Background: an optimization exercise with open tools, aiming at small area and a short achievable clock period. Do not read the settings as production practice.
Some runs may be left out. An edit can pass the tests and still lose a function that they never use.
No functional check of the RTL was part of any run shown here.

==> flow/design.v <==
module MAC(A,B,out,clk,reset);
  input [15:0] A,B;
  input clk,reset;
  output [35:0] out;
  reg [35:0] x;
  reg [35:0] y;
  wire [35:0] acc = out;
  wire [35:0] nx, ny;
  wire na0, nb0;
  INV uia0 (A[0], na0);
  INV uib0 (B[0], nb0);
  wire na1, nb1;
  INV uia1 (A[1], na1);
  INV uib1 (B[1], nb1);
  wire na2, nb2;
  INV uia2 (A[2], na2);
  INV uib2 (B[2], nb2);
  wire na3, nb3;
  INV uia3 (A[3], na3);
  INV uib3 (B[3], nb3);
  wire na4, nb4;
  INV uia4 (A[4], na4);
  INV uib4 (B[4], nb4);
  wire na5, nb5;
  INV uia5 (A[5], na5);
  INV uib5 (B[5], nb5);
  wire na6, nb6;
  INV uia6 (A[6], na6);
  INV uib6 (B[6], nb6);
  wire na7, nb7;
  INV uia7 (A[7], na7);
  INV uib7 (B[7], nb7);
  wire na8, nb8;
  INV uia8 (A[8], na8);
  INV uib8 (B[8], nb8);
  wire na9, nb9;
  INV uia9 (A[9], na9);
  INV uib9 (B[9], nb9);
  wire na10, nb10;
  INV uia10 (A[10], na10);
  INV uib10 (B[10], nb10);
  wire na11, nb11;
  INV uia11 (A[11], na11);
  INV uib11 (B[11], nb11);
  wire na12, nb12;
  INV uia12 (A[12], na12);
  INV uib12 (B[12], nb12);
  wire na13, nb13;
  INV uia13 (A[13], na13);
  INV uib13 (B[13], nb13);
  wire na14, nb14;
  INV uia14 (A[14], na14);
  INV uib14 (B[14], nb14);
  wire na15, nb15;
  INV uia15 (A[15], na15);
  INV uib15 (B[15], nb15);
  wire pp_0_0 = ~(na0 | nb0);
  wire pp_0_1 = ~(na0 | nb1);
  wire pp_0_2 = ~(na0 | nb2);
  wire pp_0_3 = ~(na0 | nb3);
  wire pp_0_4 = ~(na0 | nb4);
  wire pp_0_5 = ~(na0 | nb5);
  wire pp_0_6 = ~(na0 | nb6);
  wire pp_0_7 = ~(na0 | nb7);
  wire pp_0_8 = ~(na0 | nb8);
  wire pp_0_9 = ~(na0 | nb9);
  wire pp_0_10 = ~(na0 | nb10);
  wire pp_0_11 = ~(na0 | nb11);
  wire pp_0_12 = ~(na0 | nb12);
  wire pp_0_13 = ~(na0 | nb13);
  wire pp_0_14 = ~(na0 | nb14);
  wire pp_0_15 = ~(na0 | nb15);
  wire pp_1_0 = ~(na1 | nb0);
  wire pp_1_1 = ~(na1 | nb1);
  wire pp_1_2 = ~(na1 | nb2);
  wire pp_1_3 = ~(na1 | nb3);
  wire pp_1_4 = ~(na1 | nb4);
  wire pp_1_5 = ~(na1 | nb5);
  wire pp_1_6 = ~(na1 | nb6);
  wire pp_1_7 = ~(na1 | nb7);
  wire pp_1_8 = ~(na1 | nb8);
  wire pp_1_9 = ~(na1 | nb9);
  wire pp_1_10 = ~(na1 | nb10);
  wire pp_1_11 = ~(na1 | nb11);
  wire pp_1_12 = ~(na1 | nb12);
  wire pp_1_13 = ~(na1 | nb13);
  wire pp_1_14 = ~(na1 | nb14);
  wire pp_1_15 = ~(na1 | nb15);
  wire pp_2_0 = ~(na2 | nb0);
  wire pp_2_1 = ~(na2 | nb1);
  wire pp_2_2 = ~(na2 | nb2);
  wire pp_2_3 = ~(na2 | nb3);
  wire pp_2_4 = ~(na2 | nb4);
  wire pp_2_5 = ~(na2 | nb5);
  wire pp_2_6 = ~(na2 | nb6);
  wire pp_2_7 = ~(na2 | nb7);
  wire pp_2_8 = ~(na2 | nb8);
  wire pp_2_9 = ~(na2 | nb9);
  wire pp_2_10 = ~(na2 | nb10);
  wire pp_2_11 = ~(na2 | nb11);
  wire pp_2_12 = ~(na2 | nb12);
  wire pp_2_13 = ~(na2 | nb13);
  wire pp_2_14 = ~(na2 | nb14);
  wire pp_2_15 = ~(na2 | nb15);
  wire pp_3_0 = ~(na3 | nb0);
  wire pp_3_1 = ~(na3 | nb1);
  wire pp_3_2 = ~(na3 | nb2);
  wire pp_3_3 = ~(na3 | nb3);
  wire pp_3_4 = ~(na3 | nb4);
  wire pp_3_5 = ~(na3 | nb5);
  wire pp_3_6 = ~(na3 | nb6);
  wire pp_3_7 = ~(na3 | nb7);
  wire pp_3_8 = ~(na3 | nb8);
  wire pp_3_9 = ~(na3 | nb9);
  wire pp_3_10 = ~(na3 | nb10);
  wire pp_3_11 = ~(na3 | nb11);
  wire pp_3_12 = ~(na3 | nb12);
  wire pp_3_13 = ~(na3 | nb13);
  wire pp_3_14 = ~(na3 | nb14);
  wire pp_3_15 = ~(na3 | nb15);
  wire pp_4_0 = ~(na4 | nb0);
  wire pp_4_1 = ~(na4 | nb1);
  wire pp_4_2 = ~(na4 | nb2);
  wire pp_4_3 = ~(na4 | nb3);
  wire pp_4_4 = ~(na4 | nb4);
  wire pp_4_5 = ~(na4 | nb5);
  wire pp_4_6 = ~(na4 | nb6);
  wire pp_4_7 = ~(na4 | nb7);
  wire pp_4_8 = ~(na4 | nb8);
  wire pp_4_9 = ~(na4 | nb9);
  wire pp_4_10 = ~(na4 | nb10);
  wire pp_4_11 = ~(na4 | nb11);
  wire pp_4_12 = ~(na4 | nb12);
  wire pp_4_13 = ~(na4 | nb13);
  wire pp_4_14 = ~(na4 | nb14);
  wire pp_4_15 = ~(na4 | nb15);
  wire pp_5_0 = ~(na5 | nb0);
  wire pp_5_1 = ~(na5 | nb1);
  wire pp_5_2 = ~(na5 | nb2);
  wire pp_5_3 = ~(na5 | nb3);
  wire pp_5_4 = ~(na5 | nb4);
  wire pp_5_5 = ~(na5 | nb5);
  wire pp_5_6 = ~(na5 | nb6);
  wire pp_5_7 = ~(na5 | nb7);
  wire pp_5_8 = ~(na5 | nb8);
  wire pp_5_9 = ~(na5 | nb9);
  wire pp_5_10 = ~(na5 | nb10);
  wire pp_5_11 = ~(na5 | nb11);
  wire pp_5_12 = ~(na5 | nb12);
  wire pp_5_13 = ~(na5 | nb13);
  wire pp_5_14 = ~(na5 | nb14);
  wire pp_5_15 = ~(na5 | nb15);
  wire pp_6_0 = ~(na6 | nb0);
  wire pp_6_1 = ~(na6 | nb1);
  wire pp_6_2 = ~(na6 | nb2);
  wire pp_6_3 = ~(na6 | nb3);
  wire pp_6_4 = ~(na6 | nb4);
  wire pp_6_5 = ~(na6 | nb5);
  wire pp_6_6 = ~(na6 | nb6);
  wire pp_6_7 = ~(na6 | nb7);
  wire pp_6_8 = ~(na6 | nb8);
  wire pp_6_9 = ~(na6 | nb9);
  wire pp_6_10 = ~(na6 | nb10);
  wire pp_6_11 = ~(na6 | nb11);
  wire pp_6_12 = ~(na6 | nb12);
  wire pp_6_13 = ~(na6 | nb13);
  wire pp_6_14 = ~(na6 | nb14);
  wire pp_6_15 = ~(na6 | nb15);
  wire pp_7_0 = ~(na7 | nb0);
  wire pp_7_1 = ~(na7 | nb1);
  wire pp_7_2 = ~(na7 | nb2);
  wire pp_7_3 = ~(na7 | nb3);
  wire pp_7_4 = ~(na7 | nb4);
  wire pp_7_5 = ~(na7 | nb5);
  wire pp_7_6 = ~(na7 | nb6);
  wire pp_7_7 = ~(na7 | nb7);
  wire pp_7_8 = ~(na7 | nb8);
  wire pp_7_9 = ~(na7 | nb9);
  wire pp_7_10 = ~(na7 | nb10);
  wire pp_7_11 = ~(na7 | nb11);
  wire pp_7_12 = ~(na7 | nb12);
  wire pp_7_13 = ~(na7 | nb13);
  wire pp_7_14 = ~(na7 | nb14);
  wire pp_7_15 = ~(na7 | nb15);
  wire pp_8_0 = ~(na8 | nb0);
  wire pp_8_1 = ~(na8 | nb1);
  wire pp_8_2 = ~(na8 | nb2);
  wire pp_8_3 = ~(na8 | nb3);
  wire pp_8_4 = ~(na8 | nb4);
  wire pp_8_5 = ~(na8 | nb5);
  wire pp_8_6 = ~(na8 | nb6);
  wire pp_8_7 = ~(na8 | nb7);
  wire pp_8_8 = ~(na8 | nb8);
  wire pp_8_9 = ~(na8 | nb9);
  wire pp_8_10 = ~(na8 | nb10);
  wire pp_8_11 = ~(na8 | nb11);
  wire pp_8_12 = ~(na8 | nb12);
  wire pp_8_13 = ~(na8 | nb13);
  wire pp_8_14 = ~(na8 | nb14);
  wire pp_8_15 = ~(na8 | nb15);
  wire pp_9_0 = ~(na9 | nb0);
  wire pp_9_1 = ~(na9 | nb1);
  wire pp_9_2 = ~(na9 | nb2);
  wire pp_9_3 = ~(na9 | nb3);
  wire pp_9_4 = ~(na9 | nb4);
  wire pp_9_5 = ~(na9 | nb5);
  wire pp_9_6 = ~(na9 | nb6);
  wire pp_9_7 = ~(na9 | nb7);
  wire pp_9_8 = ~(na9 | nb8);
  wire pp_9_9 = ~(na9 | nb9);
  wire pp_9_10 = ~(na9 | nb10);
  wire pp_9_11 = ~(na9 | nb11);
  wire pp_9_12 = ~(na9 | nb12);
  wire pp_9_13 = ~(na9 | nb13);
  wire pp_9_14 = ~(na9 | nb14);
  wire pp_9_15 = ~(na9 | nb15);
  wire pp_10_0 = ~(na10 | nb0);
  wire pp_10_1 = ~(na10 | nb1);
  wire pp_10_2 = ~(na10 | nb2);
  wire pp_10_3 = ~(na10 | nb3);
  wire pp_10_4 = ~(na10 | nb4);
  wire pp_10_5 = ~(na10 | nb5);
  wire pp_10_6 = ~(na10 | nb6);
  wire pp_10_7 = ~(na10 | nb7);
  wire pp_10_8 = ~(na10 | nb8);
  wire pp_10_9 = ~(na10 | nb9);
  wire pp_10_10 = ~(na10 | nb10);
  wire pp_10_11 = ~(na10 | nb11);
  wire pp_10_12 = ~(na10 | nb12);
  wire pp_10_13 = ~(na10 | nb13);
  wire pp_10_14 = ~(na10 | nb14);
  wire pp_10_15 = ~(na10 | nb15);
  wire pp_11_0 = ~(na11 | nb0);
  wire pp_11_1 = ~(na11 | nb1);
  wire pp_11_2 = ~(na11 | nb2);
  wire pp_11_3 = ~(na11 | nb3);
  wire pp_11_4 = ~(na11 | nb4);
  wire pp_11_5 = ~(na11 | nb5);
  wire pp_11_6 = ~(na11 | nb6);
  wire pp_11_7 = ~(na11 | nb7);
  wire pp_11_8 = ~(na11 | nb8);
  wire pp_11_9 = ~(na11 | nb9);
  wire pp_11_10 = ~(na11 | nb10);
  wire pp_11_11 = ~(na11 | nb11);
  wire pp_11_12 = ~(na11 | nb12);
  wire pp_11_13 = ~(na11 | nb13);
  wire pp_11_14 = ~(na11 | nb14);
  wire pp_11_15 = ~(na11 | nb15);
  wire pp_12_0 = ~(na12 | nb0);
  wire pp_12_1 = ~(na12 | nb1);
  wire pp_12_2 = ~(na12 | nb2);
  wire pp_12_3 = ~(na12 | nb3);
  wire pp_12_4 = ~(na12 | nb4);
  wire pp_12_5 = ~(na12 | nb5);
  wire pp_12_6 = ~(na12 | nb6);
  wire pp_12_7 = ~(na12 | nb7);
  wire pp_12_8 = ~(na12 | nb8);
  wire pp_12_9 = ~(na12 | nb9);
  wire pp_12_10 = ~(na12 | nb10);
  wire pp_12_11 = ~(na12 | nb11);
  wire pp_12_12 = ~(na12 | nb12);
  wire pp_12_13 = ~(na12 | nb13);
  wire pp_12_14 = ~(na12 | nb14);
  wire pp_12_15 = ~(na12 | nb15);
  wire pp_13_0 = ~(na13 | nb0);
  wire pp_13_1 = ~(na13 | nb1);
  wire pp_13_2 = ~(na13 | nb2);
  wire pp_13_3 = ~(na13 | nb3);
  wire pp_13_4 = ~(na13 | nb4);
  wire pp_13_5 = ~(na13 | nb5);
  wire pp_13_6 = ~(na13 | nb6);
  wire pp_13_7 = ~(na13 | nb7);
  wire pp_13_8 = ~(na13 | nb8);
  wire pp_13_9 = ~(na13 | nb9);
  wire pp_13_10 = ~(na13 | nb10);
  wire pp_13_11 = ~(na13 | nb11);
  wire pp_13_12 = ~(na13 | nb12);
  wire pp_13_13 = ~(na13 | nb13);
  wire pp_13_14 = ~(na13 | nb14);
  wire pp_13_15 = ~(na13 | nb15);
  wire pp_14_0 = ~(na14 | nb0);
  wire pp_14_1 = ~(na14 | nb1);
  wire pp_14_2 = ~(na14 | nb2);
  wire pp_14_3 = ~(na14 | nb3);
  wire pp_14_4 = ~(na14 | nb4);
  wire pp_14_5 = ~(na14 | nb5);
  wire pp_14_6 = ~(na14 | nb6);
  wire pp_14_7 = ~(na14 | nb7);
  wire pp_14_8 = ~(na14 | nb8);
  wire pp_14_9 = ~(na14 | nb9);
  wire pp_14_10 = ~(na14 | nb10);
  wire pp_14_11 = ~(na14 | nb11);
  wire pp_14_12 = ~(na14 | nb12);
  wire pp_14_13 = ~(na14 | nb13);
  wire pp_14_14 = ~(na14 | nb14);
  wire pp_14_15 = ~(na14 | nb15);
  wire pp_15_0 = ~(na15 | nb0);
  wire pp_15_1 = ~(na15 | nb1);
  wire pp_15_2 = ~(na15 | nb2);
  wire pp_15_3 = ~(na15 | nb3);
  wire pp_15_4 = ~(na15 | nb4);
  wire pp_15_5 = ~(na15 | nb5);
  wire pp_15_6 = ~(na15 | nb6);
  wire pp_15_7 = ~(na15 | nb7);
  wire pp_15_8 = ~(na15 | nb8);
  wire pp_15_9 = ~(na15 | nb9);
  wire pp_15_10 = ~(na15 | nb10);
  wire pp_15_11 = ~(na15 | nb11);
  wire pp_15_12 = ~(na15 | nb12);
  wire pp_15_13 = ~(na15 | nb13);
  wire pp_15_14 = ~(na15 | nb14);
  wire pp_15_15 = ~(na15 | nb15);
  wire s1, c2;
  HA us1 (acc[12], pp_0_12, s1, c2);
  wire s3, c4;
  FA us3 (acc[13], pp_0_13, pp_10_3, s3, c4);
  wire s5, c6;
  HA us5 (pp_11_2, pp_12_1, s5, c6);
  wire s7, c8;
  FA us7 (acc[14], pp_0_14, pp_10_4, s7, c8);
  wire s9, c10;
  FA us9 (pp_11_3, pp_12_2, pp_13_1, s9, c10);
  wire s11, c12;
  HA us11 (pp_14_0, pp_1_13, s11, c12);
  wire s13, c14;
  FA us13 (acc[15], pp_0_15, pp_10_5, s13, c14);
  wire s15, c16;
  FA us15 (pp_11_4, pp_12_3, pp_13_2, s15, c16);
  wire s17, c18;
  FA us17 (pp_14_1, pp_15_0, pp_1_14, s17, c18);
  wire s19, c20;
  HA us19 (pp_2_13, pp_3_12, s19, c20);
  wire s21, c22;
  FA us21 (acc[16], pp_10_6, pp_11_5, s21, c22);
  wire s23, c24;
  FA us23 (pp_12_4, pp_13_3, pp_14_2, s23, c24);
  wire s25, c26;
  FA us25 (pp_15_1, pp_1_15, pp_2_14, s25, c26);
  wire s27, c28;
  HA us27 (pp_3_13, pp_4_12, s27, c28);
  wire s29, c30;
  FA us29 (acc[17], pp_10_7, pp_11_6, s29, c30);
  wire s31, c32;
  FA us31 (pp_12_5, pp_13_4, pp_14_3, s31, c32);
  wire s33, c34;
  FA us33 (pp_15_2, pp_2_15, pp_3_14, s33, c34);
  wire s35, c36;
  FA us35 (acc[18], pp_10_8, pp_11_7, s35, c36);
  wire s37, c38;
  FA us37 (pp_12_6, pp_13_5, pp_14_4, s37, c38);
  wire s39, c40;
  FA us39 (acc[19], pp_10_9, pp_11_8, s39, c40);
  wire s41, c42;
  HA us41 (acc[8], pp_0_8, s41, c42);
  wire s43, c44;
  FA us43 (acc[9], pp_0_9, pp_1_8, s43, c44);
  wire s45, c46;
  HA us45 (pp_2_7, pp_3_6, s45, c46);
  wire s47, c48;
  FA us47 (acc[10], pp_0_10, pp_10_0, s47, c48);
  wire s49, c50;
  FA us49 (pp_1_9, pp_2_8, pp_3_7, s49, c50);
  wire s51, c52;
  HA us51 (pp_4_6, pp_5_5, s51, c52);
  wire s53, c54;
  FA us53 (acc[11], pp_0_11, pp_10_1, s53, c54);
  wire s55, c56;
  FA us55 (pp_11_0, pp_1_10, pp_2_9, s55, c56);
  wire s57, c58;
  FA us57 (pp_3_8, pp_4_7, pp_5_6, s57, c58);
  wire s59, c60;
  HA us59 (pp_6_5, pp_7_4, s59, c60);
  wire s61, c62;
  FA us61 (pp_10_2, pp_11_1, pp_12_0, s61, c62);
  wire s63, c64;
  FA us63 (pp_1_11, pp_2_10, pp_3_9, s63, c64);
  wire s65, c66;
  FA us65 (pp_4_8, pp_5_7, pp_6_6, s65, c66);
  wire s67, c68;
  FA us67 (pp_7_5, pp_8_4, pp_9_3, s67, c68);
  wire s69, c70;
  FA us69 (pp_13_0, pp_1_12, pp_2_11, s69, c70);
  wire s71, c72;
  FA us71 (pp_3_10, pp_4_9, pp_5_8, s71, c72);
  wire s73, c74;
  FA us73 (pp_6_7, pp_7_6, pp_8_5, s73, c74);
  wire s75, c76;
  FA us75 (pp_9_4, c2, s5, s75, c76);
  wire s77, c78;
  FA us77 (pp_2_12, pp_3_11, pp_4_10, s77, c78);
  wire s79, c80;
  FA us79 (pp_5_9, pp_6_8, pp_7_7, s79, c80);
  wire s81, c82;
  FA us81 (pp_8_6, pp_9_5, c6, s81, c82);
  wire s83, c84;
  FA us83 (s11, c4, s7, s83, c84);
  wire s85, c86;
  FA us85 (pp_4_11, pp_5_10, pp_6_9, s85, c86);
  wire s87, c88;
  FA us87 (pp_7_8, pp_8_7, pp_9_6, s87, c88);
  wire s89, c90;
  FA us89 (c12, s19, c10, s89, c90);
  wire s91, c92;
  FA us91 (c8, s13, s15, s91, c92);
  wire s93, c94;
  FA us93 (pp_5_11, pp_6_10, pp_7_9, s93, c94);
  wire s95, c96;
  FA us95 (pp_8_8, pp_9_7, c20, s95, c96);
  wire s97, c98;
  FA us97 (s27, c14, c16, s97, c98);
  wire s99, c100;
  FA us99 (c18, s21, s23, s99, c100);
  wire s101, c102;
  FA us101 (pp_4_13, pp_5_12, pp_6_11, s101, c102);
  wire s103, c104;
  FA us103 (pp_7_10, pp_8_9, pp_9_8, s103, c104);
  wire s105, c106;
  FA us105 (c28, c22, c24, s105, c106);
  wire s107, c108;
  FA us107 (c26, s29, s31, s107, c108);
  wire s109, c110;
  FA us109 (pp_15_3, pp_3_15, pp_4_14, s109, c110);
  wire s111, c112;
  FA us111 (pp_5_13, pp_6_12, pp_7_11, s111, c112);
  wire s113, c114;
  FA us113 (pp_8_10, pp_9_9, c30, s113, c114);
  wire s115, c116;
  FA us115 (c32, c34, s35, s115, c116);
  wire s117, c118;
  FA us117 (pp_12_7, pp_13_6, pp_14_5, s117, c118);
  wire s119, c120;
  FA us119 (pp_15_4, pp_4_15, pp_5_14, s119, c120);
  wire s121, c122;
  FA us121 (pp_6_13, pp_7_12, pp_8_11, s121, c122);
  wire s123, c124;
  FA us123 (pp_9_10, c36, c38, s123, c124);
  wire s125, c126;
  FA us125 (acc[20], pp_10_10, pp_11_9, s125, c126);
  wire s127, c128;
  FA us127 (pp_12_8, pp_13_7, pp_14_6, s127, c128);
  wire s129, c130;
  FA us129 (pp_15_5, pp_5_15, pp_6_14, s129, c130);
  wire s131, c132;
  FA us131 (pp_7_13, pp_8_12, pp_9_11, s131, c132);
  wire s133, c134;
  FA us133 (acc[21], pp_10_11, pp_11_10, s133, c134);
  wire s135, c136;
  FA us135 (pp_12_9, pp_13_8, pp_14_7, s135, c136);
  wire s137, c138;
  FA us137 (pp_15_6, pp_6_15, pp_7_14, s137, c138);
  wire s139, c140;
  FA us139 (acc[22], pp_10_12, pp_11_11, s139, c140);
  wire s141, c142;
  FA us141 (pp_12_10, pp_13_9, pp_14_8, s141, c142);
  wire s143, c144;
  FA us143 (acc[23], pp_10_13, pp_11_12, s143, c144);
  wire s145, c146;
  HA us145 (acc[5], pp_0_5, s145, c146);
  wire s147, c148;
  FA us147 (acc[6], pp_0_6, pp_1_5, s147, c148);
  wire s149, c150;
  HA us149 (pp_2_4, pp_3_3, s149, c150);
  wire s151, c152;
  FA us151 (acc[7], pp_0_7, pp_1_6, s151, c152);
  wire s153, c154;
  FA us153 (pp_2_5, pp_3_4, pp_4_3, s153, c154);
  wire s155, c156;
  HA us155 (pp_5_2, pp_6_1, s155, c156);
  wire s157, c158;
  FA us157 (pp_1_7, pp_2_6, pp_3_5, s157, c158);
  wire s159, c160;
  FA us159 (pp_4_4, pp_5_3, pp_6_2, s159, c160);
  wire s161, c162;
  FA us161 (pp_7_1, pp_8_0, s41, s161, c162);
  wire s163, c164;
  FA us163 (pp_4_5, pp_5_4, pp_6_3, s163, c164);
  wire s165, c166;
  FA us165 (pp_7_2, pp_8_1, pp_9_0, s165, c166);
  wire s167, c168;
  FA us167 (c42, s45, s43, s167, c168);
  wire s169, c170;
  FA us169 (pp_6_4, pp_7_3, pp_8_2, s169, c170);
  wire s171, c172;
  FA us171 (pp_9_1, c46, s51, s171, c172);
  wire s173, c174;
  FA us173 (c44, s47, s49, s173, c174);
  wire s175, c176;
  FA us175 (pp_8_3, pp_9_2, c52, s175, c176);
  wire s177, c178;
  FA us177 (s59, c48, c50, s177, c178);
  wire s179, c180;
  FA us179 (s53, s55, s57, s179, c180);
  wire s181, c182;
  FA us181 (c60, s1, c54, s181, c182);
  wire s183, c184;
  FA us183 (c56, c58, s61, s183, c184);
  wire s185, c186;
  FA us185 (s63, s65, s67, s185, c186);
  wire s187, c188;
  FA us187 (c62, c64, c66, s187, c188);
  wire s189, c190;
  FA us189 (c68, s3, s69, s189, c190);
  wire s191, c192;
  FA us191 (s71, s73, s75, s191, c192);
  wire s193, c194;
  FA us193 (c70, c72, c74, s193, c194);
  wire s195, c196;
  FA us195 (s77, s79, s9, s195, c196);
  wire s197, c198;
  FA us197 (s81, c76, s83, s197, c198);
  wire s199, c200;
  FA us199 (c78, c80, s17, s199, c200);
  wire s201, c202;
  FA us201 (s85, s87, c82, s201, c202);
  wire s203, c204;
  FA us203 (c84, s89, s91, s203, c204);
  wire s205, c206;
  FA us205 (c86, c88, s25, s205, c206);
  wire s207, c208;
  FA us207 (s93, s95, c90, s207, c208);
  wire s209, c210;
  FA us209 (c92, s97, s99, s209, c210);
  wire s211, c212;
  FA us211 (c94, s101, s103, s211, c212);
  wire s213, c214;
  FA us213 (s33, c96, c98, s213, c214);
  wire s215, c216;
  FA us215 (c100, s105, s107, s215, c216);
  wire s217, c218;
  FA us217 (c102, c104, s109, s217, c218);
  wire s219, c220;
  FA us219 (s111, s37, c106, s219, c220);
  wire s221, c222;
  FA us221 (c108, s113, s115, s221, c222);
  wire s223, c224;
  FA us223 (c110, c112, s117, s223, c224);
  wire s225, c226;
  FA us225 (s119, s121, s39, s225, c226);
  wire s227, c228;
  FA us227 (c114, c116, s123, s227, c228);
  wire s229, c230;
  FA us229 (c118, c120, c122, s229, c230);
  wire s231, c232;
  FA us231 (c40, s125, s127, s231, c232);
  wire s233, c234;
  FA us233 (s129, s131, c124, s233, c234);
  wire s235, c236;
  FA us235 (pp_8_13, pp_9_12, c126, s235, c236);
  wire s237, c238;
  FA us237 (c128, c130, c132, s237, c238);
  wire s239, c240;
  FA us239 (s133, s135, s137, s239, c240);
  wire s241, c242;
  FA us241 (pp_15_7, pp_7_15, pp_8_14, s241, c242);
  wire s243, c244;
  FA us243 (pp_9_13, c134, c136, s243, c244);
  wire s245, c246;
  FA us245 (c138, s139, s141, s245, c246);
  wire s247, c248;
  FA us247 (pp_12_11, pp_13_10, pp_14_9, s247, c248);
  wire s249, c250;
  FA us249 (pp_15_8, pp_8_15, pp_9_14, s249, c250);
  wire s251, c252;
  FA us251 (c140, c142, s143, s251, c252);
  wire s253, c254;
  FA us253 (acc[24], pp_10_14, pp_11_13, s253, c254);
  wire s255, c256;
  FA us255 (pp_12_12, pp_13_11, pp_14_10, s255, c256);
  wire s257, c258;
  FA us257 (pp_15_9, pp_9_15, c144, s257, c258);
  wire s259, c260;
  FA us259 (acc[25], pp_10_15, pp_11_14, s259, c260);
  wire s261, c262;
  FA us261 (pp_12_13, pp_13_12, pp_14_11, s261, c262);
  wire s263, c264;
  FA us263 (acc[26], pp_11_15, pp_12_14, s263, c264);
  wire s265, c266;
  HA us265 (acc[3], pp_0_3, s265, c266);
  wire s267, c268;
  FA us267 (acc[4], pp_0_4, pp_1_3, s267, c268);
  wire s269, c270;
  HA us269 (pp_2_2, pp_3_1, s269, c270);
  wire s271, c272;
  FA us271 (pp_1_4, pp_2_3, pp_3_2, s271, c272);
  wire s273, c274;
  FA us273 (pp_4_1, pp_5_0, s145, s273, c274);
  wire s275, c276;
  FA us275 (pp_4_2, pp_5_1, pp_6_0, s275, c276);
  wire s277, c278;
  FA us277 (c146, s149, s147, s277, c278);
  wire s279, c280;
  FA us279 (pp_7_0, c150, s155, s279, c280);
  wire s281, c282;
  FA us281 (c148, s151, s153, s281, c282);
  wire s283, c284;
  FA us283 (c156, c152, c154, s283, c284);
  wire s285, c286;
  FA us285 (s157, s159, s161, s285, c286);
  wire s287, c288;
  FA us287 (c158, c160, s163, s287, c288);
  wire s289, c290;
  FA us289 (s165, c162, s167, s289, c290);
  wire s291, c292;
  FA us291 (c164, c166, s169, s291, c292);
  wire s293, c294;
  FA us293 (s171, c168, s173, s293, c294);
  wire s295, c296;
  FA us295 (c170, s175, c172, s295, c296);
  wire s297, c298;
  FA us297 (c174, s177, s179, s297, c298);
  wire s299, c300;
  FA us299 (c176, c178, c180, s299, c300);
  wire s301, c302;
  FA us301 (s181, s183, s185, s301, c302);
  wire s303, c304;
  FA us303 (c182, c184, c186, s303, c304);
  wire s305, c306;
  FA us305 (s187, s189, s191, s305, c306);
  wire s307, c308;
  FA us307 (c188, c190, s193, s307, c308);
  wire s309, c310;
  FA us309 (s195, c192, s197, s309, c310);
  wire s311, c312;
  FA us311 (c194, c196, s199, s311, c312);
  wire s313, c314;
  FA us313 (s201, c198, s203, s313, c314);
  wire s315, c316;
  FA us315 (c200, s205, c202, s315, c316);
  wire s317, c318;
  FA us317 (s207, c204, s209, s317, c318);
  wire s319, c320;
  FA us319 (c206, s211, c208, s319, c320);
  wire s321, c322;
  FA us321 (s213, c210, s215, s321, c322);
  wire s323, c324;
  FA us323 (c212, s217, c214, s323, c324);
  wire s325, c326;
  FA us325 (s219, c216, s221, s325, c326);
  wire s327, c328;
  FA us327 (c218, s223, s225, s327, c328);
  wire s329, c330;
  FA us329 (c220, c222, s227, s329, c330);
  wire s331, c332;
  FA us331 (c224, c226, s229, s331, c332);
  wire s333, c334;
  FA us333 (s231, c228, s233, s333, c334);
  wire s335, c336;
  FA us335 (c230, c232, s235, s335, c336);
  wire s337, c338;
  FA us337 (s237, s239, c234, s337, c338);
  wire s339, c340;
  FA us339 (s241, c236, c238, s339, c340);
  wire s341, c342;
  FA us341 (c240, s243, s245, s341, c342);
  wire s343, c344;
  FA us343 (c242, s247, s249, s343, c344);
  wire s345, c346;
  FA us345 (c244, c246, s251, s345, c346);
  wire s347, c348;
  FA us347 (c248, c250, s253, s347, c348);
  wire s349, c350;
  FA us349 (s255, c252, s257, s349, c350);
  wire s351, c352;
  FA us351 (pp_15_10, c254, c256, s351, c352);
  wire s353, c354;
  FA us353 (s259, s261, c258, s353, c354);
  wire s355, c356;
  FA us355 (pp_13_13, pp_14_12, pp_15_11, s355, c356);
  wire s357, c358;
  FA us357 (c260, c262, s263, s357, c358);
  wire s359, c360;
  FA us359 (acc[27], pp_12_15, pp_13_14, s359, c360);
  wire s361, c362;
  FA us361 (pp_14_13, pp_15_12, c264, s361, c362);
  wire s363, c364;
  FA us363 (acc[28], pp_13_15, pp_14_14, s363, c364);
  wire s365, c366;
  HA us365 (acc[2], pp_0_2, s365, c366);
  wire s367, c368;
  FA us367 (pp_1_2, pp_2_1, pp_3_0, s367, c368);
  wire s369, c370;
  FA us369 (pp_4_0, c266, s269, s369, c370);
  wire s371, c372;
  FA us371 (c270, c268, s271, s371, c372);
  wire s373, c374;
  FA us373 (c272, s275, c274, s373, c374);
  wire s375, c376;
  FA us375 (c276, s279, c278, s375, c376);
  wire s377, c378;
  FA us377 (c280, c282, s283, s377, c378);
  wire s379, c380;
  FA us379 (c284, s287, c286, s379, c380);
  wire s381, c382;
  FA us381 (c288, s291, c290, s381, c382);
  wire s383, c384;
  FA us383 (c292, s295, c294, s383, c384);
  wire s385, c386;
  FA us385 (c296, c298, s299, s385, c386);
  wire s387, c388;
  FA us387 (c300, c302, s303, s387, c388);
  wire s389, c390;
  FA us389 (c304, s307, c306, s389, c390);
  wire s391, c392;
  FA us391 (c308, s311, c310, s391, c392);
  wire s393, c394;
  FA us393 (c312, s315, c314, s393, c394);
  wire s395, c396;
  FA us395 (c316, s319, c318, s395, c396);
  wire s397, c398;
  FA us397 (c320, s323, c322, s397, c398);
  wire s399, c400;
  FA us399 (s327, c324, c326, s399, c400);
  wire s401, c402;
  FA us401 (c328, s331, c330, s401, c402);
  wire s403, c404;
  FA us403 (c332, s335, c334, s403, c404);
  wire s405, c406;
  FA us405 (c336, s339, s341, s405, c406);
  wire s407, c408;
  FA us407 (s343, c340, c342, s407, c408);
  wire s409, c410;
  FA us409 (c344, s347, c346, s409, c410);
  wire s411, c412;
  FA us411 (c348, s351, c350, s411, c412);
  wire s413, c414;
  FA us413 (s355, c352, s357, s413, c414);
  wire s415, c416;
  FA us415 (c356, s359, c358, s415, c416);
  wire s417, c418;
  FA us417 (pp_15_13, c360, s363, s417, c418);
  wire s419, c420;
  FA us419 (acc[29], pp_14_15, pp_15_14, s419, c420);
  wire s421, c422;
  HA us421 (acc[1], pp_0_1, s421, c422);
  wire s423, c424;
  FA us423 (pp_1_1, pp_2_0, s365, s423, c424);
  wire s425, c426;
  FA us425 (c366, s265, s367, s425, c426);
  wire s427, c428;
  FA us427 (c368, s267, s369, s427, c428);
  wire s429, c430;
  FA us429 (c370, s273, s371, s429, c430);
  wire s431, c432;
  FA us431 (c372, s277, s373, s431, c432);
  wire s433, c434;
  FA us433 (s281, c374, s375, s433, c434);
  wire s435, c436;
  FA us435 (s285, c376, s377, s435, c436);
  wire s437, c438;
  FA us437 (c378, s289, s379, s437, c438);
  wire s439, c440;
  FA us439 (s293, c380, s381, s439, c440);
  wire s441, c442;
  FA us441 (s297, c382, s383, s441, c442);
  wire s443, c444;
  FA us443 (s301, c384, s385, s443, c444);
  wire s445, c446;
  FA us445 (s305, c386, s387, s445, c446);
  wire s447, c448;
  FA us447 (c388, s309, s389, s447, c448);
  wire s449, c450;
  FA us449 (s313, c390, s391, s449, c450);
  wire s451, c452;
  FA us451 (s317, c392, s393, s451, c452);
  wire s453, c454;
  FA us453 (s321, c394, s395, s453, c454);
  wire s455, c456;
  FA us455 (s325, c396, s397, s455, c456);
  wire s457, c458;
  FA us457 (s329, c398, s399, s457, c458);
  wire s459, c460;
  FA us459 (s333, c400, s401, s459, c460);
  wire s461, c462;
  FA us461 (s337, c402, s403, s461, c462);
  wire s463, c464;
  FA us463 (c338, s405, c404, s463, c464);
  wire s465, c466;
  FA us465 (s345, c406, s407, s465, c466);
  wire s467, c468;
  FA us467 (s349, c408, s409, s467, c468);
  wire s469, c470;
  FA us469 (s353, c410, s411, s469, c470);
  wire s471, c472;
  FA us471 (c354, s413, c412, s471, c472);
  wire s473, c474;
  FA us473 (s361, c414, s415, s473, c474);
  wire s475, c476;
  FA us475 (c362, s417, c416, s475, c476);
  wire s477, c478;
  FA us477 (c364, s419, c418, s477, c478);
  wire s479, c480;
  FA us479 (acc[30], pp_15_15, c420, s479, c480);
  assign nx[0] = acc[0];
  assign ny[0] = pp_0_0;
  assign nx[1] = pp_1_0;
  assign ny[1] = s421;
  assign nx[2] = c422;
  assign ny[2] = s423;
  assign nx[3] = c424;
  assign ny[3] = s425;
  assign nx[4] = c426;
  assign ny[4] = s427;
  assign nx[5] = c428;
  assign ny[5] = s429;
  assign nx[6] = c430;
  assign ny[6] = s431;
  assign nx[7] = c432;
  assign ny[7] = s433;
  assign nx[8] = c434;
  assign ny[8] = s435;
  assign nx[9] = c436;
  assign ny[9] = s437;
  assign nx[10] = c438;
  assign ny[10] = s439;
  assign nx[11] = c440;
  assign ny[11] = s441;
  assign nx[12] = c442;
  assign ny[12] = s443;
  assign nx[13] = c444;
  assign ny[13] = s445;
  assign nx[14] = c446;
  assign ny[14] = s447;
  assign nx[15] = c448;
  assign ny[15] = s449;
  assign nx[16] = c450;
  assign ny[16] = s451;
  assign nx[17] = c452;
  assign ny[17] = s453;
  assign nx[18] = c454;
  assign ny[18] = s455;
  assign nx[19] = c456;
  assign ny[19] = s457;
  assign nx[20] = c458;
  assign ny[20] = s459;
  assign nx[21] = c460;
  assign ny[21] = s461;
  assign nx[22] = c462;
  assign ny[22] = s463;
  assign nx[23] = s465;
  assign ny[23] = c464;
  assign nx[24] = c466;
  assign ny[24] = s467;
  assign nx[25] = c468;
  assign ny[25] = s469;
  assign nx[26] = c470;
  assign ny[26] = s471;
  assign nx[27] = s473;
  assign ny[27] = c472;
  assign nx[28] = c474;
  assign ny[28] = s475;
  assign nx[29] = s477;
  assign ny[29] = c476;
  assign nx[30] = s479;
  assign ny[30] = c478;
  assign nx[31] = acc[31];
  assign ny[31] = c480;
  assign nx[32] = acc[32];
  assign ny[32] = 1'b0;
  assign nx[33] = acc[33];
  assign ny[33] = 1'b0;
  assign nx[34] = acc[34];
  assign ny[34] = 1'b0;
  assign nx[35] = acc[35];
  assign ny[35] = 1'b0;
  always @(posedge clk or posedge reset)
    if (reset) begin
      x <= 36'd0;
      y <= 36'd0;
    end else begin
      x <= nx;
      y <= ny;
    end
  wire [35:0] g = x & y;
  wire [35:0] p = x ^ y;
  wire G0_1 = g[1] | (p[1] & g[0]);
  wire P0_1 = p[1] & p[0];
  wire G0_3 = g[3] | (p[3] & g[2]);
  wire P0_3 = p[3] & p[2];
  wire G0_5 = g[5] | (p[5] & g[4]);
  wire P0_5 = p[5] & p[4];
  wire G0_7 = g[7] | (p[7] & g[6]);
  wire P0_7 = p[7] & p[6];
  wire G0_9 = g[9] | (p[9] & g[8]);
  wire P0_9 = p[9] & p[8];
  wire G0_11 = g[11] | (p[11] & g[10]);
  wire P0_11 = p[11] & p[10];
  wire G0_13 = g[13] | (p[13] & g[12]);
  wire P0_13 = p[13] & p[12];
  wire G0_15 = g[15] | (p[15] & g[14]);
  wire P0_15 = p[15] & p[14];
  wire G0_17 = g[17] | (p[17] & g[16]);
  wire P0_17 = p[17] & p[16];
  wire G0_19 = g[19] | (p[19] & g[18]);
  wire P0_19 = p[19] & p[18];
  wire G0_21 = g[21] | (p[21] & g[20]);
  wire P0_21 = p[21] & p[20];
  wire G0_23 = g[23] | (p[23] & g[22]);
  wire P0_23 = p[23] & p[22];
  wire G0_25 = g[25] | (p[25] & g[24]);
  wire P0_25 = p[25] & p[24];
  wire G0_27 = g[27] | (p[27] & g[26]);
  wire P0_27 = p[27] & p[26];
  wire G0_29 = g[29] | (p[29] & g[28]);
  wire P0_29 = p[29] & p[28];
  wire G0_31 = g[31] | (p[31] & g[30]);
  wire P0_31 = p[31] & p[30];
  wire G0_33 = g[33] | (p[33] & g[32]);
  wire P0_33 = p[33] & p[32];
  wire G1_2 = g[2] | (p[2] & G0_1);
  wire P1_2 = p[2] & P0_1;
  wire G1_3 = G0_3 | (P0_3 & G0_1);
  wire P1_3 = P0_3 & P0_1;
  wire G1_6 = g[6] | (p[6] & G0_5);
  wire P1_6 = p[6] & P0_5;
  wire G1_7 = G0_7 | (P0_7 & G0_5);
  wire P1_7 = P0_7 & P0_5;
  wire G1_10 = g[10] | (p[10] & G0_9);
  wire P1_10 = p[10] & P0_9;
  wire G1_11 = G0_11 | (P0_11 & G0_9);
  wire P1_11 = P0_11 & P0_9;
  wire G1_14 = g[14] | (p[14] & G0_13);
  wire P1_14 = p[14] & P0_13;
  wire G1_15 = G0_15 | (P0_15 & G0_13);
  wire P1_15 = P0_15 & P0_13;
  wire G1_18 = g[18] | (p[18] & G0_17);
  wire P1_18 = p[18] & P0_17;
  wire G1_19 = G0_19 | (P0_19 & G0_17);
  wire P1_19 = P0_19 & P0_17;
  wire G1_22 = g[22] | (p[22] & G0_21);
  wire P1_22 = p[22] & P0_21;
  wire G1_23 = G0_23 | (P0_23 & G0_21);
  wire P1_23 = P0_23 & P0_21;
  wire G1_26 = g[26] | (p[26] & G0_25);
  wire P1_26 = p[26] & P0_25;
  wire G1_27 = G0_27 | (P0_27 & G0_25);
  wire P1_27 = P0_27 & P0_25;
  wire G1_30 = g[30] | (p[30] & G0_29);
  wire P1_30 = p[30] & P0_29;
  wire G1_31 = G0_31 | (P0_31 & G0_29);
  wire P1_31 = P0_31 & P0_29;
  wire G1_34 = g[34] | (p[34] & G0_33);
  wire P1_34 = p[34] & P0_33;
  wire G2_4 = g[4] | (p[4] & G1_3);
  wire P2_4 = p[4] & P1_3;
  wire G2_5 = G0_5 | (P0_5 & G1_3);
  wire P2_5 = P0_5 & P1_3;
  wire G2_6 = G1_6 | (P1_6 & G1_3);
  wire P2_6 = P1_6 & P1_3;
  wire G2_7 = G1_7 | (P1_7 & G1_3);
  wire P2_7 = P1_7 & P1_3;
  wire G2_12 = g[12] | (p[12] & G1_11);
  wire P2_12 = p[12] & P1_11;
  wire G2_13 = G0_13 | (P0_13 & G1_11);
  wire P2_13 = P0_13 & P1_11;
  wire G2_14 = G1_14 | (P1_14 & G1_11);
  wire P2_14 = P1_14 & P1_11;
  wire G2_15 = G1_15 | (P1_15 & G1_11);
  wire P2_15 = P1_15 & P1_11;
  wire G2_20 = g[20] | (p[20] & G1_19);
  wire P2_20 = p[20] & P1_19;
  wire G2_21 = G0_21 | (P0_21 & G1_19);
  wire P2_21 = P0_21 & P1_19;
  wire G2_22 = G1_22 | (P1_22 & G1_19);
  wire P2_22 = P1_22 & P1_19;
  wire G2_23 = G1_23 | (P1_23 & G1_19);
  wire P2_23 = P1_23 & P1_19;
  wire G2_28 = g[28] | (p[28] & G1_27);
  wire P2_28 = p[28] & P1_27;
  wire G2_29 = G0_29 | (P0_29 & G1_27);
  wire P2_29 = P0_29 & P1_27;
  wire G2_30 = G1_30 | (P1_30 & G1_27);
  wire P2_30 = P1_30 & P1_27;
  wire G2_31 = G1_31 | (P1_31 & G1_27);
  wire P2_31 = P1_31 & P1_27;
  wire G3_8 = g[8] | (p[8] & G2_7);
  wire P3_8 = p[8] & P2_7;
  wire G3_9 = G0_9 | (P0_9 & G2_7);
  wire P3_9 = P0_9 & P2_7;
  wire G3_10 = G1_10 | (P1_10 & G2_7);
  wire P3_10 = P1_10 & P2_7;
  wire G3_11 = G1_11 | (P1_11 & G2_7);
  wire P3_11 = P1_11 & P2_7;
  wire G3_12 = G2_12 | (P2_12 & G2_7);
  wire P3_12 = P2_12 & P2_7;
  wire G3_13 = G2_13 | (P2_13 & G2_7);
  wire P3_13 = P2_13 & P2_7;
  wire G3_14 = G2_14 | (P2_14 & G2_7);
  wire P3_14 = P2_14 & P2_7;
  wire G3_15 = G2_15 | (P2_15 & G2_7);
  wire P3_15 = P2_15 & P2_7;
  wire G3_24 = g[24] | (p[24] & G2_23);
  wire P3_24 = p[24] & P2_23;
  wire G3_25 = G0_25 | (P0_25 & G2_23);
  wire P3_25 = P0_25 & P2_23;
  wire G3_26 = G1_26 | (P1_26 & G2_23);
  wire P3_26 = P1_26 & P2_23;
  wire G3_27 = G1_27 | (P1_27 & G2_23);
  wire P3_27 = P1_27 & P2_23;
  wire G3_28 = G2_28 | (P2_28 & G2_23);
  wire P3_28 = P2_28 & P2_23;
  wire G3_29 = G2_29 | (P2_29 & G2_23);
  wire P3_29 = P2_29 & P2_23;
  wire G3_30 = G2_30 | (P2_30 & G2_23);
  wire P3_30 = P2_30 & P2_23;
  wire G3_31 = G2_31 | (P2_31 & G2_23);
  wire P3_31 = P2_31 & P2_23;
  wire G4_16 = g[16] | (p[16] & G3_15);
  wire P4_16 = p[16] & P3_15;
  wire G4_17 = G0_17 | (P0_17 & G3_15);
  wire P4_17 = P0_17 & P3_15;
  wire G4_18 = G1_18 | (P1_18 & G3_15);
  wire P4_18 = P1_18 & P3_15;
  wire G4_19 = G1_19 | (P1_19 & G3_15);
  wire P4_19 = P1_19 & P3_15;
  wire G4_20 = G2_20 | (P2_20 & G3_15);
  wire P4_20 = P2_20 & P3_15;
  wire G4_21 = G2_21 | (P2_21 & G3_15);
  wire P4_21 = P2_21 & P3_15;
  wire G4_22 = G2_22 | (P2_22 & G3_15);
  wire P4_22 = P2_22 & P3_15;
  wire G4_23 = G2_23 | (P2_23 & G3_15);
  wire P4_23 = P2_23 & P3_15;
  wire G4_24 = G3_24 | (P3_24 & G3_15);
  wire P4_24 = P3_24 & P3_15;
  wire G4_25 = G3_25 | (P3_25 & G3_15);
  wire P4_25 = P3_25 & P3_15;
  wire G4_26 = G3_26 | (P3_26 & G3_15);
  wire P4_26 = P3_26 & P3_15;
  wire G4_27 = G3_27 | (P3_27 & G3_15);
  wire P4_27 = P3_27 & P3_15;
  wire G4_28 = G3_28 | (P3_28 & G3_15);
  wire P4_28 = P3_28 & P3_15;
  wire G4_29 = G3_29 | (P3_29 & G3_15);
  wire P4_29 = P3_29 & P3_15;
  wire G4_30 = G3_30 | (P3_30 & G3_15);
  wire P4_30 = P3_30 & P3_15;
  wire G4_31 = G3_31 | (P3_31 & G3_15);
  wire P4_31 = P3_31 & P3_15;
  wire G5_32 = g[32] | (p[32] & G4_31);
  wire P5_32 = p[32] & P4_31;
  wire G5_33 = G0_33 | (P0_33 & G4_31);
  wire P5_33 = P0_33 & P4_31;
  wire G5_34 = G1_34 | (P1_34 & G4_31);
  wire P5_34 = P1_34 & P4_31;
  assign out[0] = p[0];
  assign out[1] = p[1] ^ g[0];
  assign out[2] = p[2] ^ G0_1;
  assign out[3] = p[3] ^ G1_2;
  assign out[4] = p[4] ^ G1_3;
  assign out[5] = p[5] ^ G2_4;
  assign out[6] = p[6] ^ G2_5;
  assign out[7] = p[7] ^ G2_6;
  assign out[8] = p[8] ^ G2_7;
  assign out[9] = p[9] ^ G3_8;
  assign out[10] = p[10] ^ G3_9;
  assign out[11] = p[11] ^ G3_10;
  assign out[12] = p[12] ^ G3_11;
  assign out[13] = p[13] ^ G3_12;
  assign out[14] = p[14] ^ G3_13;
  assign out[15] = p[15] ^ G3_14;
  assign out[16] = p[16] ^ G3_15;
  assign out[17] = p[17] ^ G4_16;
  assign out[18] = p[18] ^ G4_17;
  assign out[19] = p[19] ^ G4_18;
  assign out[20] = p[20] ^ G4_19;
  assign out[21] = p[21] ^ G4_20;
  assign out[22] = p[22] ^ G4_21;
  assign out[23] = p[23] ^ G4_22;
  assign out[24] = p[24] ^ G4_23;
  assign out[25] = p[25] ^ G4_24;
  assign out[26] = p[26] ^ G4_25;
  assign out[27] = p[27] ^ G4_26;
  assign out[28] = p[28] ^ G4_27;
  assign out[29] = p[29] ^ G4_28;
  assign out[30] = p[30] ^ G4_29;
  assign out[31] = p[31] ^ G4_30;
  assign out[32] = p[32] ^ G4_31;
  assign out[33] = p[33] ^ G5_32;
  assign out[34] = p[34] ^ G5_33;
  assign out[35] = p[35] ^ G5_34;
endmodule
module FA(a, b, c, s, co);
  input a, b, c;
  output s, co;
  assign s = a ^ b ^ c;
  assign co = (a & b) | (a & c) | (b & c);
endmodule
module INV(a, y);
  input a;
  output y;
  assign y = ~a;
endmodule
module HA(a, b, s, co);
  input a, b;
  output s, co;
  assign s = a ^ b;
  assign co = a & b;
endmodule
==> flow/flow/run.sh <==
#!/bin/bash
# The standard layout (standard.sh: standard synthesis and ORFS flow, SDC unchanged),
# with a hook after repair_design that sizes the port buffers and the operand inverters
# (hooks.tcl); knobs.sh holds the cell choices. make's output goes to make_flow.log, each
# ORFS step's log to orfs/logs/.
set -euo pipefail
HERE=$(cd "$(dirname "$0")" && pwd)
source "$HERE/knobs.sh"
export PORT_BUF_IN PORT_BUF_OUT OPND_INV
bash standard.sh POST_RESIZE_TCL="$HERE/hooks.tcl" SETUP_SLACK_MARGIN=$MARGIN finish > make_flow.log 2>&1
==> flow/flow/hooks.tcl <==
# Sourced by ORFS after repair_design in the resize step (POST_RESIZE_TCL).
# Port buffers: inputs get $::env(PORT_BUF_IN), outputs $::env(PORT_BUF_OUT).
# Inverters fed by an input buffer (the operand inverters of the NOR partial
# products, each driving 16 gates) get $::env(OPND_INV).
set block [ord::get_db_block]
set n_in 0; set n_out 0; set n_inv 0
foreach bterm [$block getBTerms] {
  set net [$bterm getNet]
  if {$net eq "NULL"} continue
  set name [$bterm getName]
  if {$name eq "clk"} continue
  if {[$bterm getIoType] eq "INPUT"} {
    foreach it [$net getITerms] {
      set inst [$it getInst]
      set m [[$inst getMaster] getName]
      if {![string match "sky130_fd_sc_hd__buf_*" $m]} continue
      if {$m ne $::env(PORT_BUF_IN)} { replace_cell [get_cells [$inst getName]] [get_lib_cells $::env(PORT_BUF_IN)] }
      incr n_in
      foreach ot [$inst getITerms] {
        if {![$ot isOutputSignal]} continue
        set onet [$ot getNet]
        if {$onet eq "NULL"} continue
        foreach lt [$onet getITerms] {
          set li [$lt getInst]
          set lm [[$li getMaster] getName]
          if {[string match "sky130_fd_sc_hd__inv_*" $lm] && [$lt isInputSignal] && $::env(OPND_INV) ne ""} {
            replace_cell [get_cells [$li getName]] [get_lib_cells $::env(OPND_INV)]
            incr n_inv
          }
        }
      }
    }
  } else {
    foreach it [$net getITerms] {
      if {![$it isOutputSignal]} continue
      set inst [$it getInst]
      set m [[$inst getMaster] getName]
      if {![string match "sky130_fd_sc_hd__buf_*" $m]} continue
      if {$m ne $::env(PORT_BUF_OUT)} { replace_cell [get_cells [$inst getName]] [get_lib_cells $::env(PORT_BUF_OUT)] }
      incr n_out
    }
  }
}
puts "hooks: $n_in input buffers, $n_out output buffers, $n_inv operand inverters resized"
==> flow/flow/knobs.sh <==
PORT_BUF_IN=sky130_fd_sc_hd__buf_1
PORT_BUF_OUT=sky130_fd_sc_hd__buf_2
OPND_INV=sky130_fd_sc_hd__inv_4
MARGIN=0
==> flow/standard.sh <==
#!/bin/bash
# synth_recipe.tcl (not shown) runs the flow's synth.tcl, then flattens the netlist and writes it again
# the make line also repeats each setting of config.mk as NAME=value (left out here)
make -C /OpenROAD-flow-scripts/flow DESIGN_CONFIG=/design/flow/config.mk WORK_HOME=/design/flow/orfs CLKGATE_MAP_FILE= SYNTH_SCRIPT=/design/flow/synth_recipe.tcl "${@:-finish}"
==> flow/config.mk <==
export PLATFORM = sky130hd
export DESIGN_NAME = MAC
export DESIGN_NICKNAME = MAC
export VERILOG_FILES = /design/flow/design.v
export SDC_FILE = /design/flow/constraint.sdc
export NUM_CORES = 4
export LEC_CHECK = 0
export CAP_MARGIN = 20
export CORE_MARGIN = 2
export CORE_UTILIZATION = 40
export SLEW_MARGIN = 20
export SYNTH_HIERARCHICAL = 1
==> flow/constraint.sdc <==
create_clock -name core_clock -period 18.0 [get_ports {clk}]
set_input_delay 3.6000 -clock core_clock [delete_from_list [all_inputs] [get_ports {clk}]]
set_output_delay 3.6000 -clock core_clock [all_outputs]
set_load 0.01 [all_outputs]
Run 1, sequential cells colored by netlist name:
Scale bar: 50 um. Other cells in gray.
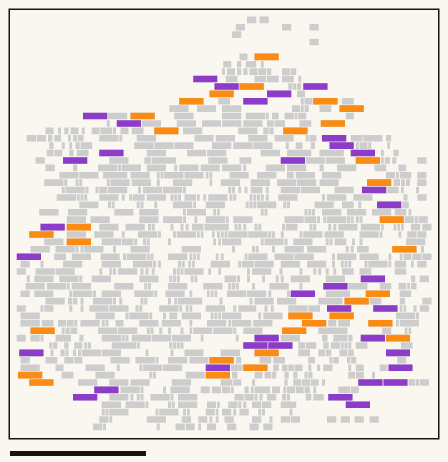
color	netlist name	sequential cells	where
orange	y	32	widely spread
purple	x	36	widely spread
fraction of area in registers: 0.1609
Layout Utilization: 0.4546
Sequential Area: 1702 um2

Run 1, zoomed window:
Scale bar: 10 um. Region (59, 90) to (99, 130) um. Cells in gray, sequential cells in the stronger gray; small squares are vias.
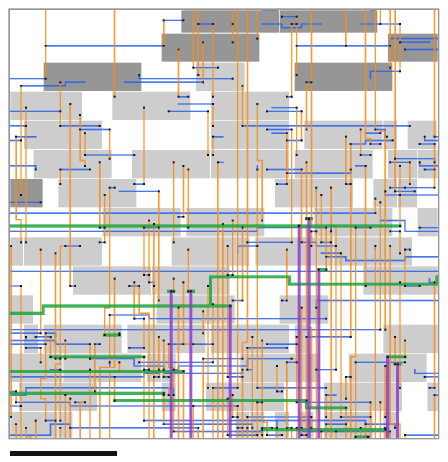
color	layer
blue	metal 1
purple	metal 4
orange	metal 2
green	metal 3
most frequent	fa_1 (35), nor2_1 (11), dfrtp_1 (6)
netlist names of flops here include	x (3), y (3)
sequential cells in the window	6
cells with their middle in the window	60

Run 1, final layout:
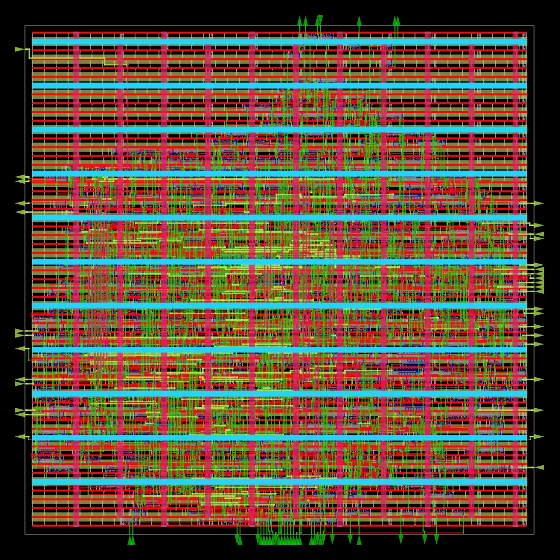
IO Pins: 70
Rows: 56
post-route cell area: 10570 um2
Layout Cells excl Fill: 1227
width of the die: 157.3 um

[run 1: worst max-delay path by stage]
stage,cells after the start,to,slack [ns]
2_1_floorplan,10,y[17],10.95
3_3_place_gp,9,y[18],10.38
3_5_place_dp,9,y[19],10.31
4_1_cts,10,out[15],10.39
5_1_grt,10,out[15],10.24
6_report,10,out[15],10.49
[run 1: cells by family (layout without fill, tap and decap cells)]
family,count (synthesis),after routing,synth area share
buffers and inverters,123,147,0.04951
xor gates and xnor gates,23,23,0.02143
adders and majority gates,277,277,0.5516
AOI/OAI and AO/OA,67,67,0.05670
DFF,68,68,0.1810
muxes,1,1,0.001198
and+or+nand+nor,325,325,0.1386
[run 1: per-module statistics from Yosys (local to each module, per instance)]
module  copies in the design  cells inside  flops+latches  cell area [um2]
INV                       32             1              0            3.754
MAC                        1           612             68             4596
FA                       224             1              0            20.02
HA                        16             1              0            12.51
[run 1: worst max-delay path, cell delays in order, from the launching register on]
cell and delay, ns:
dfrtp_1 0.33, ha_1 0.13, inv_1 0.04, fa_1 0.39, nand2b_1 0.23, a211oi_2 0.34, nor2_1 0.14, a41oi_1 0.39
a21oi_1 0.17, o311ai_1 0.72, clkdlybuf4s50_1 0.68
==> metrics.yaml, run 1 <==
grt_util_met3: 0.04956
status: "complete, no violations"
hold_slack_ns: 0.4658
final_layout_size_suffix_gt1_frac: 0.04295
vias_per_cell: 5.295
syn_inst: 884
buffers: 73
hp-class: "register to register"
synth-edff-count: 0
grt_pass1_wl_um: 40140
cp_max_fo: 3
rr_worst_depth: 15
dr.pass1.iters: 6
dp_cells: 1211
biggestCellCategory: "multi-input gates"
drcViolationCount: 0
clock_buffer_count: 9
grtUsageMet2: 0.3514
diodes: 0
post_cts_buffers: 0
n_all_inverters: 58
cts_tree: "built"
r2r_end: "y[17]"
fmax_mhz: 133.2
grt_overflow: 0
clkCellAreaFrac: 0.02852
num_vias: 6497
min_path_cells: 1
ys.flop_type: "dfrtp_1"
synth_common_cells: "nor2_1 (280), fa_1 (229), dfrtp_1 (68)"
tightest_slew_ns: 0.8959
ys_top_cells_by_area: "fa_1 (49%), dfrtp_1 (18%), nor2_1 (11%), ha_1 (6.4%), clkbuf_1 (2.6%)"
grt_util_met1: 0.2963
fin_nets: 1214
cp_data_arrival_time_ns: 3.91
dpl_cell_area_um2: 10270
cts_sinks: 68
grt_pass1_vias: 7125
buf_share: 0.06816
dr_wl_met3_um: 1812
routabilityCongestion: 0.8562
largest_reg_flops: 36
syn-cell-area_um2: 9400
synth.largest_area_cell: "fa_1"
dieArea_um2: 24740
core_um2: 23260
maxSlewHeadroom: 0.4027
dp_hpwl_um: 19610
path_class: "register to primary output"
synthArstFlopShare: 1.000
final_common_cell: "nor2_1"
r2r_setup_slack_ns: 12.13
ys_types: 52
setup_tns_ns: 0
synth_top_area_share: 0.4877
top_layer: "met4"
port_buffers: 69
drv_cap: 0
setup_viol_count_final: 0
required_ns: 14.40
clockBufferDepth: 2
final_cell_mix: "nor2_1 (280), fa_1 (229), clkdlybuf4s50_1 (69)"
drt_wl_total_um: 25210
cts_hold_buf: 0
start_kind: "register"
root_buffer: "clkbuf_16"
hold_end: "x[35]"
place_ws_ns: 10.31
multi_input_cells: 693
detail_route.wl_per_cell_um: 20.54
period_share: 0.4171
clock_latency_ns: 0.35
syn_to_final_growth_pct: 12.49
avgSynthCellArea_um2: 10.63
rsz0062_at_grt: "no"
ant_nets: 0
setup.worst_path.start: "x[0]"
grt_max_degree: 69
tap_cells: 319
syn_nets: 1195
grt_usage: 0.2219
met1Wirelength_um: 10210
skew_ns: 0.007203
h-tree-depth: 3
finalCriticalPeriod_ns: 7.508
regMostFlops: "x"
initial_core_util: 0.4041
yosys.cell_count.top_type: "nor2_1"
synth_seq_area_share: 0.1810
yosys_warnings: 7
multiInputGateArea_um2: 7233
n_fill_cell: 2235
min_from: "x[35]"
top_usage_layer: "met2"
antenna_found_initial: 0
numSequentialCells: 68
cts-buffers-inserted: 9
drtIter0Drc: 423
largestRegisters: "x: 36 flops, y: 32 flops"
cts.clk_slew.worst_paths_ns: 0.06
ys_ff_latch: 68
wl_met2_um: 12090
final_hold_viol_count: 0
worstSetupEndpointType: "primary output"
slew_violations: 0
layout_setup_ws_ns: 10.49
r2r-start: "x[0]"
ctsResizeCount: 0
multi_input_area_share: 0.6841
Run 1, wiring by layer:
Two of the layers only.
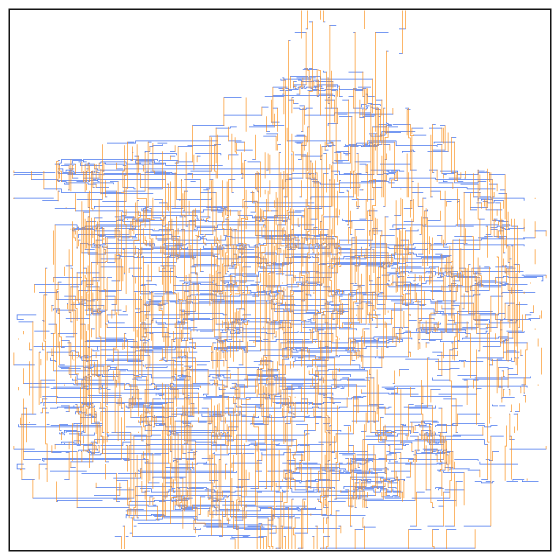

==> inputs of run 2 (changes only) <==
--- a/flow/flow/run.sh
+++ b/flow/flow/run.sh
@@ -7,4 +7,4 @@
 HERE=$(cd "$(dirname "$0")" && pwd)
 source "$HERE/knobs.sh"
 export PORT_BUF_IN PORT_BUF_OUT OPND_INV
-bash standard.sh POST_RESIZE_TCL="$HERE/hooks.tcl" SETUP_SLACK_MARGIN=$MARGIN finish > make_flow.log 2>&1
+bash standard.sh BUFFER_PORTS_ARGS="-buffer_cell $PORT_BUF_IN" POST_RESIZE_TCL="$HERE/hooks.tcl" SETUP_SLACK_MARGIN=$MARGIN finish > make_flow.log 2>&1
--- a/flow/flow/hooks.tcl
+++ b/flow/flow/hooks.tcl
@@ -13,7 +13,7 @@
     foreach it [$net getITerms] {
       set inst [$it getInst]
       set m [[$inst getMaster] getName]
-      if {![string match "sky130_fd_sc_hd__buf_*" $m]} continue
+      if {![string match "sky130_fd_sc_hd__*buf*" $m]} continue
       if {$m ne $::env(PORT_BUF_IN)} { replace_cell [get_cells [$inst getName]] [get_lib_cells $::env(PORT_BUF_IN)] }
       incr n_in
       foreach ot [$inst getITerms] {
@@ -35,7 +35,7 @@
       if {![$it isOutputSignal]} continue
       set inst [$it getInst]
       set m [[$inst getMaster] getName]
-      if {![string match "sky130_fd_sc_hd__buf_*" $m]} continue
+      if {![string match "sky130_fd_sc_hd__*buf*" $m]} continue
       if {$m ne $::env(PORT_BUF_OUT)} { replace_cell [get_cells [$inst getName]] [get_lib_cells $::env(PORT_BUF_OUT)] }
       incr n_out
     }
--- a/flow/config.mk
+++ b/flow/config.mk
@@ -8,5 +8,6 @@
 export CAP_MARGIN = 20
 export CORE_MARGIN = 2
 export CORE_UTILIZATION = 40
+export CTS_BUF_LIST = sky130_fd_sc_hd__clkbuf_8
 export SLEW_MARGIN = 20
 export SYNTH_HIERARCHICAL = 1
Run 2, wiring by layer:
Two of the layers only.
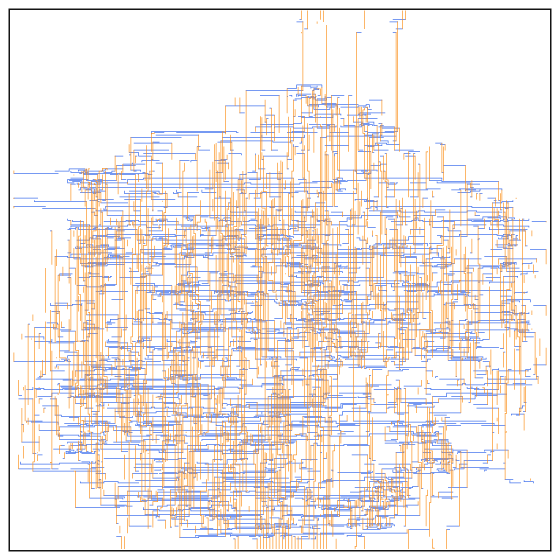
color	layer	wire length
orange	metal 2	12400 um
blue	metal 1	10200 um
routed vias: 6507
wire per inst: 20.44 um
total track usage: 0.2230
Detailed Route WL: 25080 um

Run 2, final layout:
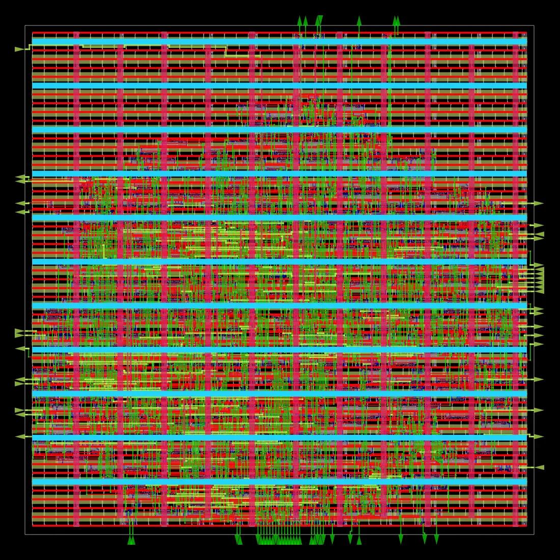
Layout Utilization: 0.4360
die height: 157.3 um
post-route cell area: 10140 um2
die area: 24740 um2

==> run 2 against run 1 <==
- synthesized area is the same
- critical path depth is the same
- final area shrank 4.1%
- fmax grew 4.6%
- hold slack lost 0.0053 ns
- first-iteration DRC count shrank 6.4%
- cell count is the same
- non-clock buffer count is the same
- largest cell class unchanged
==> metrics.yaml, run 2 <==
tightest_slew_ns: 0.9249  # was 0.8959 ns
place_ws_ns: 11.01  # was 10.31 ns
syn-cell-area_um2: 9400  # unchanged
hp-class: "register to register"  # unchanged
min_path_cells: 1  # unchanged
grt_util_met1: 0.3025  # was 0.2963
required_ns: 14.40  # about the same
final_hold_viol_count: 0  # unchanged
regMostFlops: "x"  # unchanged
final_cells: 1227  # unchanged
dp_hpwl_um: 19200  # was 19610 um
root_buffer: "clkbuf_8"  # was clkbuf_16
critPathBufInv: 2  # unchanged
rows: 56  # unchanged
grt_pass1_wl_um: 40680  # was 40140 um
synth.largest_area_cell: "fa_1"  # unchanged
routabilityCongestion: 0.8995  # was 0.8562
antenna_found_initial: 0  # unchanged
grt_overflow: 0  # unchanged
ant_nets: 0  # unchanged
dp_cells: 1211  # unchanged
ys.flop_type: "dfrtp_1"  # unchanged
rr_worst_depth: 15  # unchanged
cp_data_arrival_time_ns: 3.58  # was 3.91 ns
cts_sinks: 68  # unchanged
cts.clk_slew.worst_paths_ns: 0.09  # was 0.06 ns
dpl_cell_area_um2: 9968  # was 10270 um2
cp_num_cells: 10  # unchanged
diodes: 0  # unchanged
finalCriticalPeriod_ns: 7.178  # was 7.508 ns
die_x_um: 157.3  # unchanged
ios: 70  # unchanged
met1Wirelength_um: 10200  # was 10210 um
synth-edff-count: 0  # unchanged
ys_ff_latch: 68  # unchanged
ys_types: 52  # unchanged
clockBufferDepth: 2  # unchanged
grtUsageMet2: 0.3716  # was 0.3514
top_usage_layer: "met2"  # unchanged
hold_slack_ns: 0.4605  # was 0.4658 ns
ctsResizeCount: 0  # unchanged
core_um2: 23260  # unchanged
skew_ns: 0.01512  # was 0.007203 ns
synthArstFlopShare: 1.000  # unchanged
drcViolationCount: 0  # unchanged
clock_latency_ns: 0.38  # was 0.35 ns
dr.pass1.iters: 5  # was 6
final_layout_size_suffix_gt1_frac: 0.1178  # was 0.04295
status: "complete, no violations"  # unchanged
layout_setup_ws_ns: 10.82  # was 10.49 ns
grt_max_degree: 69  # unchanged
largest_reg_flops: 36  # unchanged
slew_violations: 0  # unchanged
post_cts_buffers: 0  # unchanged
syn_to_final_growth_pct: 7.893  # was 12.49%
critical-path-slowest-cell: "o311ai_1"  # unchanged
vias_per_cell: 5.303  # was 5.295
synth_top_area_share: 0.4877  # unchanged
grt_pass1_vias: 7177  # was 7125
drtIter0Drc: 396  # was 423
syn_inst: 884  # unchanged
min_from: "x[35]"  # unchanged
dr_wl_met3_um: 2000  # was 1812 um
cpLargestDelayFamily: "compound AO/OA/AOI/OAI gates"  # unchanged
maxSlewHeadroom: 0.3834  # was 0.4027
largestRegisters: "x: 36 flops, y: 32 flops"  # unchanged
==> run 2: changes by cell type in the layout (fill, tap and decap cells not counted), moves of 9 or more <==
| cell | change |
|---|---|
| inv_1 | -32 |
| clkbuf_8 | +9 |
| buf_1 | +33 |
| inv_4 | +33 |
| clkbuf_16 | -9 |
| buf_2 | +36 |
| clkdlybuf4s50_1 | -69 |
==> run 2: logic make-up (layout without fill, tap and decap cells) <==
group / Yosys count / count (layout) / share of synthesized area
multiplexers: 1 / 1 / 0.001198
flip-flops: 68 / 68 / 0.1810
XOR/XNOR: 23 / 23 / 0.02143
buffers and inverters: 123 / 147 / 0.04951
AO/OA/AOI/OAI: 67 / 67 / 0.05670
AND/OR/NAND/NOR: 325 / 325 / 0.1386
adder cells (fa/ha/maj): 277 / 277 / 0.5516
==> run 2: cell type report <==
| cell class | instances | area [um2] | area share |
|---|---|---|---|
| multi-input cells | 693 | 7233 | 0.7132 |
| inverters | 58 | 300.3 | 0.02961 |
| well taps | 319 | 399.1 | 0.03935 |
| repair buffers | 73 | 334.1 | 0.03294 |
| clock buffers | 9 | 123.9 | 0.01221 |
| clock inverters | 7 | 50.05 | 0.004935 |
| flip-flops and latches | 68 | 1702 | 0.1678 |
Run 2, sequential cells colored by netlist name:
Scale bar: 50 um. Other cells in gray.
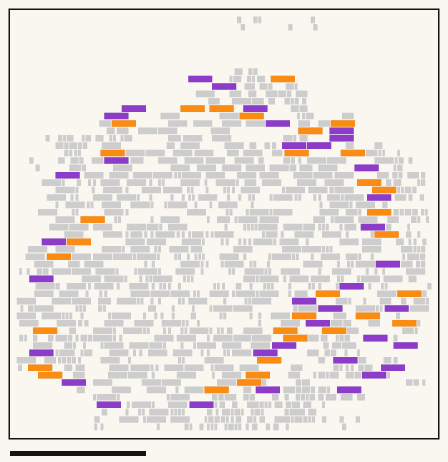

==> inputs of run 3 (changes only) <==
--- a/flow/config.mk
+++ b/flow/config.mk
@@ -8,6 +8,5 @@
 export CAP_MARGIN = 20
 export CORE_MARGIN = 2
 export CORE_UTILIZATION = 40
-export CTS_BUF_LIST = sky130_fd_sc_hd__clkbuf_8
 export SLEW_MARGIN = 20
 export SYNTH_HIERARCHICAL = 1
Run 3, sequential cells colored by netlist name:
Scale bar: 50 um. Other cells in gray.
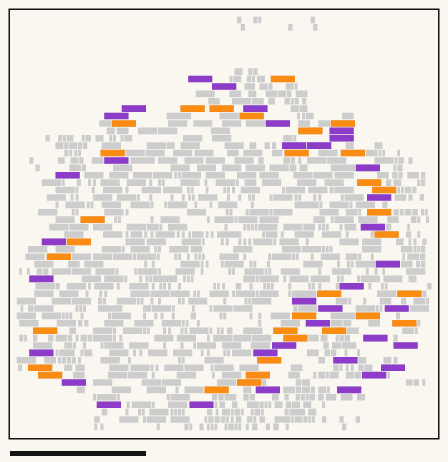
color	netlist name	sequential cells	where
orange	y	32	widely spread
purple	x	36	widely spread
fraction of area in registers: 0.1661
Layout Utilization: 0.4404

==> run 3 against run 2 <==
- sequential cell count unchanged
- critical path depth did not move
- global-route usage about the same
- critical endpoint unchanged
==> metrics.yaml, run 3 <==
status: "complete, no violations"  # unchanged
cp_data_arrival_time_ns: 3.49  # was 3.58 ns
h-tree-depth: 3  # unchanged
diodes: 0  # unchanged
final_layout_size_suffix_gt1_frac: 0.1178  # unchanged
hold_slack_ns: 0.4550  # was 0.4605 ns
regArea_um2: 1702  # unchanged
avgSynthCellArea_um2: 10.63  # unchanged
final_common_cell: "nor2_1"  # unchanged
multi_input_area_share: 0.7061  # was 0.7132
antenna_found_initial: 0  # unchanged
fmax_mhz: 140.9  # was 139.3 MHz
cts-buffers-inserted: 9  # unchanged
cts_hold_buf: 0  # unchanged
synth-edff-count: 0  # unchanged
worstSetupEndpointType: "primary output"  # unchanged
drt_wl_total_um: 25070  # was 25080 um
clock_buffer_count: 9  # unchanged
fin_nets: 1214  # unchanged
num_vias: 6536  # was 6507
syn_nets: 1195  # unchanged
dp_cells: 1211  # unchanged
drv_cap: 0  # unchanged
grt_overflow: 0  # unchanged
rsz0062_at_grt: "no"  # unchanged
multiInputGateArea_um2: 7233  # unchanged
dpl_cell_area_um2: 9968  # unchanged
critPathBufInv: 2  # unchanged
synth_common_cells: "nor2_1 (280), fa_1 (229), dfrtp_1 (68)"  # unchanged
finalCriticalPeriod_ns: 7.095  # was 7.178 ns
final_hold_viol_count: 0  # unchanged
biggestCellCategory: "multi-input gates"  # unchanged
path_class: "register to primary output"  # unchanged
dr_wl_met3_um: 1931  # was 2000 um
multi_input_cells: 693  # unchanged
grt_util_met3: 0.03772  # was 0.04102
clkCellAreaFrac: 0.02687  # was 0.01715
grt_pass1_vias: 7167  # was 7177
required_ns: 14.40  # about the same
ant_nets: 0  # unchanged
cts_tree: "built"  # unchanged
cpLargestDelayFamily: "compound AO/OA/AOI/OAI gates"  # unchanged
path_cells: "ha_1, inv_1, fa_1, nand2b_1, a211oi_2, nor2_1, a41oi_1, a21oi_1, o311ai_1, buf_2"  # unchanged
ys_ff_latch: 68  # unchanged
grt_util_met1: 0.3063  # was 0.3025
regMostFlops: "x"  # unchanged
syn_inst: 884  # unchanged
routabilityCongestion: 0.8995  # unchanged
die_x_um: 157.3  # unchanged
top_layer: "met4"  # unchanged
slew_violations: 0  # unchanged
synth_seq_area_share: 0.1810  # unchanged
ys.flop_type: "dfrtp_1"  # unchanged
grt_max_degree: 69  # unchanged
maxSlewHeadroom: 0.3912  # was 0.3834
largestRegisters: "x: 36 flops, y: 32 flops"  # unchanged
final_cell_mix: "nor2_1 (280), fa_1 (229), dfrtp_1 (68)"  # unchanged
cts.clk_slew.worst_paths_ns: 0.06  # was 0.09 ns
yosys_warnings: 7  # unchanged
ios: 70  # unchanged
post_cts_buffers: 0  # unchanged
numSequentialCells: 68  # unchanged
cp_max_fo: 3  # unchanged
layout_setup_ws_ns: 10.91  # was 10.82 ns
place_ws_ns: 11.01  # unchanged
syn_to_final_growth_pct: 8.971  # was 7.893%
tap_cells: 319  # unchanged
port_buffers: 69  # unchanged
grt_usage: 0.2230  # about the same
tightest_slew_ns: 0.9132  # was 0.9249 ns
skew_ns: 0.01159  # was 0.01512 ns
grt_pass1_wl_um: 40630  # was 40680 um
die_y_um: 157.3  # unchanged
grtUsageMet2: 0.3687  # was 0.3716
dieArea_um2: 24740  # unchanged
clock_latency_ns: 0.35  # was 0.38 ns
met1Wirelength_um: 10370  # was 10200 um
fin_area_um2: 10240  # was 10140 um2
n_all_inverters: 58  # unchanged
final_cells: 1227  # unchanged
n_fill_cell: 2240  # was 2258
ctsResizeCount: 0  # unchanged
start_kind: "register"  # unchanged
ys_top_cells_by_area: "fa_1 (49%), dfrtp_1 (18%), nor2_1 (11%), ha_1 (6.4%), clkbuf_1 (2.6%)"  # unchanged
drtIter0Drc: 467  # was 396
ys_types: 52  # unchanged
cts_sinks: 68  # unchanged
yosys.cell_count.top_type: "nor2_1"  # unchanged
setup_tns_ns: 0  # unchanged
critPathMaxStageDelay_ns: 0.70  # was 0.74 ns
critical-path-slowest-cell: "o311ai_1"  # unchanged
buffers: 73  # unchanged
dp_hpwl_um: 19200  # unchanged
root_buffer: "clkbuf_16"  # was clkbuf_8
dr.pass1.iters: 5  # unchanged
buf_share: 0.03261  # was 0.03294
syn-cell-area_um2: 9400  # unchanged
synthArstFlopShare: 1.000  # unchanged
setup_viol_count_final: 0  # unchanged
largest_reg_flops: 36  # unchanged
detail_route.wl_per_cell_um: 20.43  # was 20.44 um
hp-class: "register to register"  # unchanged
period_share: 0.3942  # was 0.3988
clockBufferDepth: 2  # unchanged
top_usage_layer: "met2"  # unchanged
drcViolationCount: 0  # unchanged
vias_per_cell: 5.327  # was 5.303
synth.largest_area_cell: "fa_1"  # unchanged
wl_met2_um: 12250  # was 12390 um
rows: 56  # unchanged
synth_top_area_share: 0.4877  # unchanged
Run 3, cell density map:
16 x 16 tiles, from dark purple (low) to yellow (high), 0 to 100% covered.
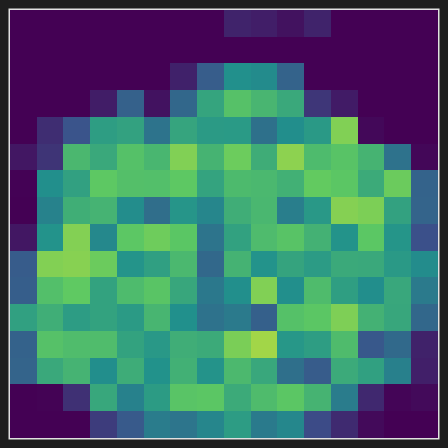
nearly empty tiles	23%
tiles over 75% full	7.0%
fullest tile	86%
mean over tiles	40%
Initial Utilization: 0.4041
Core ar.: 23260 um2

## run 3: cell count changes in the layout (fill, tap and decap cells not counted)
cell	change
clkbuf_16	+9
clkbuf_8	-9
## run 3: per-module statistics from Yosys (local to each module, per instance)
module | cell area (um2) | times used | flops+latches
HA | 12.51 | 16 | 0
FA | 20.02 | 224 | 0
MAC | 4596 | 1 | 68
INV | 3.754 | 32 | 0
## run 3: worst paths after layout
path	end	slack, ns	cells after the start	from
min reg2reg	x[35]	0.45	1	x[35]
max	out[15]	10.91	10	y[0]
min	x[35]	0.45	1	x[35]
max in group asynchronous	x[19]	13.89	3	reset
max reg2reg	y[16]	12.12	15	y[0]
min in group asynchronous	x[35]	3.52	3	reset
## run 3: kinds of logic after synthesis
kind of cell             count (synthesis)  synth area share
AND/OR/NAND/NOR                        325            0.1386
buffers and inverters                  123           0.04951
XOR/XNOR                                23           0.02143
AO/OA/AOI/OAI                           67           0.05670
flip-flops                              68            0.1810
multiplexers                             1          0.001198
adder cells (fa/ha/maj)                277            0.5516
Run 3, zoomed window:
Scale bar: 10 um. Region (59, 90) to (99, 130) um. Cells in gray, sequential cells in the stronger gray; small squares are vias.
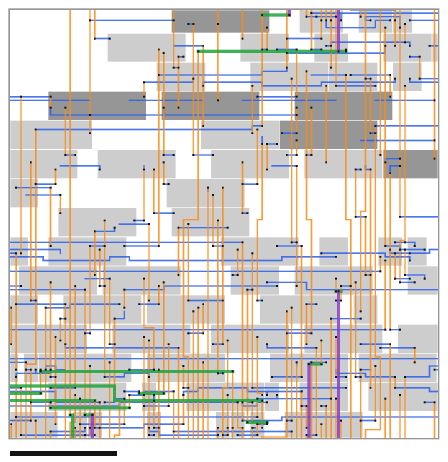

--- run 4: outline of the changes from run 3 ---
flow/design.v: 1098 -> 1128 lines; modules unchanged: 3
  MAC: edited, 1081 -> 1111 lines
==> flow/flow/run.sh (replaced) <==
#!/bin/bash
# Standard ORFS layout (standard.sh, standard synthesis unchanged) with two layout
# choices: port buffers of a given strength, and repair_timing aiming for extra setup slack
# so that the layout is optimised beyond the 18 ns constraint (the SDC is not changed).
set -euo pipefail
HERE=$(cd "$(dirname "$0")" && pwd)
source "$HERE/knobs.sh"
bash standard.sh BUFFER_PORTS_ARGS="-buffer_cell $PORT_BUF" SETUP_SLACK_MARGIN=$MARGIN finish > make_flow.log 2>&1
==> flow/flow/knobs.sh (replaced) <==
PORT_BUF=sky130_fd_sc_hd__buf_4
MARGIN=0
removed: flow/flow/hooks.tcl
Run 4, zoomed window:
Scale bar: 10 um. Region (58, 89) to (98, 129) um. Cells in gray, sequential cells in the stronger gray; small squares are vias.
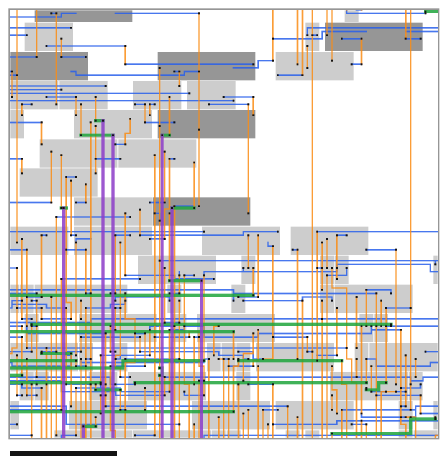
color	layer
blue	metal 1
orange	metal 2
green	metal 3
purple	metal 4
netlist names of flops here include	x (3), y (2)
sequential cells in the window	5
cells with their middle in the window	59
most frequent	nor2_1 (26), fa_1 (23)

==> run 4 against run 3 <==
- wire length decreased by 7.7%
- cell count down 6.8%
- global-route usage down 1.4 points
- clock skew about the same
- die area fell by 2.4%
- sequential share of layout area is 1.4 points lower
- synthesized cell count fell by 4.6%
- critical endpoint is now y[16]
- critical path depth is the same
==> metrics.yaml, run 4 <==
clockBufferDepth: 2  # unchanged
setup.worst_path.start: "B[15]"  # was y[0]
synth-edff-count: 0  # unchanged
dr.pass1.iters: 5  # unchanged
setup_viol_count_final: 0  # unchanged
slew_violations: 0  # unchanged
largestRegisters: "x: 36 flops, y: 25 flops"  # was x: 36 flops, y: 32 flops
cp_max_fo: 16  # was 3
grt_util_met1: 0.2740  # was 0.3063
drv_cap: 0  # unchanged
setup_tns_ns: 0  # unchanged
skew_ns: 0.01132  # was 0.01159 ns
synth_seq_area_share: 0.1664  # was 0.1810
worstSetupEndpointType: "register"  # was primary output
wl_met2_um: 11200  # was 12250 um
start_kind: "input port"  # was register
ant_nets: 0  # unchanged
hp-class: "register to register"  # unchanged
r2r_setup_slack_ns: 12.28  # was 12.12 ns
fin_nets: 1190  # was 1214
top_layer: "met4"  # unchanged
r2r_end: "y[18]"  # was y[16]
ys_ff_latch: 61  # was 68
dp_cells: 1127  # was 1211
dp_hpwl_um: 17700  # was 19200 um
grtUsageMet2: 0.3363  # was 0.3687
synthMuxAreaShare: 0  # was 0.001198
min_from: "x[35]"  # unchanged
grt_pass1_vias: 6960  # was 7167
tightest_slew_ns: 0.8503  # was 0.9132 ns
grt_usage: 0.2087  # was 0.2230
synth_common_cells: "nor2_1 (268), fa_1 (234), ha_1 (69)"  # was nor2_1 (280), fa_1 (229), dfrtp_1 (68)
vias_per_cell: 5.298  # was 5.327
routabilityCongestion: 0.8935  # was 0.8995
finalCriticalPeriod_ns: 7.287  # was 7.095 ns
detail_route.wl_per_cell_um: 20.25  # was 20.43 um
maxSlewHeadroom: 0.4332  # was 0.3912
initial_core_util: 0.4064  # was 0.4041
avgSynthCellArea_um2: 10.88  # was 10.63 um2
h-tree-depth: 3  # unchanged
rows: 55  # was 56
hold_slack_ns: 0.4704  # was 0.4550 ns
cp_data_arrival_time_ns: 7.51  # was 3.49 ns
hold_end: "x[35]"  # unchanged
crit_end: "y[16]"  # was out[15]
final_hold_viol_count: 0  # unchanged
ios: 70  # unchanged
drt_wl_total_um: 23150  # was 25070 um
final_cell_mix: "nor2_1 (268), fa_1 (234), buf_4 (70)"  # was nor2_1 (280), fa_1 (229), dfrtp_1 (68)
top_usage_layer: "met2"  # unchanged
antenna_found_initial: 0  # unchanged
synth_top_family_by_area: "adder cells"  # unchanged
ys_types: 32  # was 52
synth_top_area_share: 0.5107  # was 0.4877
syn_to_final_growth_pct: 9.630  # was 8.971%
met1Wirelength_um: 9548  # was 10370 um
syn_inst: 843  # was 884
drcViolationCount: 0  # unchanged
final_layout_size_suffix_gt1_frac: 0.1049  # was 0.1178
fmax_mhz: 137.2  # was 140.9 MHz
grt_overflow: 0  # unchanged
min_path_cells: 1  # unchanged
synth_compound_area_frac: 0.03028  # was 0.05670
largest_reg_flops: 36  # unchanged
cts-buffers-inserted: 9  # unchanged
grt_max_degree: 62  # was 69
synthSimpleGateAreaFrac: 0.1251  # was 0.1386
dieArea_um2: 24160  # was 24740 um2
synth_xor_area_frac: 0.02101  # was 0.02143
ctsResizeCount: 0  # unchanged
rsz0062_at_grt: "no"  # unchanged
status: "complete, no violations"  # unchanged
final_cells: 1143  # was 1227
die_y_um: 155.4  # was 157.3 um
period_share: 0.4048  # was 0.3942
cts_tree: "built"  # unchanged
diodes: 0  # unchanged
num_vias: 6056  # was 6536
r2r-start: "y[9]"  # was y[0]
synth.largest_area_cell: "fa_1"  # unchanged
root_buffer: "clkbuf_16"  # unchanged
die_x_um: 155.4  # was 157.3 um
cts.clk_slew.worst_paths_ns: 0.06  # about the same
syn_nets: 1180  # was 1195
grt_pass1_wl_um: 37760  # was 40630 um
path_class: "input port to register"  # was register to primary output
cts_sinks: 61  # was 68
ys.flop_type: "dfrtp_1"  # unchanged
synthArstFlopShare: 1.000  # unchanged
rr_worst_depth: 15  # unchanged
clock_latency_ns: 0.35  # about the same
post_cts_buffers: 0  # unchanged
port_buffers: 69  # unchanged
dr_wl_met3_um: 1339  # was 1931 um
drtIter0Drc: 363  # was 467
regMostFlops: "x"  # unchanged
yosys.cell_count.top_type: "nor2_1"  # unchanged
synthAdderAreaFrac: 0.6048  # was 0.5516
cts_hold_buf: 0  # unchanged
yosys_warnings: 7  # unchanged
required_ns: 18.22  # was 14.40 ns
final_common_cell: "nor2_1"  # unchanged
syn-cell-area_um2: 9173  # was 9400 um2
ys_top_cells_by_area: "fa_1 (51%), dfrtp_1 (17%), nor2_1 (11%), ha_1 (9.4%), clkbuf_1 (2.3%)"  # was fa_1 (49%), dfrtp_1 (18%), nor2_1 (11%), ha_1 (6.4%), clkbuf_1 (2.6%)
grt_util_met3: 0.03760  # was 0.03772
Run 4, cell density map:
16 x 16 tiles, from dark purple (low) to yellow (high), 0 to 100% covered.
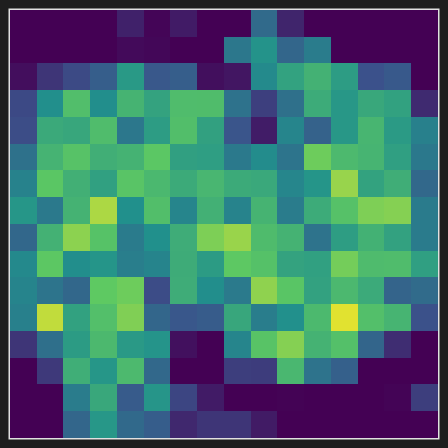
fullest tile	96%
mean over tiles	40%
tiles over 75% full	5.9%
Layout Utilization: 0.4455
Core ar.: 22570 um2

-- run 4: cell types whose count changed in the layout (fill, tap and decap cells not counted), moves of 12 or more --
cell / delta
ha_1: +21
buf_2: -36
buf_4: +66
nor2_1: -12
buf_1: -33
inv_1: +24
inv_4: -33
-- run 4: critical path: stages --
cell    delay (ns)
buf_4         0.10
inv_1         0.53
nor2_1        0.15
fa_1          0.52
fa_1          0.55
fa_1          0.43
fa_1          0.40
fa_1          0.52
fa_1          0.42
ha_1          0.28
-- run 4: metrics by stage --
step                utilization  setup slack (ns)  area [um2]
finish                   0.4455             10.71       10060
global route             0.4455             10.59       10060
floorplan                     -             10.68        9173
CTS                      0.4455             10.74       10060
global placement         0.4325             10.38        9762
detailed placement       0.4325             10.37        9762
-- run 4: area by class of cell --
class	instances	area, um2
well taps	285	356.6
flip-flops and latches	61	1526
repair buffers	70	525.5
multi-input cells	661	7166
fillers	2132	12520
clock inverters	4	47.55
inverters	50	187.7
clock buffers	12	246.5
Run 4, final layout:
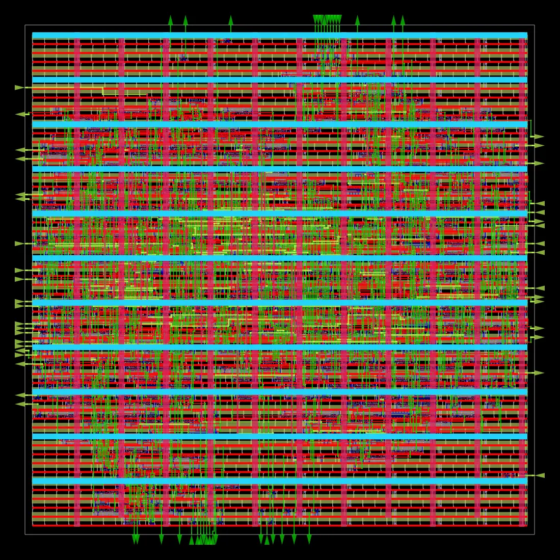

--- run 5: outline of the changes from run 4 ---
flow/design.v: 1128 -> 1456 lines; modules unchanged: 3
  MAC: edited, 1111 -> 1409 lines
  AOI21: new, 5 lines
  OAI21: new, 5 lines
  NAND2: new, 5 lines
  NOR2: new, 5 lines
  XOR2: new, 5 lines
  XNOR2: new, 5 lines
==> module NAND2 as of run 5 <==
module NAND2(a, b, y);
  input a, b;
  output y;
  assign y = ~(a & b);
endmodule
==> module AOI21 as of run 5 <==
module AOI21(a1, a2, b1, y);
  input a1, a2, b1;
  output y;
  assign y = ~((a1 & a2) | b1);
endmodule
==> module XNOR2 as of run 5 <==
module XNOR2(a, b, y);
  input a, b;
  output y;
  assign y = ~(a ^ b);
endmodule
==> module NOR2 as of run 5 <==
module NOR2(a, b, y);
  input a, b;
  output y;
  assign y = ~(a | b);
endmodule
==> module OAI21 as of run 5 <==
module OAI21(a1, a2, b1, y);
  input a1, a2, b1;
  output y;
  assign y = ~((a1 | a2) & b1);
endmodule
==> module XOR2 as of run 5 <==
module XOR2(a, b, y);
  input a, b;
  output y;
  assign y = a ^ b;
endmodule
==> flow/flow/run.sh (replaced) <==
#!/bin/bash
# The standard layout (standard.sh: standard synthesis and ORFS flow, SDC unchanged),
# with a hook after repair_design that sizes the port buffers and the operand inverters
# (hooks.tcl); knobs.sh holds the cell choices. make's output goes to make_flow.log, each
# ORFS step's log to orfs/logs/.
set -euo pipefail
HERE=$(cd "$(dirname "$0")" && pwd)
source "$HERE/knobs.sh"
export PORT_BUF_IN PORT_BUF_OUT OPND_INV
bash standard.sh BUFFER_PORTS_ARGS="-buffer_cell $PORT_BUF_IN" POST_RESIZE_TCL="$HERE/hooks.tcl" SETUP_SLACK_MARGIN=$MARGIN finish > make_flow.log 2>&1
==> flow/flow/hooks.tcl (new file) <==
# Sourced by ORFS after repair_design in the resize step (POST_RESIZE_TCL).
# Port buffers: inputs get $::env(PORT_BUF_IN), outputs $::env(PORT_BUF_OUT).
# Inverters fed by an input buffer (the operand inverters of the NOR partial
# products, each driving 16 gates) get $::env(OPND_INV).
set block [ord::get_db_block]
set n_in 0; set n_out 0; set n_inv 0
foreach bterm [$block getBTerms] {
  set net [$bterm getNet]
  if {$net eq "NULL"} continue
  set name [$bterm getName]
  if {$name eq "clk"} continue
  if {[$bterm getIoType] eq "INPUT"} {
    foreach it [$net getITerms] {
      set inst [$it getInst]
      set m [[$inst getMaster] getName]
      if {![string match "sky130_fd_sc_hd__*buf*" $m]} continue
      if {$m ne $::env(PORT_BUF_IN)} { replace_cell [get_cells [$inst getName]] [get_lib_cells $::env(PORT_BUF_IN)] }
      incr n_in
      foreach ot [$inst getITerms] {
        if {![$ot isOutputSignal]} continue
        set onet [$ot getNet]
        if {$onet eq "NULL"} continue
        foreach lt [$onet getITerms] {
          set li [$lt getInst]
          set lm [[$li getMaster] getName]
          if {[string match "sky130_fd_sc_hd__inv_*" $lm] && [$lt isInputSignal] && $::env(OPND_INV) ne ""} {
            replace_cell [get_cells [$li getName]] [get_lib_cells $::env(OPND_INV)]
            incr n_inv
          }
        }
      }
    }
  } else {
    foreach it [$net getITerms] {
      if {![$it isOutputSignal]} continue
      set inst [$it getInst]
      set m [[$inst getMaster] getName]
      if {![string match "sky130_fd_sc_hd__*buf*" $m]} continue
      if {$m ne $::env(PORT_BUF_OUT)} { replace_cell [get_cells [$inst getName]] [get_lib_cells $::env(PORT_BUF_OUT)] }
      incr n_out
    }
  }
}
puts "hooks: $n_in input buffers, $n_out output buffers, $n_inv operand inverters resized"
==> flow/flow/knobs.sh (replaced) <==
PORT_BUF_IN=sky130_fd_sc_hd__buf_1
PORT_BUF_OUT=sky130_fd_sc_hd__buf_2
OPND_INV=sky130_fd_sc_hd__inv_4
MARGIN=0
Run 5, final layout:
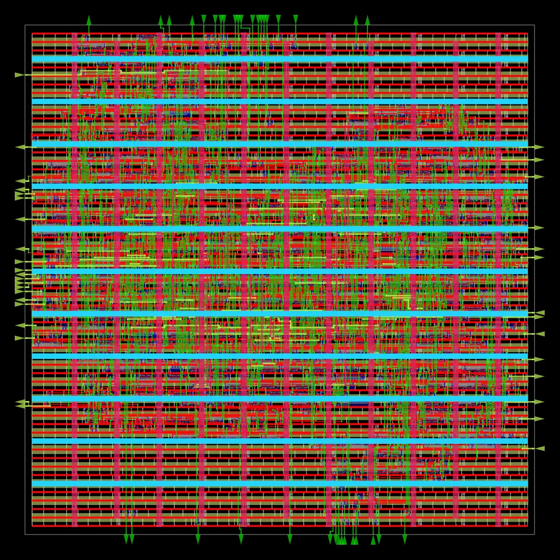
post-route cell area: 10320 um2
Rows: 58
die height: 163.2 um

==> run 5 against run 4 <==
- cell count rose by 11%
- hold slack got worse by 0.019 ns
- sequential share of layout area rose by 1.3 points
- first-iteration DRC count fell by 1.4%
- core utilization fell by 3.3 points
- wire length rose by 2.3%
- sequential cell count rose by 7
- register-to-register slack improved by 0.09 ns
- non-clock buffer count rose by 1
- count of clock-buffer cells in the layout fell by 3
==> metrics.yaml, run 5 <==
status: "complete, no violations"  # unchanged
grt_pass1_wl_um: 39030  # was 37760 um
numSequentialCells: 68  # was 61
ctsResizeCount: 0  # unchanged
hold_slack_ns: 0.4514  # was 0.4704 ns
grt_util_met1: 0.2580  # was 0.2740
cts-buffers-inserted: 9  # unchanged
multi_input_cells: 697  # was 661
wl_met2_um: 12010  # was 11200 um
ys.flop_type: "dfrtp_1"  # unchanged
period_share: 0.3837  # was 0.4048
cp_common_cell: "a21oi_2"  # was fa_1
worstSetupEndpointType: "primary output"  # was register
final_layout_size_suffix_gt1_frac: 0.1660  # was 0.1049
clock_latency_ns: 0.35  # about the same
grt_pass1_vias: 7015  # was 6960
ios: 70  # unchanged
top_layer: "met4"  # unchanged
dr.pass1.iters: 4  # was 5
antenna_found_initial: 0  # unchanged
sh_seq_area: 0.1649  # was 0.1518
ys_top_cells_by_area: "fa_1 (44%), dfrtp_1 (17%), nor2_1 (9.7%), buf_6 (6.3%), ha_1 (5.9%)"  # was fa_1 (51%), dfrtp_1 (17%), nor2_1 (11%), ha_1 (9.4%), clkbuf_1 (2.3%)
largest_reg_flops: 36  # unchanged
root_buffer: "clkbuf_16"  # unchanged
synthAdderAreaFrac: 0.5015  # was 0.6048
finalCriticalPeriod_ns: 6.907  # was 7.287 ns
multiInputGateArea_um2: 7187  # was 7166 um2
regMostFlops: "x"  # unchanged
synth_seq_area_share: 0.1678  # was 0.1664
setup_tns_ns: 0  # unchanged
avgSynthCellArea_um2: 10.71  # was 10.88 um2
drtIter0Drc: 358  # was 363
synth_xor_area_frac: 0.03023  # was 0.02101
final_cell_mix: "nor2_1 (263), fa_1 (224), dfrtp_1 (68)"  # was nor2_1 (268), fa_1 (234), buf_4 (70)
routabilityCongestion: 0.8440  # was 0.8935
fin_nets: 1235  # was 1190
slew_violations: 0  # unchanged
drcViolationCount: 0  # unchanged
num_vias: 6300  # was 6056
cp_data_arrival_time_ns: 3.31  # was 7.51 ns
port_buffers: 69  # unchanged
h-tree-depth: 3  # unchanged
setup_viol_count_final: 0  # unchanged
grt_util_met3: 0.02235  # was 0.03760
required_ns: 14.40  # was 18.22 ns
syn-cell-area_um2: 10140  # was 9173 um2
cts_sinks: 68  # was 61
drv_cap: 0  # unchanged
synth_top_area_share: 0.4423  # was 0.5107
ys_types: 14  # was 32
maxSlewHeadroom: 0.4045  # was 0.4332
synth_common_cells: "nor2_1 (263), fa_1 (224), inv_1 (82)"  # was nor2_1 (268), fa_1 (234), ha_1 (69)
biggestCellCategory: "multi-input gates"  # unchanged
synth_top_family_by_area: "adder cells"  # unchanged
n_fill_cell: 2438  # was 2132
clkCellAreaFrac: 0.02959  # was 0.02924
cp_max_fo: 17  # was 16
synthMuxAreaShare: 0  # unchanged
n_all_inverters: 82  # was 50
grt_usage: 0.1945  # was 0.2087
syn_inst: 947  # was 843
fmax_mhz: 144.8  # was 137.2 MHz
clock_buffer_count: 9  # was 12
multi_input_area_share: 0.6967  # was 0.7126
syn_nets: 1253  # was 1180
ys_ff_latch: 68  # was 61
critPathMaxStageDelay_ns: 0.47  # was 0.55 ns
initial_core_util: 0.4050  # was 0.4064
yosys.cell_count.top_type: "nor2_1"  # unchanged
r2r_setup_slack_ns: 12.37  # was 12.28 ns
tap_cells: 330  # was 285
drt_wl_total_um: 23680  # was 23150 um
critical-path-slowest-cell: "o21ai_1"  # was fa_1
ant_nets: 0  # unchanged
buffers: 71  # was 70
post_cts_buffers: 0  # unchanged
regArea_um2: 1702  # was 1526 um2
final_common_cell: "nor2_1"  # unchanged
path_class: "register to primary output"  # was input port to register
dr_wl_met3_um: 935  # was 1339 um
synth_compound_area_frac: 0.05726  # was 0.03028
die_x_um: 163.2  # was 155.4 um
grtUsageMet2: 0.3345  # was 0.3363
cts.clk_slew.worst_paths_ns: 0.07  # was 0.06 ns
core_um2: 25040  # was 22570 um2
cts_tree: "built"  # unchanged
start_kind: "register"  # was input port
synthSimpleGateAreaFrac: 0.1194  # was 0.1251
met1Wirelength_um: 10160  # was 9548 um
cts_hold_buf: 0  # unchanged
diodes: 0  # unchanged
synth-edff-count: 0  # unchanged
dp_hpwl_um: 18140  # was 17700 um
synthArstFlopShare: 1.000  # unchanged
detail_route.wl_per_cell_um: 18.73  # was 20.25 um
path_cells: "ha_1, a21oi_2, o21ai_1, a21oi_2, o21ai_2, buf_4, a21oi_2, xnor2_1, buf_2"  # was buf_4, inv_1, nor2_1, fa_1, fa_1, fa_1, fa_1, fa_1, fa_1, ha_1
final_hold_viol_count: 0  # unchanged
rsz0062_at_grt: "no"  # unchanged
hp-class: "register to register"  # unchanged
vias_per_cell: 4.984  # was 5.298
top_usage_layer: "met2"  # unchanged
syn_to_final_growth_pct: 1.739  # was 9.630%
grt_overflow: 0  # unchanged
grt_max_degree: 69  # was 62
Run 5, zoomed window:
Scale bar: 10 um. Region (62, 94) to (102, 134) um. Cells in gray, sequential cells in the stronger gray; small squares are vias.
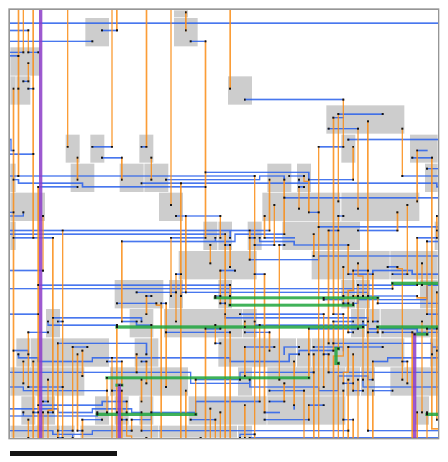
color	layer
green	metal 3
blue	metal 1
orange	metal 2
purple	metal 4
cells with their middle in the window	59
sequential cells in the window	0
most frequent	nor2_1 (27), fa_1 (18), inv_4 (7)

==> run 5: changes by cell type after synthesis, sizes merged, moves of 7 or more <==
cell    change
o21ai      +24
inv        +32
a21oi      +34
xor2        +9
ha         -21
dfrtp       +7
nand2      +19
buf        +85
clkbuf     -56
fa         -10
nor2       +14
==> run 5: worst paths after layout <==
path | start | endpoint | cells past startpoint
max in group asynchronous | reset | y[29] | 3
min | x[35] | x[35] | 1
min reg2reg | x[35] | x[35] | 1
max reg2reg | x[1] | y[18] | 14
min in group asynchronous | reset | x[4] | 3
max | x[1] | out[17] | 9
==> run 5: stage by stage <==
stage,instance area (um2),instances,setup slack [ns],util
floorplan,10140,947,11.19,-
global placement,9883,1248,10.71,0.3948
detailed placement,10010,1248,11.04,0.3999
CTS,10320,1264,11.01,0.4120
global route,10320,1264,10.84,0.4120
finish,10320,1264,11.09,0.4120
==> run 5: worst max-delay path, delay by kind of cell, from the launching register on <==
kind	cells	cell delay, ns
AO/OA/AOI/OAI	5	1.16
buffers and inverters	2	0.61
XOR/XNOR	1	0.47
flip-flops	1	0.37
adder cells (fa/ha/maj)	1	0.32

==> notes/layouts.md <==
Pictures saved along the way, in no particular order.

Wiring by layer.
Two of the layers only.
Plate I
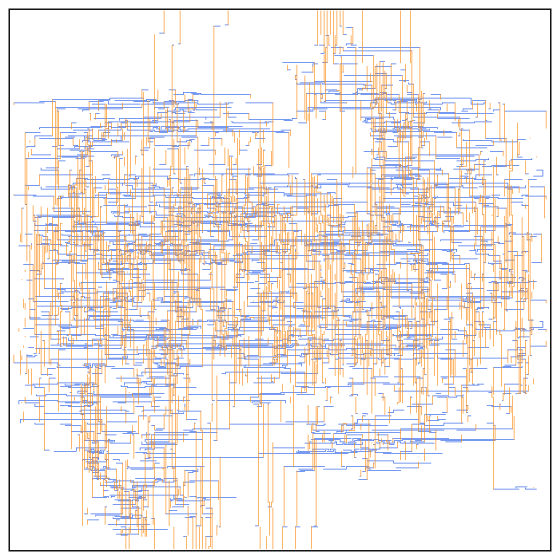
Plate II
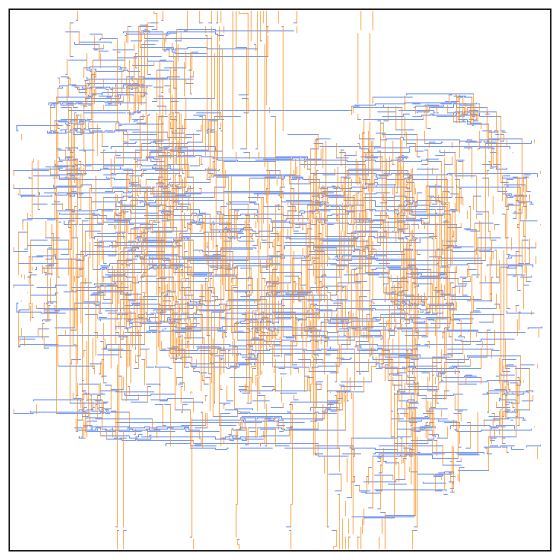
Plate III
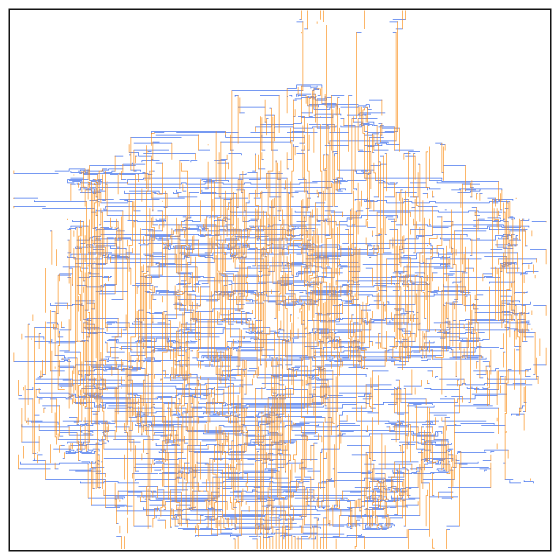
- Plate III = run 3
- Plate II = run 5
- Plate I = run 4


==> notes/layouts.md <==
Pictures saved along the way, in no particular order.

Cell density map.
16 x 16 tiles, from dark purple (low) to yellow (high), 0 to 100% covered.
shot_01.png
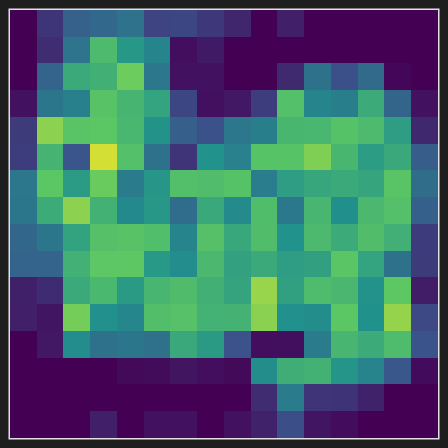
shot_02.png
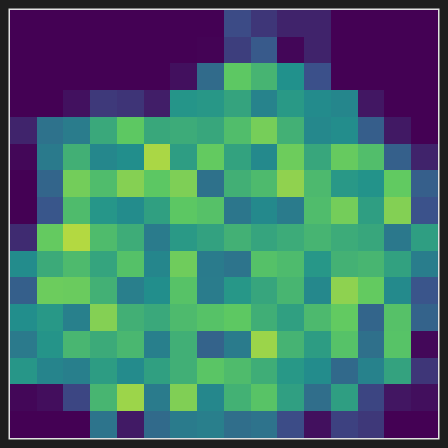
shot_02.png -> run 1
shot_01.png -> run 5

Key to shot_02.png:
emptiest ninth of the die	upper left
mean over tiles	41%
nearly empty tiles	19%
fullest tile	88%
tiles over 75% full	9.4%

## afterwards: timing with drivers on the ports
No port has a modelled driver above. Below, the same layouts with a new extraction and two added sets of constraints. Step 1, drivers: a clkbuf_16 drives clk and a buf_2 each remaining input, both assumed. Step 2 moves the port delays by t, midway between the first and last clock arrival at a register: inputs arrive t later, outputs are due t later. That takes back most of the time a late clock gives input paths. Three values: no drivers, after step 1, after step 2; two values: the first two.
run | t, ns | setup slack, ns | worst setup path after step 2 | latest minus earliest clock arrival (ns) | worst data-port slew with drivers (ns)
run 1 | 0.393 | 10.492 / 10.444 / 10.310 | input to register | 0.007 / 0.007 | 0.04
run 2 | 0.414 | 10.822 / 10.781 / 11.019 | input to register | 0.015 / 0.016 | 0.03
run 3 | 0.393 | 10.905 / 10.858 / 11.017 | input to register | 0.011 / 0.012 | 0.03
run 4 | 0.392 | 10.713 / 10.738 / 10.346 | input to register | 0.012 / 0.011 | 0.04
run 5 | 0.398 | 11.093 / 11.044 / 11.026 | input to register | 0.011 / 0.010 | 0.05
After both steps setup and hold are still met in every run listed. For run 4, which loses most, drivers alone change the setup slack by +0.025 ns; drivers and shift together by -0.367 ns.
